From an optimization exercise on the open Yosys and OpenROAD flow, aimed at small area; shortcuts taken in it are not production practice. Where RTL was checked, it was by simulation tests only, not by an equivalence proof against the original. Not every run is shown, and edits may drop behaviour that the tests do not exercise. No functional check of the RTL was part of run 8. No activity file was given, so power comes from the tool's default toggle rates.

**design/flow/config.mk**
```make
export PLATFORM = sky130hd
export DESIGN_NAME = decralp
export DESIGN_NICKNAME = decralp
export VERILOG_FILES = /design/flow/design.v
export SDC_FILE = /design/flow/constraint.sdc
export NUM_CORES = 4
export LEC_CHECK = 0
export CAP_MARGIN = 20
export CORE_MARGIN = 2
export CORE_UTILIZATION = 40
export SLEW_MARGIN = 20
```
**design/flow/run.sh**
```bash
#!/bin/bash
# synth_recipe.tcl (not shown) runs the flow's synth.tcl, then flattens the netlist and writes it again
# the make line also repeats each setting of config.mk as NAME=value (left out here)
make -C /OpenROAD-flow-scripts/flow DESIGN_CONFIG=/design/flow/config.mk WORK_HOME=/design/flow/orfs CLKGATE_MAP_FILE= SYNTH_SCRIPT=/design/flow/synth_recipe.tcl finish
```
**design/flow/constraint.sdc**
```tcl
create_clock -name core_clock -period 5.0 [get_ports {clk}]
set_input_delay 1.0000 -clock core_clock [delete_from_list [all_inputs] [get_ports {clk}]]
set_output_delay 1.0000 -clock core_clock [all_outputs]
set_load 0.01 [all_outputs]
```
**design/flow/design.v**
```verilog
module decralp (
	input [7:0] in1, in2, in3, in4,
	input clk,
	input [255:0] key,
	input [3:0] r,
	output reg [7:0] out1, out2, out3, out4);
function [7:0] xt;
	input [7:0] v;
	xt = {v[6:0], 1'b0} ^ (v[7] ? 8'h1B : 8'h00);
endfunction
function [7:0] rotr;
	input [7:0] v;
	input [2:0] n;
	rotr = ({v, v} >> n);
endfunction
function [3:0] sb;
	input [3:0] v;
	input [1:0] sel;
	reg [63:0] t;
	begin
		case (sel)
			2'd0: t = 64'h0123456789ABCDEF;
			2'd1: t = 64'h543210EDCBA9876F;
			2'd2: t = 64'hBA9EDC601572438F;
			default: t = 64'hEDC01245B3A6987F;
		endcase
		sb = t[4*v +: 4];
	end
endfunction
wire [1:0] rh = r[3:2];
wire [1:0] rl = r[1:0];
reg [7:0] tw [25:31];
integer m;
always @* begin
	for (m = 25; m <= 31; m = m + 1)
		case (rh)
			2'd0: tw[m] = key[8*m +: 8];
			2'd1: tw[m] = key[8*(m-4) +: 8];
			2'd2: tw[m] = key[8*(m-8) +: 8];
			default: tw[m] = key[8*(m-12) +: 8];
		endcase
end
reg [7:0] kw1, kw2, kw3, kw4;
always @* begin
	case (rl)
		2'd0: begin kw1 = tw[28]; kw2 = tw[29]; kw3 = tw[30]; kw4 = tw[31]; end
		2'd1: begin kw1 = tw[27]; kw2 = tw[28]; kw3 = tw[29]; kw4 = tw[30]; end
		2'd2: begin kw1 = tw[26]; kw2 = tw[27]; kw3 = tw[28]; kw4 = tw[29]; end
		default: begin kw1 = tw[25]; kw2 = tw[26]; kw3 = tw[27]; kw4 = tw[28]; end
	endcase
end
wire [7:0] w1 = in1 ^ kw1;
wire [7:0] w2 = in2 ^ kw2;
wire [7:0] w3 = in3 ^ kw3;
wire [7:0] w4 = in4 ^ kw4;
wire [2:0] rn = r[2:0] + 3'd1;
wire [7:0] a1 = rotr(w1, rn);
wire [7:0] a2 = rotr(w2, rn);
wire [7:0] a3 = rotr(w3, rn);
wire [7:0] a4 = rotr(w4, rn);
reg [7:0] c1, c2, c3, c4;
wire [7:0] p13 = a1 ^ a3;
wire [7:0] p24 = a2 ^ a4;
always @(posedge clk) begin
	c1 <= p13 ^ p24;
	c2 <= p24 ^ xt(c1);
	c3 <= a2 ^ a3 ^ xt(c2);
	c4 <= p13 ^ a4 ^ xt(c3);
end
wire [7:0] b2 = c4;
wire [7:0] b3 = c3 ^ c4;
wire [7:0] b4 = c2 ^ c4;
wire [7:0] b1 = c1 ^ c2 ^ b3;
reg [7:0] uo [0:6];
reg [1:0] us [0:17];
always @* begin
	for (m = 0; m <= 17; m = m + 1)
		case (rh)
			2'd0: us[m] = key[8*m +: 2];
			2'd1: us[m] = key[8*(m+4) +: 2];
			2'd2: us[m] = key[8*(m+8) +: 2];
			default: us[m] = key[8*(m+12) +: 2];
		endcase
	for (m = 0; m <= 6; m = m + 1)
		case (rh)
			2'd0: uo[m] = key[8*m +: 8];
			2'd1: uo[m] = key[8*(m+4) +: 8];
			2'd2: uo[m] = key[8*(m+8) +: 8];
			default: uo[m] = key[8*(m+12) +: 8];
		endcase
end
reg [7:0] ko1, ko2, ko3, ko4;
reg [1:0] s0, s1, s2, s3, s4, s5, s6, s7;
always @* begin
	case (rl)
		2'd0: begin ko1 = uo[0]; ko2 = uo[1]; ko3 = uo[2]; ko4 = uo[3];
			s1 = us[2]; s2 = us[4]; s3 = us[6]; s4 = us[8]; s5 = us[10]; s6 = us[12]; s7 = us[14]; end
		2'd1: begin ko1 = uo[1]; ko2 = uo[2]; ko3 = uo[3]; ko4 = uo[4];
			s1 = us[3]; s2 = us[5]; s3 = us[7]; s4 = us[9]; s5 = us[11]; s6 = us[13]; s7 = us[15]; end
		2'd2: begin ko1 = uo[2]; ko2 = uo[3]; ko3 = uo[4]; ko4 = uo[5];
			s1 = us[4]; s2 = us[6]; s3 = us[8]; s4 = us[10]; s5 = us[12]; s6 = us[14]; s7 = us[16]; end
		default: begin ko1 = uo[3]; ko2 = uo[4]; ko3 = uo[5]; ko4 = uo[6];
			s1 = us[5]; s2 = us[7]; s3 = us[9]; s4 = us[11]; s5 = us[13]; s6 = us[15]; s7 = us[17]; end
	endcase
	s0 = ko1[1:0];
end
always @(posedge clk) begin
	out1 <= {sb(b3[7:4], s1), sb(b3[3:0], s0)} ^ ko1;
	out2 <= {sb(b4[7:4], s3), sb(b4[3:0], s2)} ^ ko2;
	out3 <= {sb(b1[7:4], s5), sb(b1[3:0], s4)} ^ ko3;
	out4 <= {sb(b2[7:4], s7), sb(b2[3:0], s6)} ^ ko4;
end
endmodule
```
Figure 1. Close-up of the layout (run 1).
Window x 129 to 159, y 33 to 63 um. Cells in gray, sequential cells in the stronger gray; small squares are vias.
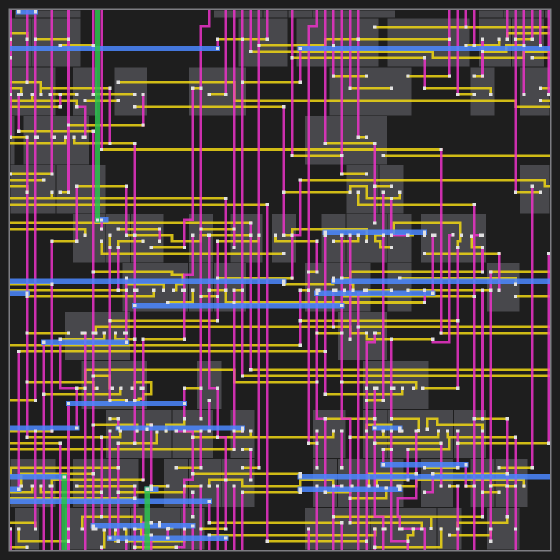
met2: shown in magenta. met3: shown in blue. met4: shown in green. met1: shown in yellow.
Sequential cells in the window: 0. 67 logic cells have their middle in the window. Most frequent: a222oi_1 (14), nor2_1 (11), a21oi_1 (10).

Figure 2. Top view of the die (run 1).
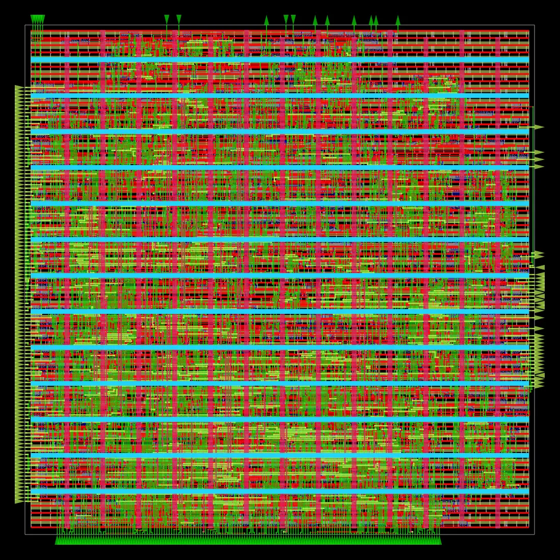
die height: 193 um
Routed WL: 63300 um
die footprint: 0.0371 sq mm
FP Rows: 69

==> notes.md, run 1 <==
RSZ-0062 raised after global routing no; slowest CP cell a2111oi_0; outcome no timing/DRC/antenna violations; yosys warns 4; most numerous cell in the Yosys netlist nor2_1; mux cell area share after synthesis 0.263; Overflow after GRT 0; first-pass GRT wire length a little over 90000 um; EDFF count, synth 0; Crit path depth 13; Buf+Inv Stages, Crit Path 3; TritonCTS clock tree done; vias in the first global route 14766; Slew Limit Headroom 0.281; met3 WL between 5000 and 6000 um; post-synthesis cell type with the largest combined area mux4_2; Slew @ Worst Pin around 1100 ps; WL/cell approximately 26 um; internal power ~5.0 mW; count of final setup violators 0; vias approximately 16000; sequential cells 64; Net Sw Frac 0.523; ClkCell Share 0.0191; grt met3 use 0.0560; CTS buffer count 9; Post-Syn Area 0.0142 sq mm; Min Hold Slack between 400 and 500 ps; footprint of the multi-input gates between 0.01 and 0.015 sq mm; Post-CTS Setup Bufs 0; FILL cells 3301; Sequential Power Share 0.119; CTS root buffer clkbuf_16; max-slew violation count 0; Clock transition at path regs 60 ps; multi-input gates about 1400; GPL Wtd Cong 0.989; Seq. cell area between 0.001 and 0.0015 sq mm; HP Start c1[1]$_DFF_P_; CP top delay family compound AO/OA/AOI/OAI gates; pwr dens approximately 570 mW/mm^2; ANT cells 4; flop-to-flop setup slack about 1800 ps; CP Capture Type register; die width 193 um; RR Endpoint out3[1]$_DFF_P_; commonest cells after routing, fill and taps aside clkdlybuf4s50_1, nor2_1, nand2_1; global routing's busiest layer met2; achievable frequency around 220 MHz; reg-to-reg startpoint c4[0]$_DFF_P_; most common cell after layout, fill and taps aside clkdlybuf4s50_1; leakage power 6.85 nW; Signal buffers ~400
Figure 3. Cells colored by class (run 1).
Bar = 50 um.
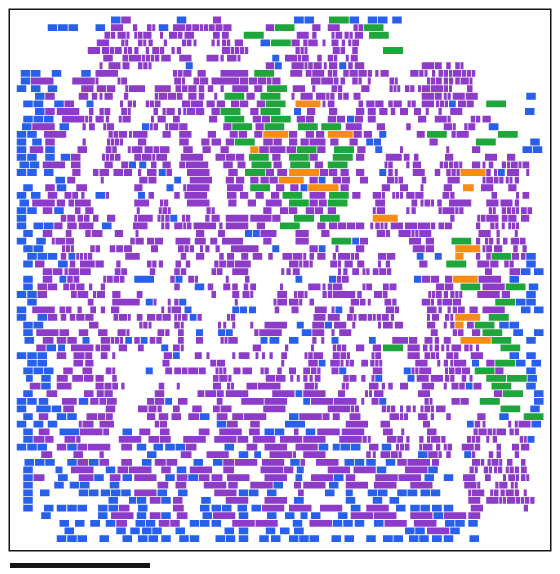
flip-flops: shown in green, cells 64, share of their area 7.2%. clock drivers and dummy loads: shown in orange, cells 16, share of their area 2.0%. other buffers and delay cells: shown in blue, cells 409, share of their area 22%. all other logic: shown in purple, cells 1498, share of their area 69%.
Post-Layout Inst Area: 0.0184 sq mm
Core ar.: 0.0353 sq mm

Figure 4. Clock distribution (run 1).
Bar = 50 um.
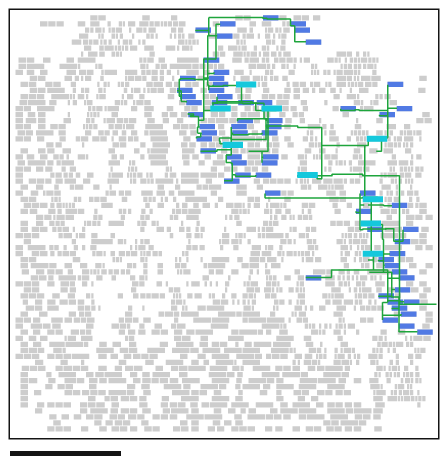
cells driving clock nets: shown in cyan, count 9. clock wires: shown in green, length 1110 um. flip-flops: shown in blue, count 64.
There are 10 routed clock nets.
Clk network pwr share: 0.073
P_clk: 763 uW
clk_skew: 10.8 ps
worst skew pair latency: 350 ps

Figure 5. PDN straps and rails (run 1).
Bar = 50 um. Pins as bars on the die edge. Tap cells in gray.
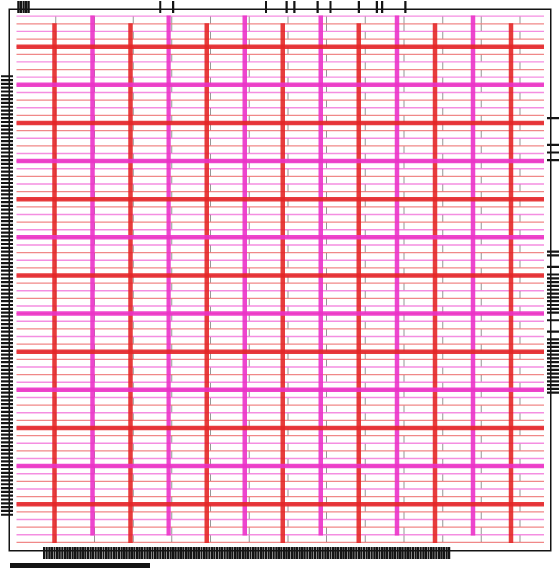

--- run 2 (changed files replaced; the others as in run 1) ---
removed: design/flow/run.sh
==> design/flow/design.v <==
module decralp (
	input [7:0] in1, in2, in3, in4,
	input clk,
	input [255:0] key,
	input [3:0] r,
	output reg [7:0] out1, out2, out3, out4);
function [7:0] xt;
	input [7:0] v;
	xt = {v[6:0], 1'b0} ^ (v[7] ? 8'h1B : 8'h00);
endfunction
function [3:0] sb;
	input [3:0] v;
	input [1:0] sel;
	reg [63:0] t;
	begin
		case (sel)
			2'd0: t = 64'h0123456789ABCDEF;
			2'd1: t = 64'h543210EDCBA9876F;
			2'd2: t = 64'hBA9EDC601572438F;
			default: t = 64'hEDC01245B3A6987F;
		endcase
		sb = t[4*v +: 4];
	end
endfunction
wire [3:0] h = 4'b0001 << r[3:2];
wire [3:0] l = 4'b0001 << r[1:0];
function [7:0] sel4;
	input [3:0] s;
	input [7:0] d0, d1, d2, d3;
	sel4 = ({8{s[0]}} & d0) | ({8{s[1]}} & d1) | ({8{s[2]}} & d2) | ({8{s[3]}} & d3);
endfunction
function [7:0] kb;
	input [255:0] k;
	input integer i;
	kb = k[8*i +: 8];
endfunction
wire [7:0] tw [25:31];
genvar g;
generate
	for (g = 25; g <= 31; g = g + 1) begin : gtw
		assign tw[g] = sel4(h, kb(key, g), kb(key, g-4), kb(key, g-8), kb(key, g-12));
	end
endgenerate
wire [7:0] kw1 = sel4(l, tw[28], tw[27], tw[26], tw[25]);
wire [7:0] kw2 = sel4(l, tw[29], tw[28], tw[27], tw[26]);
wire [7:0] kw3 = sel4(l, tw[30], tw[29], tw[28], tw[27]);
wire [7:0] kw4 = sel4(l, tw[31], tw[30], tw[29], tw[28]);
function [7:0] rot;
	input [7:0] v;
	input [3:0] s;
	input b2;
	reg [7:0] u;
	begin
		u = sel4(s, v, {v[0], v[7:1]}, {v[1:0], v[7:2]}, {v[2:0], v[7:3]});
		u = b2 ? {u[3:0], u[7:4]} : u;
		rot = {u[0], u[7:1]};
	end
endfunction
wire [7:0] a1 = rot(in1 ^ kw1, l, r[2]);
wire [7:0] a2 = rot(in2 ^ kw2, l, r[2]);
wire [7:0] a3 = rot(in3 ^ kw3, l, r[2]);
wire [7:0] a4 = rot(in4 ^ kw4, l, r[2]);
reg [7:0] c1, c2, c3, c4;
wire [7:0] p13 = a1 ^ a3;
wire [7:0] p24 = a2 ^ a4;
always @(posedge clk) begin
	c1 <= p13 ^ p24;
	c2 <= p24 ^ xt(c1);
	c3 <= a2 ^ a3 ^ xt(c2);
	c4 <= p13 ^ a4 ^ xt(c3);
end
wire [7:0] b2 = c4;
wire [7:0] b3 = c3 ^ c4;
wire [7:0] b4 = c2 ^ c4;
wire [7:0] b1 = c1 ^ c2 ^ b3;
wire [7:0] uo [0:17];
generate
	for (g = 0; g <= 6; g = g + 1) begin : guo
		assign uo[g] = sel4(h, kb(key, g), kb(key, g+4), kb(key, g+8), kb(key, g+12));
	end
	for (g = 7; g <= 17; g = g + 1) begin : gus
		assign uo[g][1:0] = sel4(h, kb(key, g), kb(key, g+4), kb(key, g+8), kb(key, g+12));
		assign uo[g][7:2] = 6'd0;
	end
endgenerate
wire [7:0] ko1 = sel4(l, uo[0], uo[1], uo[2], uo[3]);
wire [7:0] ko2 = sel4(l, uo[1], uo[2], uo[3], uo[4]);
wire [7:0] ko3 = sel4(l, uo[2], uo[3], uo[4], uo[5]);
wire [7:0] ko4 = sel4(l, uo[3], uo[4], uo[5], uo[6]);
wire [7:0] s2 = sel4(l, uo[4], uo[5], uo[6], uo[7]);
wire [7:0] s3 = sel4(l, uo[6], uo[7], uo[8], uo[9]);
wire [7:0] s4 = sel4(l, uo[8], uo[9], uo[10], uo[11]);
wire [7:0] s5 = sel4(l, uo[10], uo[11], uo[12], uo[13]);
wire [7:0] s6 = sel4(l, uo[12], uo[13], uo[14], uo[15]);
wire [7:0] s7 = sel4(l, uo[14], uo[15], uo[16], uo[17]);
wire [1:0] s0 = ko1[1:0];
wire [1:0] s1 = ko3[1:0];
always @(posedge clk) begin
	out1 <= {sb(b3[7:4], s1), sb(b3[3:0], s0)} ^ ko1;
	out2 <= {sb(b4[7:4], s3[1:0]), sb(b4[3:0], s2[1:0])} ^ ko2;
	out3 <= {sb(b1[7:4], s5[1:0]), sb(b1[3:0], s4[1:0])} ^ ko3;
	out4 <= {sb(b2[7:4], s7[1:0]), sb(b2[3:0], s6[1:0])} ^ ko4;
end
endmodule
==> design/flow/flow/run.sh <==
#!/bin/bash
# Own layout flow: ORFS as in standard.sh, with
#  - synthesis as synth_recipe.tcl, but mapping with an area-oriented ABC script
#    and without the half/full adder extraction (registers are untouched: ABC
#    runs without -dff, so the registers and their names are the standard ones)
#  - the smallest buffer on the ports, and CTS without dummy loads.
set -euo pipefail
W=$(pwd)
F=$W/flow
mkdir -p $W/mysynth
sed -e 's|log_cmd abc {\*}\$abc_args|set abc_args [lreplace $abc_args 1 1 '"$F"'/area.abc]\n  log_cmd abc {*}$abc_args|' \
    -e 's|  \[dont_use_adder_kinds\] ne "none"|  0|' \
    $FLOW_HOME/scripts/synth.tcl > $W/mysynth/synth.tcl
grep -q "area.abc" $W/mysynth/synth.tcl
sed "s|source \$::env(SCRIPTS_DIR)/synth.tcl|source $W/mysynth/synth.tcl|" $W/synth_recipe.tcl > $W/mysynth/synth_recipe.tcl
grep -q "mysynth/synth.tcl" $W/mysynth/synth_recipe.tcl

ORFS_DIR=$W/orfs
RES=$ORFS_DIR/results/$FLOW_PLATFORM/decralp/base
make -C $FLOW_HOME DESIGN_CONFIG=$W/config.mk WORK_HOME=$ORFS_DIR CLKGATE_MAP_FILE= \
  SYNTH_SCRIPT=$W/mysynth/synth_recipe.tcl \
  "BUFFER_PORTS_ARGS=-buffer_cell sky130_fd_sc_hd__buf_1" \
  "CTS_ARGS=-sink_clustering_enable -repair_clock_nets -dont_use_dummy_load" \
  finish > $W/make.log 2>&1
: # left out here: write the final layout as DEF
==> design/flow/flow/area.abc <==
strash
dch
map -a
mfs2
strash
dch
map -a
topo
==> design/flow/standard.sh <==
#!/bin/bash
# synth_recipe.tcl (not shown) runs the flow's synth.tcl, then flattens the netlist and writes it again
# the make line also repeats each setting of config.mk as NAME=value (left out here)
make -C /OpenROAD-flow-scripts/flow DESIGN_CONFIG=/design/flow/config.mk WORK_HOME=/design/flow/orfs CLKGATE_MAP_FILE= SYNTH_SCRIPT=/design/flow/synth_recipe.tcl "${@:-finish}"
==> design/flow/config.mk <==
export PLATFORM = sky130hd
export DESIGN_NAME = decralp
export DESIGN_NICKNAME = decralp
export VERILOG_FILES = /design/flow/design.v
export SDC_FILE = /design/flow/constraint.sdc
export NUM_CORES = 4
export LEC_CHECK = 0
export CAP_MARGIN = 20
export CORE_MARGIN = 2
export CORE_UTILIZATION = 60
export SLEW_MARGIN = 20
Figure 6. PDN straps and rails (run 2).
Bar = 50 um. Pins as bars on the die edge. Tap cells in gray.
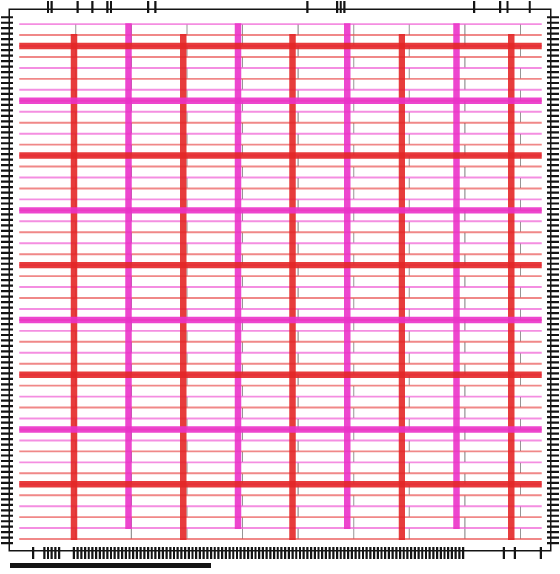
VSS: shown in red. VDD: shown in magenta.
9 straps on met5. 220 tap cells.

==> run 2 against run 1 <==
  * Sequential share of layout area increased by 3.5 points
  * Critical path type unchanged
  * Final cell count decreased by 9.3%
  * Fmax increased by 5.2%
  * Clock power decreased by 28%
  * Clock skew increased by 7.2 ps
  * Critical path depth increased by 4
  * Highest routed layer is now met5
  * Largest cell class unchanged
  * Design area decreased by 33%
  * Critical endpoint is now out1[1]$_DFF_P_
  * Power decreased by 29%
  * Die area decreased by 52%
==> notes.md, run 2 <==
vias in the first global route 13401 (was 14766); internal power 3.14 mW (was 5.00 mW); flop-to-flop setup slack 1510 ps (was 1810 ps); most numerous cell in the Yosys netlist nand2_1 (was nor2_1); RR Endpoint out3[2]$_DFF_P_ (was out3[1]$_DFF_P_); P_clk 547 uW (was 763 uW); outcome no timing/DRC/antenna violations (unchanged); Seq. cell area 0.00128 sq mm (unchanged); sequential cells 64 (unchanged); Buf+Inv Stages, Crit Path 6 (was 3); FP Rows 47 (was 69); Slew Limit Headroom 0.452 (was 0.281); Min Hold Slack 505 ps (was 485 ps); count of final setup violators 0 (unchanged); clk_skew 17.9 ps (was 10.8 ps); die height 134 um (was 193 um); GPL Wtd Cong 1.06 (was 0.989); Slew @ Worst Pin 816 ps (was 1070 ps); Sequential Power Share 0.154 (was 0.119); footprint of the multi-input gates 0.00843 sq mm (was 0.0121 sq mm); Clock transition at path regs 60 ps (about the same); TritonCTS clock tree done (unchanged); Net Sw Frac 0.576 (was 0.523); most common cell after layout, fill and taps aside nand2_1 (was clkdlybuf4s50_1); Post-Syn Area 0.0101 sq mm (was 0.0142 sq mm); RSZ-0062 raised after global routing no (unchanged); achievable frequency 228 MHz (was 217 MHz); grt met3 use 0.103 (was 0.0560); Routed WL 45000 um (was 63300 um); yosys warns 1 (was 4); first-pass GRT wire length 68500 um (was 93100 um)
Figure 7. Cells colored by class (run 2).
Bar = 50 um.
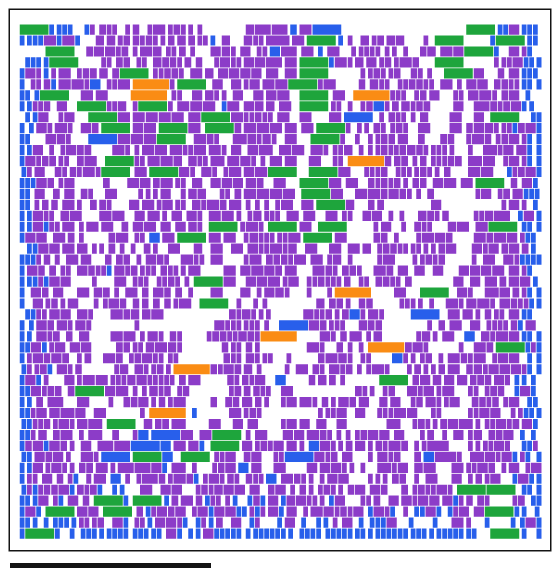
flip-flops: shown in green, cells 64, share of their area 11%. other buffers and delay cells: shown in blue, cells 349, share of their area 13%. all other logic: shown in purple, cells 1581, share of their area 75%. cells driving clock nets: shown in orange, cells 9, share of their area 1.9%.
Core ar.: 0.0166 sq mm
Post-Layout Inst Area: 0.0123 sq mm
fin util: 0.740

Figure 8. Top view of the die (run 2).
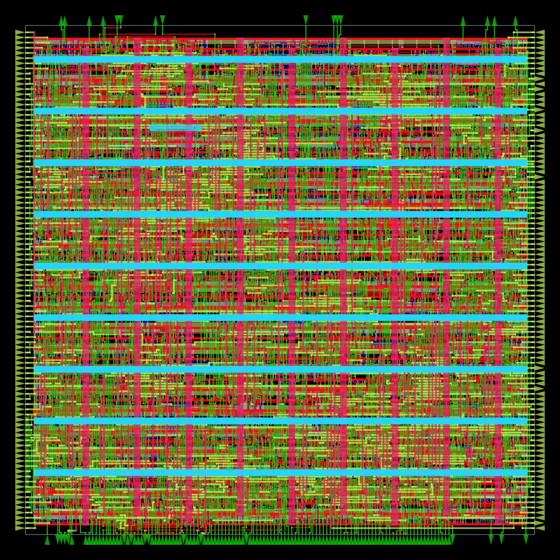

--- run 3 (changed files replaced; the others as in run 2) ---
==> design/flow/design.v <==
module decralp (
	input [7:0] in1, in2, in3, in4,
	input clk,
	input [255:0] key,
	input [3:0] r,
	output reg [7:0] out1, out2, out3, out4);
function [7:0] xt;
	input [7:0] v;
	xt = {v[6:0], 1'b0} ^ (v[7] ? 8'h1B : 8'h00);
endfunction
wire [3:0] h = 4'b0001 << r[3:2];
wire [3:0] l = 4'b0001 << r[1:0];
function [7:0] sel4;
	input [3:0] s;
	input [7:0] d0, d1, d2, d3;
	sel4 = ({8{s[0]}} & d0) | ({8{s[1]}} & d1) | ({8{s[2]}} & d2) | ({8{s[3]}} & d3);
endfunction
function [7:0] kb;
	input [255:0] k;
	input integer i;
	kb = k[8*i +: 8];
endfunction
wire [7:0] tw [25:31];
genvar g;
generate
	for (g = 25; g <= 31; g = g + 1) begin : gtw
		assign tw[g] = sel4(h, kb(key, g), kb(key, g-4), kb(key, g-8), kb(key, g-12));
	end
endgenerate
wire [7:0] kw1 = sel4(l, tw[28], tw[27], tw[26], tw[25]);
wire [7:0] kw2 = sel4(l, tw[29], tw[28], tw[27], tw[26]);
wire [7:0] kw3 = sel4(l, tw[30], tw[29], tw[28], tw[27]);
wire [7:0] kw4 = sel4(l, tw[31], tw[30], tw[29], tw[28]);
function [7:0] rot;
	input [7:0] v;
	input [3:0] s;
	input b2;
	reg [7:0] u;
	begin
		u = sel4(s, v, {v[0], v[7:1]}, {v[1:0], v[7:2]}, {v[2:0], v[7:3]});
		u = b2 ? {u[3:0], u[7:4]} : u;
		rot = {u[0], u[7:1]};
	end
endfunction
wire [7:0] a1 = rot(in1 ^ kw1, l, r[2]);
wire [7:0] a2 = rot(in2 ^ kw2, l, r[2]);
wire [7:0] a3 = rot(in3 ^ kw3, l, r[2]);
wire [7:0] a4 = rot(in4 ^ kw4, l, r[2]);
reg [7:0] c1, c2, c3, c4;
wire [7:0] p13 = a1 ^ a3;
wire [7:0] p24 = a2 ^ a4;
always @(posedge clk) begin
	c1 <= p13 ^ p24;
	c2 <= p24 ^ xt(c1);
	c3 <= a2 ^ a3 ^ xt(c2);
	c4 <= p13 ^ a4 ^ xt(c3);
end
wire [7:0] b2 = c4;
wire [7:0] b3 = c3 ^ c4;
wire [7:0] b4 = c2 ^ c4;
wire [7:0] b1 = c1 ^ c2 ^ b3;
wire [7:0] uo [0:17];
generate
	for (g = 0; g <= 6; g = g + 1) begin : guo
		assign uo[g] = sel4(h, kb(key, g), kb(key, g+4), kb(key, g+8), kb(key, g+12));
	end
	for (g = 7; g <= 17; g = g + 1) begin : gus
		assign uo[g][1:0] = sel4(h, kb(key, g), kb(key, g+4), kb(key, g+8), kb(key, g+12));
		assign uo[g][7:2] = 6'd0;
	end
endgenerate
wire [7:0] ko1 = sel4(l, uo[0], uo[1], uo[2], uo[3]);
wire [7:0] ko2 = sel4(l, uo[1], uo[2], uo[3], uo[4]);
wire [7:0] ko3 = sel4(l, uo[2], uo[3], uo[4], uo[5]);
wire [7:0] ko4 = sel4(l, uo[3], uo[4], uo[5], uo[6]);
wire [7:0] s2 = sel4(l, uo[4], uo[5], uo[6], uo[7]);
wire [7:0] s3 = sel4(l, uo[6], uo[7], uo[8], uo[9]);
wire [7:0] s4 = sel4(l, uo[8], uo[9], uo[10], uo[11]);
wire [7:0] s5 = sel4(l, uo[10], uo[11], uo[12], uo[13]);
wire [7:0] s6 = sel4(l, uo[12], uo[13], uo[14], uo[15]);
wire [7:0] s7 = sel4(l, uo[14], uo[15], uo[16], uo[17]);
wire [1:0] s0 = ko1[1:0];
wire [1:0] s1 = ko3[1:0];
wire [7:0] y1, y2, y3, y4;
dec_sbox u_sb0 (.v(b3[3:0]), .s(s0),      .k(ko1[3:0]), .y(y1[3:0]));
dec_sbox u_sb1 (.v(b3[7:4]), .s(s1),      .k(ko1[7:4]), .y(y1[7:4]));
dec_sbox u_sb2 (.v(b4[3:0]), .s(s2[1:0]), .k(ko2[3:0]), .y(y2[3:0]));
dec_sbox u_sb3 (.v(b4[7:4]), .s(s3[1:0]), .k(ko2[7:4]), .y(y2[7:4]));
dec_sbox u_sb4 (.v(b1[3:0]), .s(s4[1:0]), .k(ko3[3:0]), .y(y3[3:0]));
dec_sbox u_sb5 (.v(b1[7:4]), .s(s5[1:0]), .k(ko3[7:4]), .y(y3[7:4]));
dec_sbox u_sb6 (.v(b2[3:0]), .s(s6[1:0]), .k(ko4[3:0]), .y(y4[3:0]));
dec_sbox u_sb7 (.v(b2[7:4]), .s(s7[1:0]), .k(ko4[7:4]), .y(y4[7:4]));
always @(posedge clk) begin
	out1 <= y1;
	out2 <= y2;
	out3 <= y3;
	out4 <= y4;
end
endmodule
module dec_sbox (
	input [3:0] v,
	input [1:0] s,
	input [3:0] k,
	output [3:0] y);
reg [63:0] t;
always @* begin
	case (s)
		2'd0: t = 64'h0123456789ABCDEF;
		2'd1: t = 64'h543210EDCBA9876F;
		2'd2: t = 64'hBA9EDC601572438F;
		default: t = 64'hEDC01245B3A6987F;
	endcase
end
assign y = t[4*v +: 4] ^ k;
endmodule
==> design/flow/flow/run.sh <==
#!/bin/bash
# Own layout flow: ORFS as in standard.sh, with
#  - synthesis as synth_recipe.tcl, but the S-box module dec_sbox replaced by a
#    pre-mapped netlist of the same function (flow/dec_sbox_mapped.v), the rest
#    mapped with an area-oriented ABC script and without the half/full adder
#    extraction (registers are untouched: ABC runs without -dff, so the
#    registers and their names are the standard ones)
#  - the smallest buffer on the ports, and CTS without dummy loads.
set -euo pipefail
W=$(pwd)
F=$W/flow
mkdir -p $W/mysynth
sed -e 's|log_cmd abc {\*}\$abc_args|set abc_args [lreplace $abc_args 1 1 '"$F"'/area.abc]\n  log_cmd abc {*}$abc_args|' \
    -e 's|  \[dont_use_adder_kinds\] ne "none"|  0|' \
    $FLOW_HOME/scripts/synth.tcl > $W/mysynth/synth.tcl
grep -q "area.abc" $W/mysynth/synth.tcl
sed "s|source \$::env(SCRIPTS_DIR)/synth.tcl|source $W/mysynth/synth.tcl|" $W/synth_recipe.tcl > $W/mysynth/synth_recipe.tcl
grep -q "mysynth/synth.tcl" $W/mysynth/synth_recipe.tcl
cat > $W/mysynth/premap.tcl <<EOT
read_verilog -overwrite $F/dec_sbox_mapped.v
hierarchy -check -top \$::env(DESIGN_NAME)
EOT

ORFS_DIR=$W/orfs
RES=$ORFS_DIR/results/$FLOW_PLATFORM/decralp/base
make -C $FLOW_HOME DESIGN_CONFIG=$W/config.mk WORK_HOME=$ORFS_DIR CLKGATE_MAP_FILE= \
  SYNTH_SCRIPT=$W/mysynth/synth_recipe.tcl \
  SYNTH_CANONICALIZE_TCL=$W/mysynth/premap.tcl \
  REMOVE_ABC_BUFFERS=1 \
  "BUFFER_PORTS_ARGS=-buffer_cell sky130_fd_sc_hd__buf_1" \
  "CTS_ARGS=-sink_clustering_enable -repair_clock_nets -dont_use_dummy_load -buf_list {sky130_fd_sc_hd__clkbuf_4 sky130_fd_sc_hd__clkbuf_8}" \
  finish > $W/make.log 2>&1
: # left out here: write the final layout as DEF
==> design/flow/flow/dec_sbox_mapped.v <==
// dec_sbox mapped by ABC (&deepsyn -J 5000 -S 7; dch; map -a)
module dec_sbox (input [3:0] v, input [1:0] s, input [3:0] k, output [3:0] y);
  wire new_n15, new_n16, new_n17, new_n18, new_n19, new_n20, new_n21,
    new_n22, new_n23, new_n24, new_n25, new_n26, new_n27, new_n28, new_n29,
    new_n30, new_n31, new_n32, new_n33, new_n34, new_n35, new_n36, new_n37,
    new_n38, new_n39, new_n40, new_n41, new_n42, new_n44, new_n45, new_n46,
    new_n47, new_n48, new_n49, new_n50, new_n51, new_n52, new_n53, new_n55,
    new_n56, new_n57, new_n58, new_n59, new_n60, new_n61, new_n63, new_n64,
    new_n65, new_n66;
  sky130_fd_sc_hd__nand3_1                          g00(.A(v[1]), .B(v[2]), .C(s[1]), .Y(new_n15));
  sky130_fd_sc_hd__clkinv_1                         g01(.A(v[1]), .Y(new_n16));
  sky130_fd_sc_hd__clkinv_1                         g02(.A(s[0]), .Y(new_n17));
  sky130_fd_sc_hd__clkinv_1                         g03(.A(s[1]), .Y(new_n18));
  sky130_fd_sc_hd__nor2_1                           g04(.A(v[0]), .B(v[3]), .Y(new_n19));
  sky130_fd_sc_hd__a21oi_1                          g05(.A1(new_n19), .A2(new_n18), .B1(new_n16), .Y(new_n20));
  sky130_fd_sc_hd__nand2_1                          g06(.A(v[2]), .B(s[1]), .Y(new_n21));
  sky130_fd_sc_hd__nor2_1                           g07(.A(v[1]), .B(v[2]), .Y(new_n22));
  sky130_fd_sc_hd__clkinv_1                         g08(.A(new_n22), .Y(new_n23));
  sky130_fd_sc_hd__o21ai_0                          g09(.A1(new_n17), .A2(new_n21), .B1(new_n23), .Y(new_n24));
  sky130_fd_sc_hd__nor2_1                           g10(.A(new_n17), .B(new_n18), .Y(new_n25));
  sky130_fd_sc_hd__clkinv_1                         g11(.A(new_n25), .Y(new_n26));
  sky130_fd_sc_hd__a21oi_1                          g12(.A1(new_n26), .A2(new_n21), .B1(new_n24), .Y(new_n27));
  sky130_fd_sc_hd__nor2_1                           g13(.A(v[0]), .B(new_n27), .Y(new_n28));
  sky130_fd_sc_hd__nand2_1                          g14(.A(new_n22), .B(new_n17), .Y(new_n29));
  sky130_fd_sc_hd__nand3_1                          g15(.A(new_n29), .B(v[0]), .C(new_n15), .Y(new_n30));
  sky130_fd_sc_hd__nand2_1                          g16(.A(new_n30), .B(v[3]), .Y(new_n31));
  sky130_fd_sc_hd__o32ai_1                          g17(.A1(new_n16), .A2(new_n17), .A3(new_n20), .B1(new_n31), .B2(new_n28), .Y(new_n32));
  sky130_fd_sc_hd__clkinv_1                         g18(.A(new_n24), .Y(new_n33));
  sky130_fd_sc_hd__o21ai_0                          g19(.A1(v[3]), .A2(s[1]), .B1(s[0]), .Y(new_n34));
  sky130_fd_sc_hd__nor2_1                           g20(.A(v[2]), .B(v[3]), .Y(new_n35));
  sky130_fd_sc_hd__o21ai_0                          g21(.A1(new_n18), .A2(new_n35), .B1(new_n34), .Y(new_n36));
  sky130_fd_sc_hd__nor2_1                           g22(.A(v[0]), .B(new_n17), .Y(new_n37));
  sky130_fd_sc_hd__nor2_1                           g23(.A(v[3]), .B(new_n26), .Y(new_n38));
  sky130_fd_sc_hd__o21ai_0                          g24(.A1(new_n37), .A2(new_n38), .B1(new_n22), .Y(new_n39));
  sky130_fd_sc_hd__o21ai_0                          g25(.A1(v[0]), .A2(new_n36), .B1(new_n39), .Y(new_n40));
  sky130_fd_sc_hd__a31oi_1                          g26(.A1(v[0]), .A2(new_n33), .A3(new_n36), .B1(new_n40), .Y(new_n41));
  sky130_fd_sc_hd__o21ai_0                          g27(.A1(new_n15), .A2(new_n32), .B1(new_n41), .Y(new_n42));
  sky130_fd_sc_hd__xor2_1                           g28(.A(k[0]), .B(new_n42), .X(y[0]));
  sky130_fd_sc_hd__clkinv_1                         g29(.A(new_n35), .Y(new_n44));
  sky130_fd_sc_hd__a21oi_1                          g30(.A1(new_n44), .A2(new_n37), .B1(s[1]), .Y(new_n45));
  sky130_fd_sc_hd__o31ai_1                          g31(.A1(new_n18), .A2(new_n19), .A3(new_n37), .B1(v[2]), .Y(new_n46));
  sky130_fd_sc_hd__o21ai_0                          g32(.A1(v[3]), .A2(s[1]), .B1(new_n23), .Y(new_n47));
  sky130_fd_sc_hd__a221oi_1                         g33(.A1(v[3]), .A2(s[1]), .B1(new_n46), .B2(new_n25), .C1(new_n47), .Y(new_n48));
  sky130_fd_sc_hd__o21ai_0                          g34(.A1(new_n45), .A2(new_n48), .B1(new_n16), .Y(new_n49));
  sky130_fd_sc_hd__a21oi_1                          g35(.A1(s[1]), .A2(new_n19), .B1(new_n38), .Y(new_n50));
  sky130_fd_sc_hd__nor2_1                           g36(.A(new_n27), .B(new_n50), .Y(new_n51));
  sky130_fd_sc_hd__nor2_1                           g37(.A(new_n51), .B(new_n32), .Y(new_n52));
  sky130_fd_sc_hd__nand2_1                          g38(.A(new_n52), .B(new_n49), .Y(new_n53));
  sky130_fd_sc_hd__xor2_1                           g39(.A(k[1]), .B(new_n53), .X(y[1]));
  sky130_fd_sc_hd__nor2_1                           g40(.A(s[0]), .B(new_n19), .Y(new_n55));
  sky130_fd_sc_hd__xnor2_1                          g41(.A(v[2]), .B(new_n55), .Y(new_n56));
  sky130_fd_sc_hd__nor3_1                           g42(.A(new_n20), .B(new_n46), .C(new_n38), .Y(new_n57));
  sky130_fd_sc_hd__nor2_1                           g43(.A(v[0]), .B(v[1]), .Y(new_n58));
  sky130_fd_sc_hd__nor2_1                           g44(.A(new_n22), .B(new_n58), .Y(new_n59));
  sky130_fd_sc_hd__a221oi_1                         g45(.A1(new_n38), .A2(new_n59), .B1(new_n56), .B2(new_n20), .C1(new_n57), .Y(new_n60));
  sky130_fd_sc_hd__o31ai_1                          g46(.A1(v[1]), .A2(s[0]), .A3(new_n53), .B1(new_n60), .Y(new_n61));
  sky130_fd_sc_hd__xnor2_1                          g47(.A(k[2]), .B(new_n61), .Y(y[2]));
  sky130_fd_sc_hd__o21ai_0                          g48(.A1(v[0]), .A2(v[1]), .B1(v[2]), .Y(new_n63));
  sky130_fd_sc_hd__nand2_1                          g49(.A(new_n26), .B(new_n29), .Y(new_n64));
  sky130_fd_sc_hd__nor4_1                           g50(.A(new_n17), .B(new_n58), .C(new_n44), .D(new_n20), .Y(new_n65));
  sky130_fd_sc_hd__a311oi_1                         g51(.A1(v[3]), .A2(new_n63), .A3(new_n64), .B1(new_n65), .C1(new_n48), .Y(new_n66));
  sky130_fd_sc_hd__xor2_1                           g52(.A(k[3]), .B(new_n66), .X(y[3]));
endmodule


==> design/flow/config.mk <==
export PLATFORM = sky130hd
export DESIGN_NAME = decralp
export DESIGN_NICKNAME = decralp
export VERILOG_FILES = /design/flow/design.v
export SDC_FILE = /design/flow/constraint.sdc
export NUM_CORES = 4
export LEC_CHECK = 0
export CAP_MARGIN = 20
export CORE_MARGIN = 2
export CORE_UTILIZATION = 50
export GPL_TIMING_DRIVEN = 0
export SLEW_MARGIN = 20
Figure 9. Top view of the die (run 3).
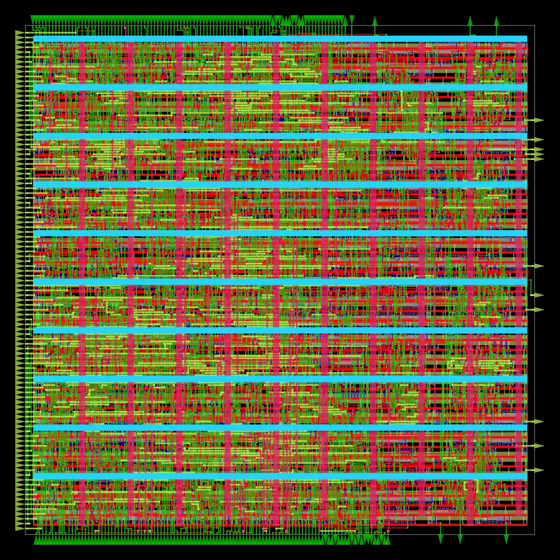
Routed WL: 41300 um
die footprint: 0.0203 sq mm
die width: 142 um
fin util: 0.638
Top-Level Pins: 325

Figure 10. Routing view (run 3).
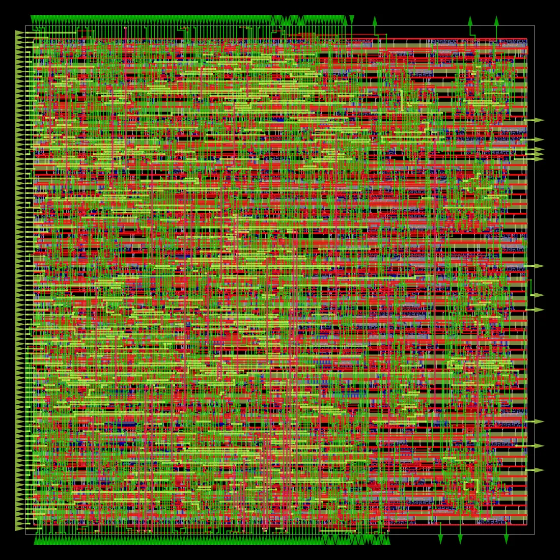
WL/cell: 19.5 um
WL met1: 16600 um
Total Routing Usage GR: 0.390
top sig layer: met4

==> run 3 against run 2 <==
  * Largest cell class unchanged
  * Highest routed layer is now met4
  * Synthesized cell count decreased by 8.4%
  * Area after synthesis down 5.6%
  * Worst hold slack got worse by 33 ps
  * Sequential share of layout area rose by 0.27 points
  * Critical path depth down 1
  * Wire length down 8.3%
  * Sequential power barely moved
  * Setup slack got worse by 210 ps
  * Count of clock-buffer cells in the layout unchanged
  * Via count fell by 9.3%
==> notes.md, run 3 <==
ClkCell Share 0.0104 (was 0.0184); vias 13752 (was 15158); ANT cells 1 (unchanged); Sequential Power Share 0.167 (was 0.154); RSZ-0062 raised after global routing no (unchanged); Overflow after GRT 0 (unchanged); clk_skew 19.3 ps (was 17.9 ps); count of final setup violators 0 (unchanged); Slew Limit Headroom 0.496 (was 0.452); Post-Layout Inst Area 0.0120 sq mm (was 0.0123 sq mm); sequential cells 64 (unchanged); post-synthesis cell type with the largest combined area a22oi_1 (unchanged); EDFF count, synth 0 (unchanged); pwr dens 563 mW/mm^2 (was 604 mW/mm^2); mux cell area share after synthesis 0 (unchanged); flop-to-flop setup slack 1850 ps (was 1510 ps); Seq. cell area 0.00128 sq mm (unchanged); Buf+Inv Stages, Crit Path 6 (unchanged); most numerous cell in the Yosys netlist nand2_1 (unchanged); TritonCTS clock tree done (unchanged); Crit path depth 16 (was 17); commonest cells after routing, fill and taps aside buf_1, nand2_1, a22oi_1 (was nand2_1, buf_1, a22oi_1); multi-input gates 1342 (was 1440); FP Rows 50 (was 47); slowest CP cell o221ai_1 (was o211ai_1); GPL Wtd Cong 0.999 (was 1.06); Clock transition at path regs 70 ps (was 60 ps); Net Sw Frac 0.558 (was 0.576); Post-Syn Area 0.00958 sq mm (was 0.0101 sq mm); reg-to-reg startpoint c4[2]$_DFF_P_ (was c4[0]$_DFF_P_); Slew @ Worst Pin 754 ps (was 816 ps); leakage power 4.47 nW (was 4.48 nW); max-slew violation count 0 (unchanged); FILL cells 1845 (was 1427); Signal buffers 359 (was 349); CTS root buffer clkbuf_8 (was clkbuf_16); Core ar. 0.0188 sq mm (was 0.0166 sq mm); first-pass GRT wire length 63900 um (was 68500 um); CP Capture Type register (unchanged); CTS buffer count 9 (unchanged); outcome no timing/DRC/antenna violations (unchanged); footprint of the multi-input gates 0.00799 sq mm (was 0.00843 sq mm); RR Endpoint out3[2]$_DFF_P_ (unchanged); global routing's busiest layer met2 (unchanged)
Figure 11. Clock distribution (run 3).
Bar = 50 um.
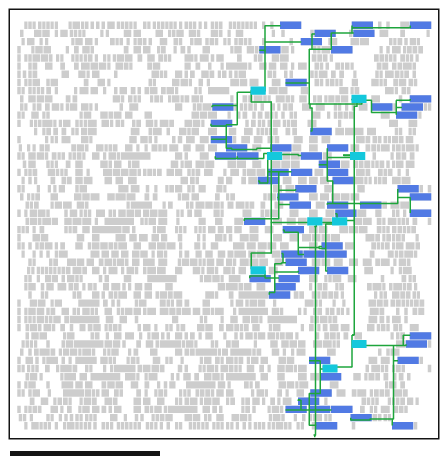

==> run 3 -> run 4 <==
--- a/design/flow/flow/run.sh
+++ b/design/flow/flow/run.sh
@@ -26,7 +26,6 @@
 make -C $FLOW_HOME DESIGN_CONFIG=$W/config.mk WORK_HOME=$ORFS_DIR CLKGATE_MAP_FILE= \
   SYNTH_SCRIPT=$W/mysynth/synth_recipe.tcl \
   SYNTH_CANONICALIZE_TCL=$W/mysynth/premap.tcl \
-  REMOVE_ABC_BUFFERS=1 \
   "BUFFER_PORTS_ARGS=-buffer_cell sky130_fd_sc_hd__buf_1" \
   "CTS_ARGS=-sink_clustering_enable -repair_clock_nets -dont_use_dummy_load -buf_list {sky130_fd_sc_hd__clkbuf_4 sky130_fd_sc_hd__clkbuf_8}" \
   finish > $W/make.log 2>&1
--- a/design/flow/config.mk
+++ b/design/flow/config.mk
@@ -8,5 +8,4 @@
 export CAP_MARGIN = 20
 export CORE_MARGIN = 2
 export CORE_UTILIZATION = 50
-export GPL_TIMING_DRIVEN = 0
 export SLEW_MARGIN = 20
Figure 12. Clock distribution (run 4).
Bar = 50 um.
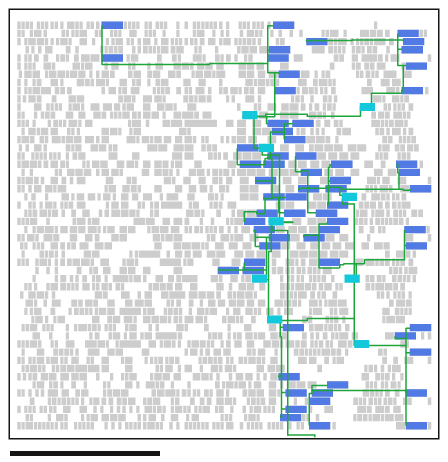
clk_skew: 30.6 ps
Clk network pwr share: 0.051
worst skew pair latency: 360 ps
P_clk: 348 uW

Figure 13. Routing view (run 4).
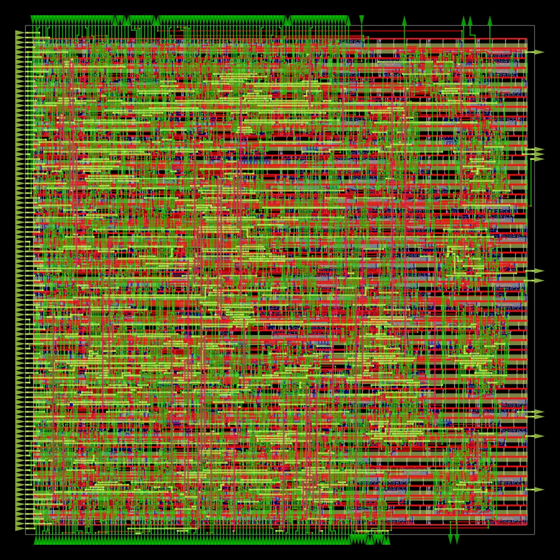
WL/cell: 19.6 um
WL met1: 16400 um
vias: 13805
Total Routing Usage GR: 0.387
met3 WL: 4740 um

==> run 4 against run 3 <==
  * Largest power group unchanged
  * Clock power about the same
  * Clock skew up 11 ps
  * Worst hold slack better by 30 ps
  * Count of clock-buffer cells in the layout unchanged
  * Design area down 2.6%
  * Utilization down 1.7 points
  * Non-clock buffer count down 7
  * Setup slack better by 120 ps
==> notes.md, run 4 <==
CTS buffer count 9 (unchanged); sequential cells 64 (unchanged); Top-Level Pins 325 (unchanged); Combinational Power Share 0.781 (was 0.782); Crit path depth 16 (unchanged); commonest cells after routing, fill and taps aside buf_1, nand2_1, a22oi_1 (unchanged); reg-to-reg startpoint c4[0]$_DFF_P_ (was c4[2]$_DFF_P_); outcome no timing/DRC/antenna violations (unchanged); achievable frequency 223 MHz (was 217 MHz); Core ar. 0.0188 sq mm (unchanged); XOR/XNOR Fraction of Synth Area 0.162 (unchanged); ClkCell Share 0.0106 (was 0.0104); mux cell area share after synthesis 0 (unchanged); count of final setup violators 0 (unchanged); Sequential Power Share 0.168 (was 0.167); Routed WL 41300 um (about the same); flop-to-flop setup slack 1790 ps (was 1850 ps); Min Hold Slack 502 ps (was 472 ps); internal power 2.96 mW (was 2.98 mW); RSZ-0062 raised after global routing no (unchanged); die footprint 0.0203 sq mm (unchanged); cell count after placement 2092 (was 2087); RR Endpoint out3[2]$_DFF_P_ (unchanged); vias in the first global route 12207 (was 12229); grt met3 use 0.0754 (was 0.0596); multi-input gates 1339 (was 1342); Slew @ Worst Pin 794 ps (was 754 ps); post-synthesis cell type with the largest combined area a22oi_1 (unchanged); die width 142 um (unchanged); GPL Wtd Cong 1.04 (was 0.999); simple-gate area share of the yosys netlist 0.238 (unchanged); die height 142 um (unchanged); footprint of the multi-input gates 0.00804 sq mm (was 0.00799 sq mm); Buf+Inv Stages, Crit Path 5 (was 6); leakage power 4.33 nW (was 4.47 nW); CTS root buffer clkbuf_8 (unchanged); Slew Limit Headroom 0.469 (was 0.496); Post-CTS Setup Bufs 0 (was 9); Clock transition at path regs 80 ps (was 70 ps); Net Sw Frac 0.567 (was 0.558); FP Rows 50 (unchanged); most numerous cell in the Yosys netlist nand2_1 (unchanged); top sig layer met4 (unchanged); Seq. cell area 0.00128 sq mm (unchanged); HP Start c1[6]$_DFF_P_ (unchanged); ANT cells 1 (unchanged); Fin Setup TNS 0 ps (unchanged); yosys warns 1 (unchanged); most common cell after layout, fill and taps aside buf_1 (unchanged); EDFF count, synth 0 (unchanged); Post-Syn Area 0.00958 sq mm (unchanged); first-pass GRT wire length 63400 um (was 63900 um); Overflow after GRT 0 (unchanged); slowest CP cell o31ai_1 (was o221ai_1); pwr dens 586 mW/mm^2 (was 563 mW/mm^2); Signal buffers 352 (was 359)
Figure 14. Close-up of the layout (run 4).
Window x 92 to 122, y 21 to 51 um. Cells in gray, sequential cells in the stronger gray; small squares are vias.
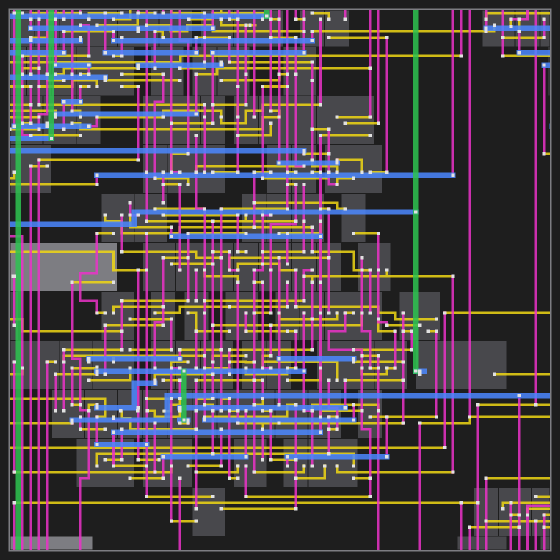

==> run 4 -> run 5 <==
==> design/flow/design.v (replaced) <==
module decralp (
	input [7:0] in1, in2, in3, in4,
	input clk,
	input [255:0] key,
	input [3:0] r,
	output reg [7:0] out1, out2, out3, out4);
function [7:0] xt;
	input [7:0] v;
	xt = {v[6:0], 1'b0} ^ (v[7] ? 8'h1B : 8'h00);
endfunction
wire [31:0] kw, ko;
wire [11:0] ks;
dec_keysel u_ks (.key(key), .r(r), .kw(kw), .ko(ko), .ks(ks));
wire [31:0] an;
dec_rot u_rot (.w({in4, in3, in2, in1} ^ kw), .r(r[2:0]), .an(an));
wire [7:0] a1 = ~an[7:0];
wire [7:0] a2 = ~an[15:8];
wire [7:0] a3 = ~an[23:16];
wire [7:0] a4 = ~an[31:24];
reg [7:0] c1, c2, c3, c4;
wire [7:0] p13 = a1 ^ a3;
wire [7:0] p24 = a2 ^ a4;
always @(posedge clk) begin
	c1 <= p13 ^ p24;
	c2 <= p24 ^ xt(c1);
	c3 <= a2 ^ a3 ^ xt(c2);
	c4 <= p13 ^ a4 ^ xt(c3);
end
wire [7:0] b2 = c4;
wire [7:0] b3 = c3 ^ c4;
wire [7:0] b4 = c2 ^ c4;
wire [7:0] b1 = c1 ^ c2 ^ b3;
wire [7:0] y1, y2, y3, y4;
dec_sbox u_sb0 (.v(b3[3:0]), .s(ko[1:0]),   .k(ko[3:0]),   .y(y1[3:0]));
dec_sbox u_sb1 (.v(b3[7:4]), .s(ko[17:16]), .k(ko[7:4]),   .y(y1[7:4]));
dec_sbox u_sb2 (.v(b4[3:0]), .s(ks[1:0]),   .k(ko[11:8]),  .y(y2[3:0]));
dec_sbox u_sb3 (.v(b4[7:4]), .s(ks[3:2]),   .k(ko[15:12]), .y(y2[7:4]));
dec_sbox u_sb4 (.v(b1[3:0]), .s(ks[5:4]),   .k(ko[19:16]), .y(y3[3:0]));
dec_sbox u_sb5 (.v(b1[7:4]), .s(ks[7:6]),   .k(ko[23:20]), .y(y3[7:4]));
dec_sbox u_sb6 (.v(b2[3:0]), .s(ks[9:8]),   .k(ko[27:24]), .y(y4[3:0]));
dec_sbox u_sb7 (.v(b2[7:4]), .s(ks[11:10]), .k(ko[31:28]), .y(y4[7:4]));
always @(posedge clk) begin
	out1 <= y1;
	out2 <= y2;
	out3 <= y3;
	out4 <= y4;
end
endmodule
module dec_keysel (
	input [255:0] key,
	input [3:0] r,
	output [31:0] kw,
	output [31:0] ko,
	output [11:0] ks);
genvar g;
generate
	for (g = 0; g < 4; g = g + 1) begin : gk
		assign kw[8*g +: 8] = key[8*(28+g-r) +: 8];
		assign ko[8*g +: 8] = key[8*(r+g) +: 8];
	end
	for (g = 2; g < 8; g = g + 1) begin : gs
		assign ks[2*(g-2) +: 2] = key[8*(r+2*g) +: 2];
	end
endgenerate
endmodule
module dec_rot (
	input [31:0] w,
	input [2:0] r,
	output [31:0] an);
wire [2:0] n = r + 3'd1;
genvar g;
generate
	for (g = 0; g < 4; g = g + 1) begin : gr
		wire [15:0] d = {w[8*g +: 8], w[8*g +: 8]} >> n;
		assign an[8*g +: 8] = ~d[7:0];
	end
endgenerate
endmodule
module dec_sbox (
	input [3:0] v,
	input [1:0] s,
	input [3:0] k,
	output [3:0] y);
reg [63:0] t;
always @* begin
	case (s)
		2'd0: t = 64'h0123456789ABCDEF;
		2'd1: t = 64'h543210EDCBA9876F;
		2'd2: t = 64'hBA9EDC601572438F;
		default: t = 64'hEDC01245B3A6987F;
	endcase
end
assign y = t[4*v +: 4] ^ k;
endmodule
--- a/design/flow/flow/run.sh
+++ b/design/flow/flow/run.sh
@@ -1,7 +1,8 @@
 #!/bin/bash
 # Own layout flow: ORFS as in standard.sh, with
-#  - synthesis as synth_recipe.tcl, but the S-box module dec_sbox replaced by a
-#    pre-mapped netlist of the same function (flow/dec_sbox_mapped.v), the rest
+#  - synthesis as synth_recipe.tcl, but the modules dec_sbox, dec_keysel and
+#    dec_rot replaced by pre-mapped netlists of the same functions
+#    (flow/dec_sbox_mapped.v, and the netlist flow/gen_premap.py writes), the rest
 #    mapped with an area-oriented ABC script and without the half/full adder
 #    extraction (registers are untouched: ABC runs without -dff, so the
 #    registers and their names are the standard ones)
@@ -16,7 +17,9 @@
 grep -q "area.abc" $W/mysynth/synth.tcl
 sed "s|source \$::env(SCRIPTS_DIR)/synth.tcl|source $W/mysynth/synth.tcl|" $W/synth_recipe.tcl > $W/mysynth/synth_recipe.tcl
 grep -q "mysynth/synth.tcl" $W/mysynth/synth_recipe.tcl
+python3 $F/gen_premap.py $W/mysynth/premap.v > $W/gen_premap.log 2>&1
 cat > $W/mysynth/premap.tcl <<EOT
+read_verilog -overwrite $W/mysynth/premap.v
 read_verilog -overwrite $F/dec_sbox_mapped.v
 hierarchy -check -top \$::env(DESIGN_NAME)
 EOT
==> design/flow/flow/gen_premap.py (new file) <==
#!/usr/bin/env python3
"""Writes flow/premap.v: gate-level (sky130_fd_sc_hd) netlists of dec_keysel and
dec_rot, the same functions as the behavioural modules in rtl/decralp.v.
4:1 selects use active-low one-hot selects: y = (s0|d0)(s1|d1)(s2|d2)(s3|d3),
built as nor2(o22ai, o22ai)."""
import sys
P = 'sky130_fd_sc_hd__'
out = []
cnt = [0]
def inst(cell, **pins):
    cnt[0] += 1
    conn = ', '.join('.%s(%s)' % (k, v) for k, v in pins.items())
    out.append('  %s%s g%d (%s);' % (P, cell, cnt[0], conn))
wires = []
def wire(name):
    wires.append(name)
    return name
def mux4(sn, d, y):
    x1 = wire('x%d_a' % (cnt[0] + 1)); inst('o22ai_1', A1=sn[0], A2=d[0], B1=sn[1], B2=d[1], Y=x1)
    x2 = wire('x%d_b' % (cnt[0] + 1)); inst('o22ai_1', A1=sn[2], A2=d[2], B1=sn[3], B2=d[3], Y=x2)
    inst('nor2_1', A=x1, B=x2, Y=y)
def decoder(hi, lo, tag):
    # active-low one-hot of {hi,lo}: n0 = hi|lo, n1 = hi|~lo, n2 = ~hi|lo, n3 = ~(hi&lo)
    n = [wire('%sn%d' % (tag, i)) for i in range(4)]
    inst('or2_1', A=hi, B=lo, X=n[0])
    inst('or2b_1', A=hi, B_N=lo, X=n[1])
    inst('or2b_1', A=lo, B_N=hi, X=n[2])
    inst('nand2_1', A=hi, B=lo, Y=n[3])
    return n

def keysel():
    global out, wires, cnt
    out, wires = [], []
    hn = decoder('r[3]', 'r[2]', 'h')
    ln = decoder('r[1]', 'r[0]', 'l')
    K = lambda byte, bit: 'key[%d]' % (8 * byte + bit)
    # whitening: tw[m] = byte m - 4*r[3:2], m = 25..31
    tw = {}
    for m in range(25, 32):
        for b in range(8):
            tw[m, b] = wire('tw%d_%d' % (m, b))
            mux4(hn, [K(m - 4 * i, b) for i in range(4)], tw[m, b])
    for j in range(4):
        for b in range(8):
            mux4(ln, [tw[28 + j - i, b] for i in range(4)], 'kw[%d]' % (8 * j + b))
    # output: uo[m] = byte m + 4*r[3:2]; full bytes m = 0..6, bits 1:0 up to 17
    uo = {}
    for m in range(0, 18):
        for b in (range(8) if m <= 6 else range(2)):
            uo[m, b] = wire('uo%d_%d' % (m, b))
            mux4(hn, [K(m + 4 * i, b) for i in range(4)], uo[m, b])
    for i in range(4):
        for b in range(8):
            mux4(ln, [uo[i + t, b] for t in range(4)], 'ko[%d]' % (8 * i + b))
    for k in range(2, 8):
        for b in range(2):
            mux4(ln, [uo[2 * k + t, b] for t in range(4)], 'ks[%d]' % (2 * (k - 2) + b))
    body = out
    hdr = ['module dec_keysel (input [255:0] key, input [3:0] r, output [31:0] kw, output [31:0] ko, output [11:0] ks);']
    return hdr + ['  wire %s;' % w for w in wires] + body + ['endmodule']

def rot():
    global out, wires, cnt
    out, wires = [], []
    ln = decoder('r[1]', 'r[0]', 'l')
    r2n = wire('r2n'); inst('clkinv_1', A='r[2]', Y=r2n)
    for j in range(4):
        v = ['w[%d]' % (8 * j + b) for b in range(8)]
        u = [wire('u%d_%d' % (j, b)) for b in range(8)]
        for b in range(8):
            mux4(ln, [v[(b + t) % 8] for t in range(4)], u[b])
        # zn[b] = ~(r[2] ? u[b+4] : u[b]);  an[b] = zn[(b+1)%8]
        for b in range(8):
            bb = (b + 1) % 8
            inst('o22ai_1', A1='r[2]', A2=u[bb], B1=r2n, B2=u[(bb + 4) % 8], Y='an[%d]' % (8 * j + b))
    hdr = ['module dec_rot (input [31:0] w, input [2:0] r, output [31:0] an);']
    return hdr + ['  wire %s;' % w for w in wires] + out + ['endmodule']

text = ['// generated by gen/gen_premap.py', ''] + keysel() + [''] + rot() + ['']
open(sys.argv[1] if len(sys.argv) > 1 else 'flow/premap.v', 'w').write('\n'.join(text))
Figure 15. Close-up of the layout (run 5).
Window x 88 to 118, y 19 to 49 um. Cells in gray, sequential cells in the stronger gray; small squares are vias.
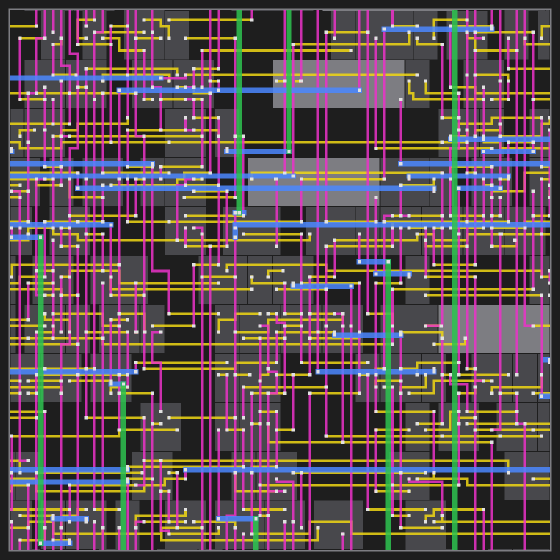

Figure 16. Clock distribution (run 5).
Bar = 50 um.
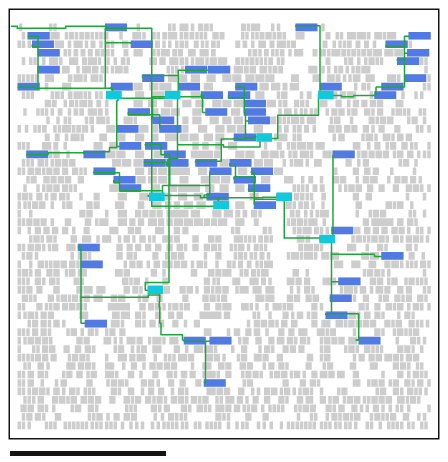
clk_skew: 22.0 ps
Clk network pwr share: 0.049
P_clk: 359 uW

==> run 5 against run 4 <==
  * Still clean
  * Clock power is 3% higher
  * Synthesized cell count decreased by 7.3%
  * Die area is 6.8% lower
  * Sequential cell count stayed put
  * Largest power group unchanged
==> notes.md, run 5 <==
GPL Wtd Cong 1.02 (was 1.04); ANT cells 0 (was 1); first-pass GRT wire length 58800 um (was 63400 um); multi-input gates 1275 (was 1339); most numerous cell in the Yosys netlist o22ai_1 (was nand2_1); reg-to-reg startpoint c4[7]$_DFF_P_ (was c4[0]$_DFF_P_); Crit path depth 13 (was 16); outcome no timing/DRC/antenna violations (unchanged); CP Capture Type register (unchanged); pwr dens 663 mW/mm^2 (was 586 mW/mm^2); achievable frequency 235 MHz (was 223 MHz); met3 WL 3860 um (was 4740 um); FP Rows 48 (was 50); Core ar. 0.0174 sq mm (was 0.0188 sq mm); ClkCell Share 0.0113 (was 0.0106); Slew @ Worst Pin 1030 ps (was 794 ps); Buf+Inv Stages, Crit Path 2 (was 5); Sequential Power Share 0.159 (was 0.168); Slew Limit Headroom 0.316 (was 0.469); simple-gate area share of the yosys netlist 0.187 (was 0.238); commonest cells after routing, fill and taps aside o22ai_1, nor2_1, buf_1 (was buf_1, nand2_1, a22oi_1); post-synthesis cell type with the largest combined area o22ai_1 (was a22oi_1); WL met1 14900 um (was 16400 um); Routed WL 39100 um (was 41300 um); Top-Level Pins 325 (unchanged); CTS buffer count 9 (unchanged); Combinational Power Share 0.792 (was 0.781); RSZ-0062 raised after global routing no (unchanged); flop-to-flop setup slack 1630 ps (was 1790 ps); RR Endpoint out3[6]$_DFF_P_ (was out3[2]$_DFF_P_); fin util 0.632 (was 0.621); Net Sw Frac 0.567 (about the same); Min Hold Slack 477 ps (was 502 ps); vias 13408 (was 13805); footprint of the multi-input gates 0.00744 sq mm (was 0.00804 sq mm); worst skew pair latency 360 ps (about the same); WL/cell 19.5 um (was 19.6 um); Post-Layout Inst Area 0.0110 sq mm (was 0.0117 sq mm); vias in the first global route 11416 (was 12207); Signal buffers 369 (was 352); EDFF count, synth 0 (unchanged); Post-Syn Area 0.00891 sq mm (was 0.00958 sq mm); TritonCTS clock tree done (unchanged); top sig layer met4 (unchanged); die footprint 0.0189 sq mm (was 0.0203 sq mm); global routing's busiest layer met2 (unchanged); internal power 3.15 mW (was 2.96 mW); CTS root buffer clkbuf_8 (unchanged); die height 137 um (was 142 um); cell count after placement 1990 (was 2092); HP Start c1[1]$_DFF_P_ (was c1[6]$_DFF_P_); leakage power 3.57 nW (was 4.33 nW); sequential cells 64 (unchanged); Clock transition at path regs 70 ps (was 80 ps)
Figure 17. PDN straps and rails (run 5).
Bar = 50 um. Pins as bars on the die edge. Tap cells in gray.
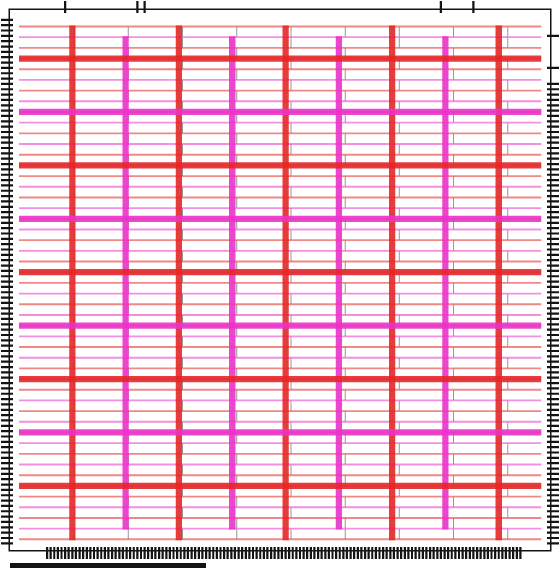

==> run 5 -> run 6 <==
--- a/design/flow/flow/run.sh
+++ b/design/flow/flow/run.sh
@@ -30,6 +30,6 @@
   SYNTH_SCRIPT=$W/mysynth/synth_recipe.tcl \
   SYNTH_CANONICALIZE_TCL=$W/mysynth/premap.tcl \
   "BUFFER_PORTS_ARGS=-buffer_cell sky130_fd_sc_hd__buf_1" \
-  "CTS_ARGS=-sink_clustering_enable -repair_clock_nets -dont_use_dummy_load -buf_list {sky130_fd_sc_hd__clkbuf_4 sky130_fd_sc_hd__clkbuf_8}" \
+  "CTS_ARGS=-sink_clustering_enable -repair_clock_nets -dont_use_dummy_load -sink_clustering_size 16 -sink_clustering_max_diameter 60 -buf_list {sky130_fd_sc_hd__clkbuf_8}" \
   finish > $W/make.log 2>&1
 : # left out here: write the final layout as DEF
==> design/flow/flow/gen_premap.py (replaced) <==
#!/usr/bin/env python3
"""Writes flow/premap.v: gate-level (sky130_fd_sc_hd) netlists of dec_keysel and
dec_rot, the same functions as the behavioural modules in rtl/decralp.v.
4:1 selects use active-low one-hot selects: y = (s0|d0)(s1|d1)(s2|d2)(s3|d3),
built as nor2(o22ai, o22ai)."""
import sys
P = 'sky130_fd_sc_hd__'
out = []
cnt = [0]
def inst(cell, **pins):
    cnt[0] += 1
    conn = ', '.join('.%s(%s)' % (k, v) for k, v in pins.items())
    out.append('  %s%s g%d (%s);' % (P, cell, cnt[0], conn))
wires = []
def wire(name):
    wires.append(name)
    return name
def mux4(sn, d, y):
    x1 = wire('x%d_a' % (cnt[0] + 1)); inst('o22ai_1', A1=sn[0], A2=d[0], B1=sn[1], B2=d[1], Y=x1)
    x2 = wire('x%d_b' % (cnt[0] + 1)); inst('o22ai_1', A1=sn[2], A2=d[2], B1=sn[3], B2=d[3], Y=x2)
    inst('nor2_1', A=x1, B=x2, Y=y)
def decoder(hi, lo, tag, copies):
    # active-low one-hot of {hi,lo}: n0 = hi|lo, n1 = hi|~lo, n2 = ~hi|lo,
    # n3 = ~(hi&lo); one copy of the four nand2 gates per group of loads
    hin = wire('%sin' % tag); inst('clkinv_1', A=hi, Y=hin)
    lon = wire('%son' % tag); inst('clkinv_1', A=lo, Y=lon)
    res = []
    for c in range(copies):
        n = [wire('%sn%d_%d' % (tag, i, c)) for i in range(4)]
        inst('nand2_1', A=hin, B=lon, Y=n[0])
        inst('nand2_1', A=hin, B=lo, Y=n[1])
        inst('nand2_1', A=hi, B=lon, Y=n[2])
        inst('nand2_1', A=hi, B=lo, Y=n[3])
        res.append(n)
    return res
def grp(decs, i, total):
    # the decoder copy for load i of total
    return decs[min(len(decs) - 1, i * len(decs) // total)]

def keysel():
    global out, wires, cnt
    out, wires = [], []
    hw = decoder('r[3]', 'r[2]', 'hw', 3)
    ho = decoder('r[3]', 'r[2]', 'ho', 4)
    lw = decoder('r[1]', 'r[0]', 'lw', 2)
    lo = decoder('r[1]', 'r[0]', 'lo', 3)
    K = lambda byte, bit: 'key[%d]' % (8 * byte + bit)
    # whitening: tw[m] = byte m - 4*r[3:2], m = 25..31
    tw = {}
    for m in range(25, 32):
        for b in range(8):
            tw[m, b] = wire('tw%d_%d' % (m, b))
            mux4(grp(hw, 8 * (m - 25) + b, 56), [K(m - 4 * i, b) for i in range(4)], tw[m, b])
    for j in range(4):
        for b in range(8):
            mux4(grp(lw, 8 * j + b, 32), [tw[28 + j - i, b] for i in range(4)], 'kw[%d]' % (8 * j + b))
    # output: uo[m] = byte m + 4*r[3:2]; full bytes m = 0..6, bits 1:0 up to 17
    uo = {}
    idx = 0
    for m in range(0, 18):
        for b in (range(8) if m <= 6 else range(2)):
            uo[m, b] = wire('uo%d_%d' % (m, b))
            mux4(grp(ho, idx, 78), [K(m + 4 * i, b) for i in range(4)], uo[m, b])
            idx += 1
    idx = 0
    for i in range(4):
        for b in range(8):
            mux4(grp(lo, idx, 44), [uo[i + t, b] for t in range(4)], 'ko[%d]' % (8 * i + b))
            idx += 1
    for k in range(2, 8):
        for b in range(2):
            mux4(grp(lo, idx, 44), [uo[2 * k + t, b] for t in range(4)], 'ks[%d]' % (2 * (k - 2) + b))
            idx += 1
    body = out
    hdr = ['module dec_keysel (input [255:0] key, input [3:0] r, output [31:0] kw, output [31:0] ko, output [11:0] ks);']
    return hdr + ['  wire %s;' % w for w in wires] + body + ['endmodule']

def rot():
    global out, wires, cnt
    out, wires = [], []
    lr = decoder('r[1]', 'r[0]', 'lr', 2)
    r2n = wire('r2n'); inst('clkinv_1', A='r[2]', Y=r2n)
    for j in range(4):
        v = ['w[%d]' % (8 * j + b) for b in range(8)]
        u = [wire('u%d_%d' % (j, b)) for b in range(8)]
        for b in range(8):
            mux4(grp(lr, 8 * j + b, 32), [v[(b + t) % 8] for t in range(4)], u[b])
        # zn[b] = ~(r[2] ? u[b+4] : u[b]);  an[b] = zn[(b+1)%8]
        for b in range(8):
            bb = (b + 1) % 8
            inst('o22ai_1', A1='r[2]', A2=u[bb], B1=r2n, B2=u[(bb + 4) % 8], Y='an[%d]' % (8 * j + b))
    hdr = ['module dec_rot (input [31:0] w, input [2:0] r, output [31:0] an);']
    return hdr + ['  wire %s;' % w for w in wires] + out + ['endmodule']

text = ['// generated by gen/gen_premap.py', ''] + keysel() + [''] + rot() + ['']
open(sys.argv[1] if len(sys.argv) > 1 else 'flow/premap.v', 'w').write('\n'.join(text))
--- a/design/flow/config.mk
+++ b/design/flow/config.mk
@@ -8,4 +8,5 @@
 export CAP_MARGIN = 20
 export CORE_MARGIN = 2
 export CORE_UTILIZATION = 50
+export GPL_TIMING_DRIVEN = 0
 export SLEW_MARGIN = 20
Figure 18. PDN straps and rails (run 6).
Bar = 50 um. Pins as bars on the die edge. Tap cells in gray.
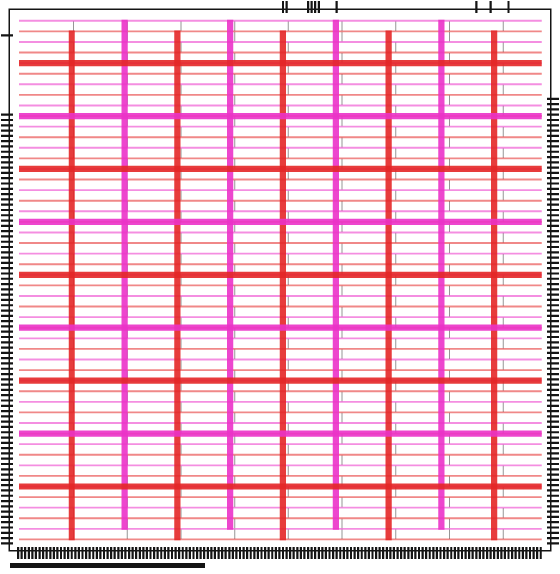
VDD: shown in magenta. VSS: shown in red.
325 signal pins sit on the boundary. 50 met1 rails follow the rows. 229 tap cells. The core has 49 rows. 9 straps on met4.

==> run 6 against run 5 <==
  * Still clean on timing, DRC and antenna
  * Non-clock buffer count shrank 45
  * Design area is 1.9% lower
  * Sequential cell count unchanged
  * Wire length is 19% higher
  * Worst hold slack worse by 3.3 ps
  * Clock power decreased by 3%
  * Area after synthesis increased by 1.9%
  * Critical endpoint is now out1[2]$_DFF_P_
  * Largest power group unchanged
==> notes.md, run 6 <==
Slew @ Worst Pin 877 ps (was 1030 ps); Routed WL 46400 um (was 39100 um); CTS root buffer clkbuf_8 (unchanged); die width 139 um (was 137 um); Clk network pwr share 0.048 (was 0.049); Slew Limit Headroom 0.415 (was 0.316); top sig layer met4 (unchanged); WL met1 17100 um (was 14900 um); Total Routing Usage GR 0.446 (was 0.395); EDFF count, synth 0 (unchanged); achievable frequency 210 MHz (was 235 MHz); commonest cells after routing, fill and taps aside o22ai_1, nor2_1, buf_1 (unchanged); Seq. cell area 0.00128 sq mm (unchanged); Net Sw Frac 0.579 (was 0.567); yosys warns 1 (unchanged); simple-gate area share of the yosys netlist 0.198 (was 0.187); Combinational Power Share 0.794 (was 0.792); Post-CTS Setup Bufs 0 (unchanged); CP Capture Type register (unchanged); leakage power 3.45 nW (was 3.57 nW); ANT cells 1 (was 0); first-pass GRT wire length 68300 um (was 58800 um); WL/cell 23.1 um (was 19.5 um); RSZ-0062 raised after global routing no (unchanged); Fin Setup TNS 0 ps (unchanged); vias in the first global route 12172 (was 11416); mux cell area share after synthesis 0 (unchanged); sequential cells 64 (unchanged); most numerous cell in the Yosys netlist o22ai_1 (unchanged); TritonCTS clock tree done (unchanged); CP top delay family simple AND/OR/NAND/NOR gates (unchanged); clk_skew 27.8 ps (was 22.0 ps); outcome no timing/DRC/antenna violations (unchanged); met3 WL 7480 um (was 3860 um); count of final setup violators 0 (unchanged); die height 139 um (was 137 um); grt met3 use 0.137 (was 0.0644); pwr dens 669 mW/mm^2 (was 663 mW/mm^2); Post-Syn Area 0.00908 sq mm (was 0.00891 sq mm); cell count after placement 2003 (was 1990)
Figure 19. Close-up of the layout (run 6).
Window x 89 to 119, y 20 to 50 um. Cells in gray, sequential cells in the stronger gray; small squares are vias.
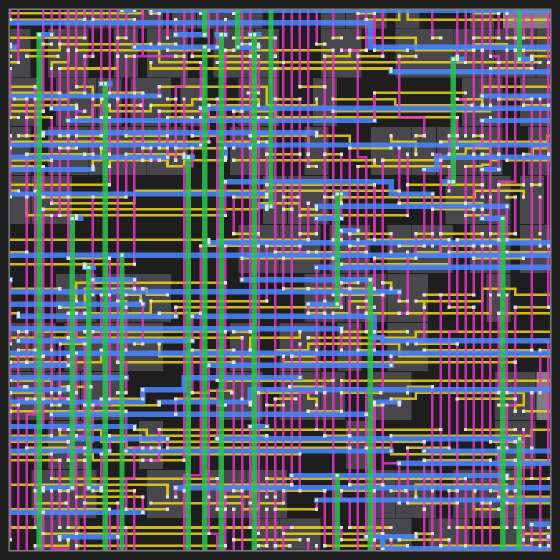
met1: shown in yellow. met2: shown in magenta. met3: shown in blue. met4: shown in green.
Most frequent: o22ai_1 (53), nor2_1 (26), xor2_1 (3). 84 logic cells have their middle in the window. Sequential cells in the window: 0.

==> run 6 -> run 7 <==
--- a/design/flow/flow/run.sh
+++ b/design/flow/flow/run.sh
@@ -30,6 +30,6 @@
   SYNTH_SCRIPT=$W/mysynth/synth_recipe.tcl \
   SYNTH_CANONICALIZE_TCL=$W/mysynth/premap.tcl \
   "BUFFER_PORTS_ARGS=-buffer_cell sky130_fd_sc_hd__buf_1" \
-  "CTS_ARGS=-sink_clustering_enable -repair_clock_nets -dont_use_dummy_load -sink_clustering_size 16 -sink_clustering_max_diameter 60 -buf_list {sky130_fd_sc_hd__clkbuf_8}" \
+  "CTS_ARGS=-sink_clustering_enable -repair_clock_nets -dont_use_dummy_load -buf_list {sky130_fd_sc_hd__clkbuf_4 sky130_fd_sc_hd__clkbuf_8}" \
   finish > $W/make.log 2>&1
 : # left out here: write the final layout as DEF
Figure 20. Routing view (run 7).
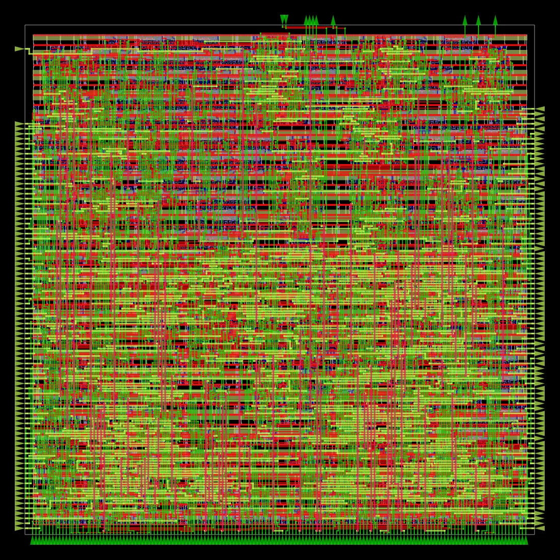
Total Routing Usage GR: 0.446
WL/cell: 23.1 um
WL met2: 19200 um
WL met1: 17100 um

==> run 7 against run 6 <==
  * Global-route usage stayed put
  * Die area stayed put
  * Sequential cell count stayed put
  * Worst hold slack stayed put
  * Fmax stayed put
  * Count of clock-buffer cells in the layout stayed put
  * Area after synthesis stayed put
  * Via count stayed put
  * Critical endpoint unchanged
  * Largest power group unchanged
==> notes.md, run 7 <==
die width 139 um (unchanged); P_clk 349 uW (about the same); Slew @ Worst Pin 877 ps (unchanged); HP Start c1[4]$_DFF_P_ (unchanged); outcome no timing/DRC/antenna violations (unchanged); TritonCTS clock tree done (unchanged); Signal buffers 324 (unchanged); CTS root buffer clkbuf_8 (unchanged); GPL Wtd Cong 1.09 (unchanged); simple-gate area share of the yosys netlist 0.198 (unchanged); footprint of the multi-input gates 0.00760 sq mm (unchanged); worst skew pair latency 370 ps (about the same); Top-Level Pins 325 (unchanged); most common cell after layout, fill and taps aside o22ai_1 (unchanged); Post-Layout Inst Area 0.0108 sq mm (unchanged); leakage power 3.45 nW (unchanged); achievable frequency 210 MHz (unchanged); RR Endpoint out3[6]$_DFF_P_ (unchanged); grt met3 use 0.137 (unchanged); post-synthesis cell type with the largest combined area o22ai_1 (unchanged); Core ar. 0.0179 sq mm (unchanged); Seq. cell area 0.00128 sq mm (unchanged); commonest cells after routing, fill and taps aside o22ai_1, nor2_1, buf_1 (unchanged); Crit path depth 14 (unchanged); Slew Limit Headroom 0.415 (unchanged); Net Sw Frac 0.579 (unchanged); Combinational Power Share 0.794 (about the same); Sequential Power Share 0.157 (about the same); reg-to-reg startpoint c4[4]$_DFF_P_ (unchanged); Buf+Inv Stages, Crit Path 3 (unchanged); top sig layer met4 (unchanged); most numerous cell in the Yosys netlist o22ai_1 (unchanged); ANT cells 1 (unchanged); count of final setup violators 0 (unchanged); flop-to-flop setup slack 1600 ps (about the same); vias 14116 (unchanged); RSZ-0062 raised after global routing no (unchanged); internal power 3.04 mW (unchanged); global routing's busiest layer met2 (unchanged); first-pass GRT wire length 68300 um (unchanged); CTS buffer count 9 (unchanged); Clock transition at path regs 70 ps (about the same); vias in the first global route 12172 (unchanged); CP top delay family simple AND/OR/NAND/NOR gates (unchanged); mux cell area share after synthesis 0 (unchanged); multi-input gates 1319 (unchanged)
Figure 21. Top view of the die (run 7).
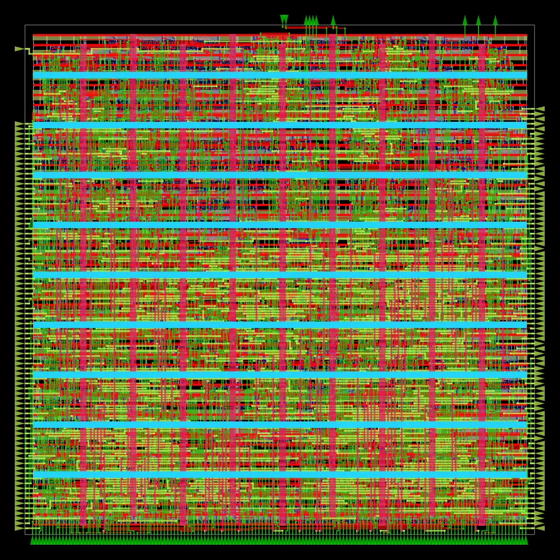
fin util: 0.602
die height: 139 um
FP Rows: 49
die footprint: 0.0193 sq mm
Layout Cells excl Fill: 2013

Figure 22. Cells colored by class (run 7).
Bar = 50 um.
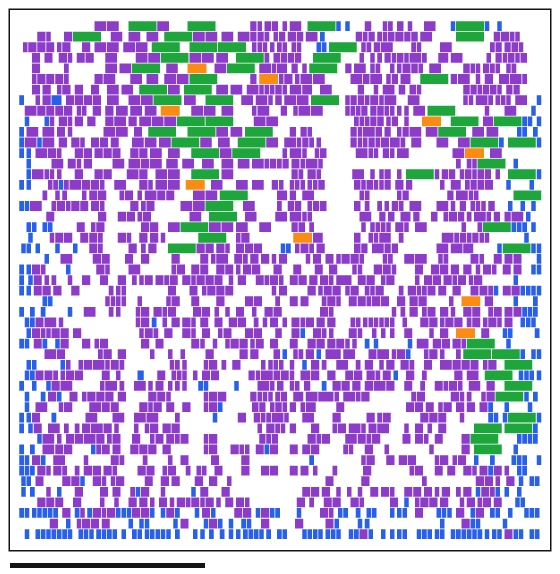

--- run 8 (changed files replaced; the others as in run 7) ---
removed: design/flow/flow/run.sh
removed: design/flow/flow/area.abc
removed: design/flow/flow/dec_sbox_mapped.v
removed: design/flow/flow/gen_premap.py
removed: design/flow/standard.sh
==> design/flow/design.v <==
module decralp (
	input [7:0] in1, in2, in3, in4,
	input clk,
	input [255:0] key,
	input [3:0] r,
	output reg [7:0] out1, out2, out3, out4);
genvar k;
wire [7:0] imd5[0:3];
generate
	for (k=0; k<8; k=k+1)
	begin
		xor(imd5[0][k], in1[k], key[k+224-8*r]);
		xor(imd5[1][k], in2[k], key[k+232-8*r]);
		xor(imd5[2][k], in3[k], key[k+240-8*r]);
		xor(imd5[3][k], in4[k], key[k+248-8*r]);
	end
endgenerate
reg [7:0] imd4[0:3];
always@(posedge clk)
begin
if (r==0||r==8)
	begin
		imd4 [0][7:0]<={imd5 [0][0],imd5 [0][7:1]};
		imd4 [1][7:0]<={imd5 [1][0],imd5 [1][7:1]};
		imd4 [2][7:0]<={imd5 [2][0],imd5 [2][7:1]};
		imd4 [3][7:0]<={imd5 [3][0],imd5 [3][7:1]};
	end
else if (r==1||r==9)
	begin
		imd4 [0][7:0]<={imd5 [0][1:0],imd5 [0][7:2]};
		imd4 [1][7:0]<={imd5 [1][1:0],imd5 [1][7:2]};
		imd4 [2][7:0]<={imd5 [2][1:0],imd5 [2][7:2]};
		imd4 [3][7:0]<={imd5 [3][1:0],imd5 [3][7:2]};
	end
else if (r==2||r==10)
	begin
		imd4 [0][7:0]<={imd5 [0][2:0],imd5 [0][7:3]};
		imd4 [1][7:0]<={imd5 [1][2:0],imd5 [1][7:3]};
		imd4 [2][7:0]<={imd5 [2][2:0],imd5 [2][7:3]};
		imd4 [3][7:0]<={imd5 [3][2:0],imd5 [3][7:3]};
	end
else if (r==3||r==11)
	begin
		imd4 [0][7:0]<={imd5 [0][3:0],imd5 [0][7:4]};
		imd4 [1][7:0]<={imd5 [1][3:0],imd5 [1][7:4]};
		imd4 [2][7:0]<={imd5 [2][3:0],imd5 [2][7:4]};
		imd4 [3][7:0]<={imd5 [3][3:0],imd5 [3][7:4]};
	end
else if (r==4||r==12)
	begin
		imd4 [0][7:0]<={imd5 [0][4:0],imd5 [0][7:5]};
		imd4 [1][7:0]<={imd5 [1][4:0],imd5 [1][7:5]};
		imd4 [2][7:0]<={imd5 [2][4:0],imd5 [2][7:5]};
		imd4 [3][7:0]<={imd5 [3][4:0],imd5 [3][7:5]};
	end
else if (r==5||r==13)
	begin
		imd4 [0][7:0]<={imd5 [0][5:0],imd5 [0][7:6]};
		imd4 [1][7:0]<={imd5 [1][5:0],imd5 [1][7:6]};
		imd4 [2][7:0]<={imd5 [2][5:0],imd5 [2][7:6]};
		imd4 [3][7:0]<={imd5 [3][5:0],imd5 [3][7:6]};
	end
else if (r==6||r==14)
	begin
		imd4 [0][7:0]<={imd5 [0][6:0],imd5 [0][7]};
		imd4 [1][7:0]<={imd5 [1][6:0],imd5 [1][7]};
		imd4 [2][7:0]<={imd5 [2][6:0],imd5 [2][7]};
		imd4 [3][7:0]<={imd5 [3][6:0],imd5 [3][7]};
	end
else
	begin
		imd4 [0][7:0]<=imd5 [0][7:0];
		imd4 [1][7:0]<=imd5 [1][7:0];
		imd4 [2][7:0]<=imd5 [2][7:0];
		imd4 [3][7:0]<=imd5 [3][7:0];
	end
end
wire [7:0] a1, a2, a3, a4;
wire [7:0] b1, b2, b3, b4;
wire [7:0] x1, x2, x3, x4;
reg [7:0] y1, y2, y3, y4;
wire [7:0] z1, z2, z3, z4;
assign a1 = imd4 [0];
assign a2 = imd4 [1];
assign a3 = imd4 [2];
assign a4 = imd4 [3];
assign x1=a1<<1;
assign x2=a2<<1;
assign x3=a3<<1;
assign x4=a4<<1;
always@(posedge clk)
begin
	if (a1[7]==1)
	begin
	y1<=(x1^8'h1B);
	end
	else
	begin
	y1<=x1;
	end
	if (a2[7]==1)
	begin
	y2<=(x2^8'h1B);
	end
	else
	begin
	y2<=x2;
	end
	if (a3[7]==1)
	begin
	y3<=(x3^8'h1B);
	end
	else
	begin
	y3<=x3;
	end
	if (a4[7]==1)
	begin
	y4<=(x4^8'h1B);
	end
	else
	begin
	y4<=x4;
	end
end
assign z1=(y1^a1);
assign z2=(y2^a2);
assign z3=(y3^a3);
assign z4=(y4^a4);
wire [7:0] p1, p2, p3, p4;
reg [7:0] q1, q2, q3, q4;
wire [7:0] r1, r2, r3, r4;
assign p1=y1<<1;
assign p2=y2<<1;
assign p3=y3<<1;
assign p4=y4<<1;
always@(posedge clk)
begin
	if (y1[7]==1)
	begin
	q1<=(p1^8'h1B);
	end
	else
	begin
	q1<=p1;
	end
	if (y2[7]==1)
	begin
	q2<=(p2^8'h1B);
	end
	else
	begin
	q2<=p2;
	end
	if (y3[7]==1)
	begin
	q3<=(p3^8'h1B);
	end
	else
	begin
	q3<=p3;
	end
	if (y4[7]==1)
	begin
	q4<=(p4^8'h1B);
	end
	else
	begin
	q4<=p4;
	end
end
assign r1=(q1^a1);
assign r2=(q2^a2);
assign r3=(q3^a3);
assign r4=(q4^a4);
wire [7:0] s1, s2, s3, s4;
reg [7:0] t1, t2, t3, t4;
wire [7:0] u1, u2, u3, u4;
assign s1=q1<<1;
assign s2=q2<<1;
assign s3=q3<<1;
assign s4=q4<<1;
always@(posedge clk)
begin
	if (q1[7]==1)
	begin
	t1<=(s1^8'h1B);
	end
	else
	begin
	t1<=s1;
	end
	if (q2[7]==1)
	begin
	t2<=(s2^8'h1B);
	end
	else
	begin
	t2<=s2;
	end
	if (q3[7]==1)
	begin
	t3<=(s3^8'h1B);
	end
	else
	begin
	t3<=s3;
	end
	if (q4[7]==1)
	begin
	t4<=(s4^8'h1B);
	end
	else
	begin
	t4<=s4;
	end
end
assign u1=(t1^a1);
assign u2=(t2^a2);
assign u3=(t3^a3);
assign u4=(t4^a4);
wire [7:0] d1, d2, d3, d4;
reg [7:0] e1, e2, e3, e4;
wire [7:0] f1, f2, f3, f4;
assign d1=r1<<1;
assign d2=r2<<1;
assign d3=r3<<1;
assign d4=r4<<1;
always@(posedge clk)
begin
	if (r1[7]==1)
	begin
	e1<=(d1^8'h1B);
	end
	else
	begin
	e1<=d1;
	end
	if (r2[7]==1)
	begin
	e2<=(d2^8'h1B);
	end
	else
	begin
	e2<=d2;
	end
	if (r3[7]==1)
	begin
	e3<=(d3^8'h1B);
	end
	else
	begin
	e3<=d3;
	end
	if (r4[7]==1)
	begin
	e4<=(d4^8'h1B);
	end
	else
	begin
	e4<=d4;
	end
end
assign f1=(e1^a1);
assign f2=(e2^a2);
assign f3=(e3^a3);
assign f4=(e4^a4);
wire [7:0] g1, g2, g3, g4;
reg [7:0] h1, h2, h3, h4;
wire [7:0] i1, i2, i3, i4;
assign g1=z1<<1;
assign g2=z2<<1;
assign g3=z3<<1;
assign g4=z4<<1;
always@(posedge clk)
begin
	if (z1[7]==1)
	begin
	h1<=(g1^8'h1B);
	end
	else
	begin
	h1<=g1;
	end
	if (z2[7]==1)
	begin
	h2<=(g2^8'h1B);
	end
	else
	begin
	h2<=g2;
	end
	if (z3[7]==1)
	begin
	h3<=(g3^8'h1B);
	end
	else
	begin
	h3<=g3;
	end
	if (z4[7]==1)
	begin
	h4<=(g4^8'h1B);
	end
	else
	begin
	h4<=g4;
	end
end
assign i1=(h1^a1);
assign i2=(h2^a2);
assign i3=(h3^a3);
assign i4=(h4^a4);
wire [7:0] j1, j2, j3, j4;
reg [7:0] k1, k2, k3, k4;
wire [7:0] l1, l2, l3, l4;
assign j1=h1<<1;
assign j2=h2<<1;
assign j3=h3<<1;
assign j4=h4<<1;
always@(posedge clk)
begin
	if (h1[7]==1)
	begin
	k1<=(j1^8'h1B);
	end
	else
	begin
	k1<=j1;
	end
	if (h2[7]==1)
	begin
	k2<=(j2^8'h1B);
	end
	else
	begin
	k2<=j2;
	end
	if (h3[7]==1)
	begin
	k3<=(j3^8'h1B);
	end
	else
	begin
	k3<=j3;
	end
	if (h4[7]==1)
	begin
	k4<=(j4^8'h1B);
	end
	else
	begin
	k4<=j4;
	end
end
assign l1=(k1^a1);
assign l2=(k2^a2);
assign l3=(k3^a3);
assign l4=(k4^a4);
wire [7:0] m1, m2, m3, m4;
reg [7:0] n1, n2, n3, n4;
assign m1=i1<<1;
assign m2=i2<<1;
assign m3=i3<<1;
assign m4=i4<<1;
always@(posedge clk)
begin
	if (i1[7]==1)
	begin
	n1<=(m1^8'h1B);
	end
	else
	begin
	n1<=m1;
	end
	if (i2[7]==1)
	begin
	n2<=(m2^8'h1B);
	end
	else
	begin
	n2<=m2;
	end
	if (i3[7]==1)
	begin
	n3<=(m3^8'h1B);
	end
	else
	begin
	n3<=m3;
	end
	if (i4[7]==1)
	begin
	n4<=(m4^8'h1B);
	end
	else
	begin
	n4<=m4;
	end
end
assign b1=(n1^f2^l3^u4);
assign b2=(u1^n2^f3^l4);
assign b3=(l1^u2^n3^f4);
assign b4=(f1^l2^u3^n4);
wire [7:0] bimd4[0:3];
assign bimd4 [0] = b1;
assign bimd4 [1] = b2;
assign bimd4 [2] = b3;
assign bimd4 [3] = b4;
wire [3:0] imd3[0:7];
generate
	for (k=0; k<4; k=k+1)
	begin
		assign imd3 [4][k] = bimd4 [0][k];
		assign imd3 [5][k] = bimd4 [0][k+4];
		assign imd3 [6][k] = bimd4 [1][k];
		assign imd3 [7][k] = bimd4 [1][k+4];
		assign imd3 [0][k] = bimd4 [2][k];
		assign imd3 [1][k] = bimd4 [2][k+4];
		assign imd3 [2][k] = bimd4 [3][k];
		assign imd3 [3][k] = bimd4 [3][k+4];
	end
endgenerate
wire [63:0] sbox[0:3];
assign sbox[0]=64'h0123456789ABCDEF;
assign sbox[1]=64'h543210EDCBA9876F;
assign sbox[2]=64'hBA9EDC601572438F;
assign sbox[3]=64'hEDC01245B3A6987F;
wire [3:0] imd2[0:7];
generate
	for (k=0; k<8; k=k+1)
	begin
		assign imd2 [k][0] = sbox [ {key[8*(r+2*k)+1],key[8*(r+2*k)]} ] [4*imd3 [k]];
		assign imd2 [k][1] = sbox [ {key[8*(r+2*k)+1],key[8*(r+2*k)]} ] [4*imd3 [k]+1];
		assign imd2 [k][2] = sbox [ {key[8*(r+2*k)+1],key[8*(r+2*k)]} ] [4*imd3 [k]+2];
		assign imd2 [k][3] = sbox [ {key[8*(r+2*k)+1],key[8*(r+2*k)]} ] [4*imd3 [k]+3];
	end
endgenerate
wire [7:0] splimd1[0:3];
generate
	for (k=0; k<4; k=k+1)
	begin
		assign splimd1 [0][k]	= imd2 [0][k];
		assign splimd1 [0][k+4] = imd2 [1][k];
		assign splimd1 [1][k]	= imd2 [2][k];
		assign splimd1 [1][k+4] = imd2 [3][k];
		assign splimd1 [2][k]	= imd2 [4][k];
		assign splimd1 [2][k+4] = imd2 [5][k];
		assign splimd1 [3][k]	= imd2 [6][k];
		assign splimd1 [3][k+4] = imd2 [7][k];
	end
endgenerate
wire [7:0] imd1[0:3];
generate
	for (k=0; k<8; k=k+1)
	begin
		xor(imd1[0][k], splimd1[0][k], key[k+8*r]);
		xor(imd1[1][k], splimd1[1][k], key[k+8+8*r]);
		xor(imd1[2][k], splimd1[2][k], key[k+16+8*r]);
		xor(imd1[3][k], splimd1[3][k], key[k+24+8*r]);
	end
endgenerate
always@(posedge clk)
begin
	out1<=imd1[0];
	out2<=imd1[1];
	out3<=imd1[2];
	out4<=imd1[3];
end
endmodule
==> design/flow/run.sh <==
#!/bin/bash
# synth_recipe.tcl (not shown) runs the flow's synth.tcl, then flattens the netlist and writes it again
# the make line also repeats each setting of config.mk as NAME=value (left out here)
make -C /OpenROAD-flow-scripts/flow DESIGN_CONFIG=/design/flow/config.mk WORK_HOME=/design/flow/orfs CLKGATE_MAP_FILE= SYNTH_SCRIPT=/design/flow/synth_recipe.tcl finish
==> design/flow/config.mk <==
export PLATFORM = sky130hd
export DESIGN_NAME = decralp
export DESIGN_NICKNAME = decralp
export VERILOG_FILES = /design/flow/design.v
export SDC_FILE = /design/flow/constraint.sdc
export NUM_CORES = 4
export LEC_CHECK = 0
export CAP_MARGIN = 20
export CORE_MARGIN = 2
export CORE_UTILIZATION = 40
export SLEW_MARGIN = 20
Figure 23. Cells colored by class (run 8).
Bar = 100 um.
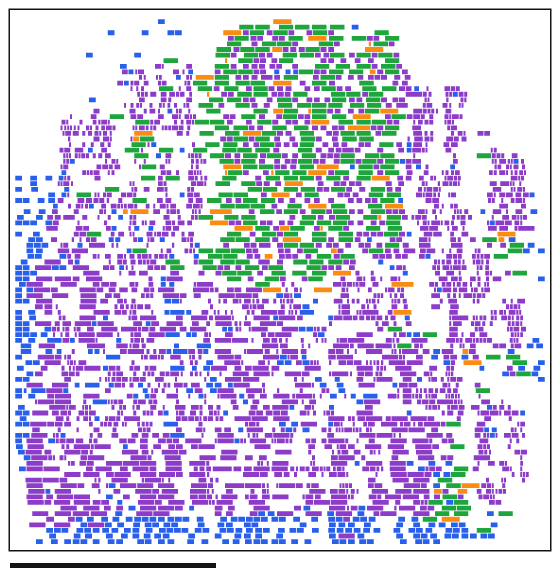
FP Rows: 94
Seq/total area: 0.178

Figure 24. Clock distribution (run 8).
Bar = 100 um.
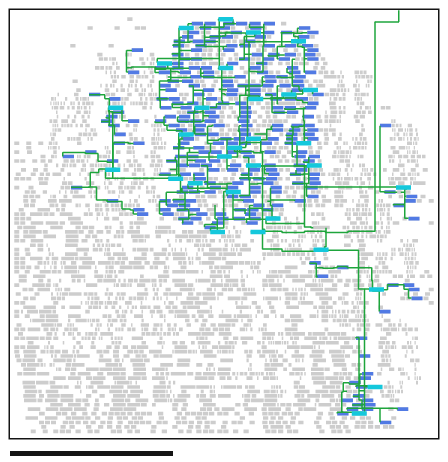
clock wires: shown in green, length 3480 um. cells driving clock nets: shown in cyan, count 30. flip-flops: shown in blue, count 288.
There are 31 routed clock nets.
clk_skew: 14.7 ps
Clk network pwr share: 0.084
worst skew pair latency: 590 ps

==> run 8 against run 7 <==
  * Global-route usage shrank 15 points
  * Combinational power grew to 3.6 times the previous value
  * Sequential cell count increased by 224
  * Count of clock-buffer cells in the layout rose by 31
  * Critical endpoint is now imd4[0][0]$_DFF_P_
  * Worst hold slack got worse by 120 ps
  * Final cell count up 96%
  * Setup slack improved by 290 ps
  * Clock power increased to 6.6 times the previous value
  * Non-clock buffer count up 133
  * Area after synthesis rose to 2.9 times the previous value
==> notes.md, run 8 <==
top sig layer met5 (was met4); cell count after placement 3872 (was 2003); vias 25162 (was 14116); Layout Cells excl Fill 3943 (was 2013); outcome no timing/DRC/antenna violations (unchanged); die footprint 0.0690 sq mm (was 0.0193 sq mm); fin util 0.490 (was 0.602); first-pass GRT wire length 159000 um (was 68300 um); slowest CP cell xnor2_1 (was nor2_1); internal power 13.5 mW (was 3.04 mW); die width 263 um (was 139 um); TritonCTS clock tree done (unchanged); mux cell area share after synthesis 0.314 (was 0); Post-Layout Inst Area 0.0323 sq mm (was 0.0108 sq mm); flop-to-flop setup slack 1490 ps (was 1600 ps); Sequential Power Share 0.159 (was 0.157); P_clk 2.30 mW (was 349 uW); RSZ-0062 raised after global routing no (unchanged); leakage power 12.2 nW (was 3.45 nW); grt met3 use 0.0653 (was 0.137); Clock transition at path regs 70 ps (about the same); FILL cells 6054 (was 1830); EDFF count, synth 0 (unchanged); CP top delay family compound AO/OA/AOI/OAI gates (was simple AND/OR/NAND/NOR gates); Slew Limit Headroom 0.224 (was 0.415); count of final setup violators 0 (unchanged); HP Start y1[6]$_DFF_P_ (was c1[4]$_DFF_P_); Seq. cell area 0.00577 sq mm (was 0.00128 sq mm)

[port drivers added, routing unchanged]
Ports are ideal in the flow. The routed layouts listed here were re-timed in OpenROAD.
Step 1, drivers: a clkbuf_16 drives clk and a buf_2 each remaining input, both assumed.
Step 2 also shifts input and output timing later by t, the mid clock arrival at the registers, as if the neighbouring blocks saw the same clock.
Three values: ideal ports, drivers, drivers and shift; two values: the first two.
| run | shift t [ns] | setup WS [ns] | hold slack, ns | clock arrival spread, ns | pins driven straight from the clock port |
|---|---|---|---|---|---|
| run 1 | 0.384 | 0.385 / 0.371 / -0.013 | 0.485 / 0.485 / 0.485 | 0.011 / 0.012 | 1 |
| run 2 | 0.394 | 0.611 / 0.633 / 0.239 | 0.505 / 0.505 / 0.505 | 0.018 / 0.018 | 1 |
| run 3 | 0.384 | 0.402 / 0.375 / -0.009 | 0.472 / 0.472 / 0.472 | 0.029 / 0.029 | 1 |
| run 4 | 0.385 | 0.525 / 0.535 / 0.150 | 0.502 / 0.502 / 0.502 | 0.030 / 0.031 | 1 |
| run 5 | 0.402 | 0.747 / 0.745 / 0.342 | 0.477 / 0.477 / 0.477 | 0.036 / 0.035 | 1 |
| run 6 | 0.401 | 0.245 / 0.198 / -0.203 | 0.474 / 0.474 / 0.474 | 0.028 / 0.028 | 1 |
| run 7 | 0.401 | 0.245 / 0.198 / -0.203 | 0.474 / 0.474 / 0.474 | 0.028 / 0.028 | 1 |
| run 8 | 0.641 | 0.531 / 0.540 / -0.101 | 0.356 / 0.356 / 0.356 | 0.014 / 0.015 | 1 |
With both steps, setup timing fails in 5 of these runs, where it was met with ideal ports. The setup slack of run 8, which loses most, moves by +0.009 ns with the drivers and by -0.632 ns with both steps.
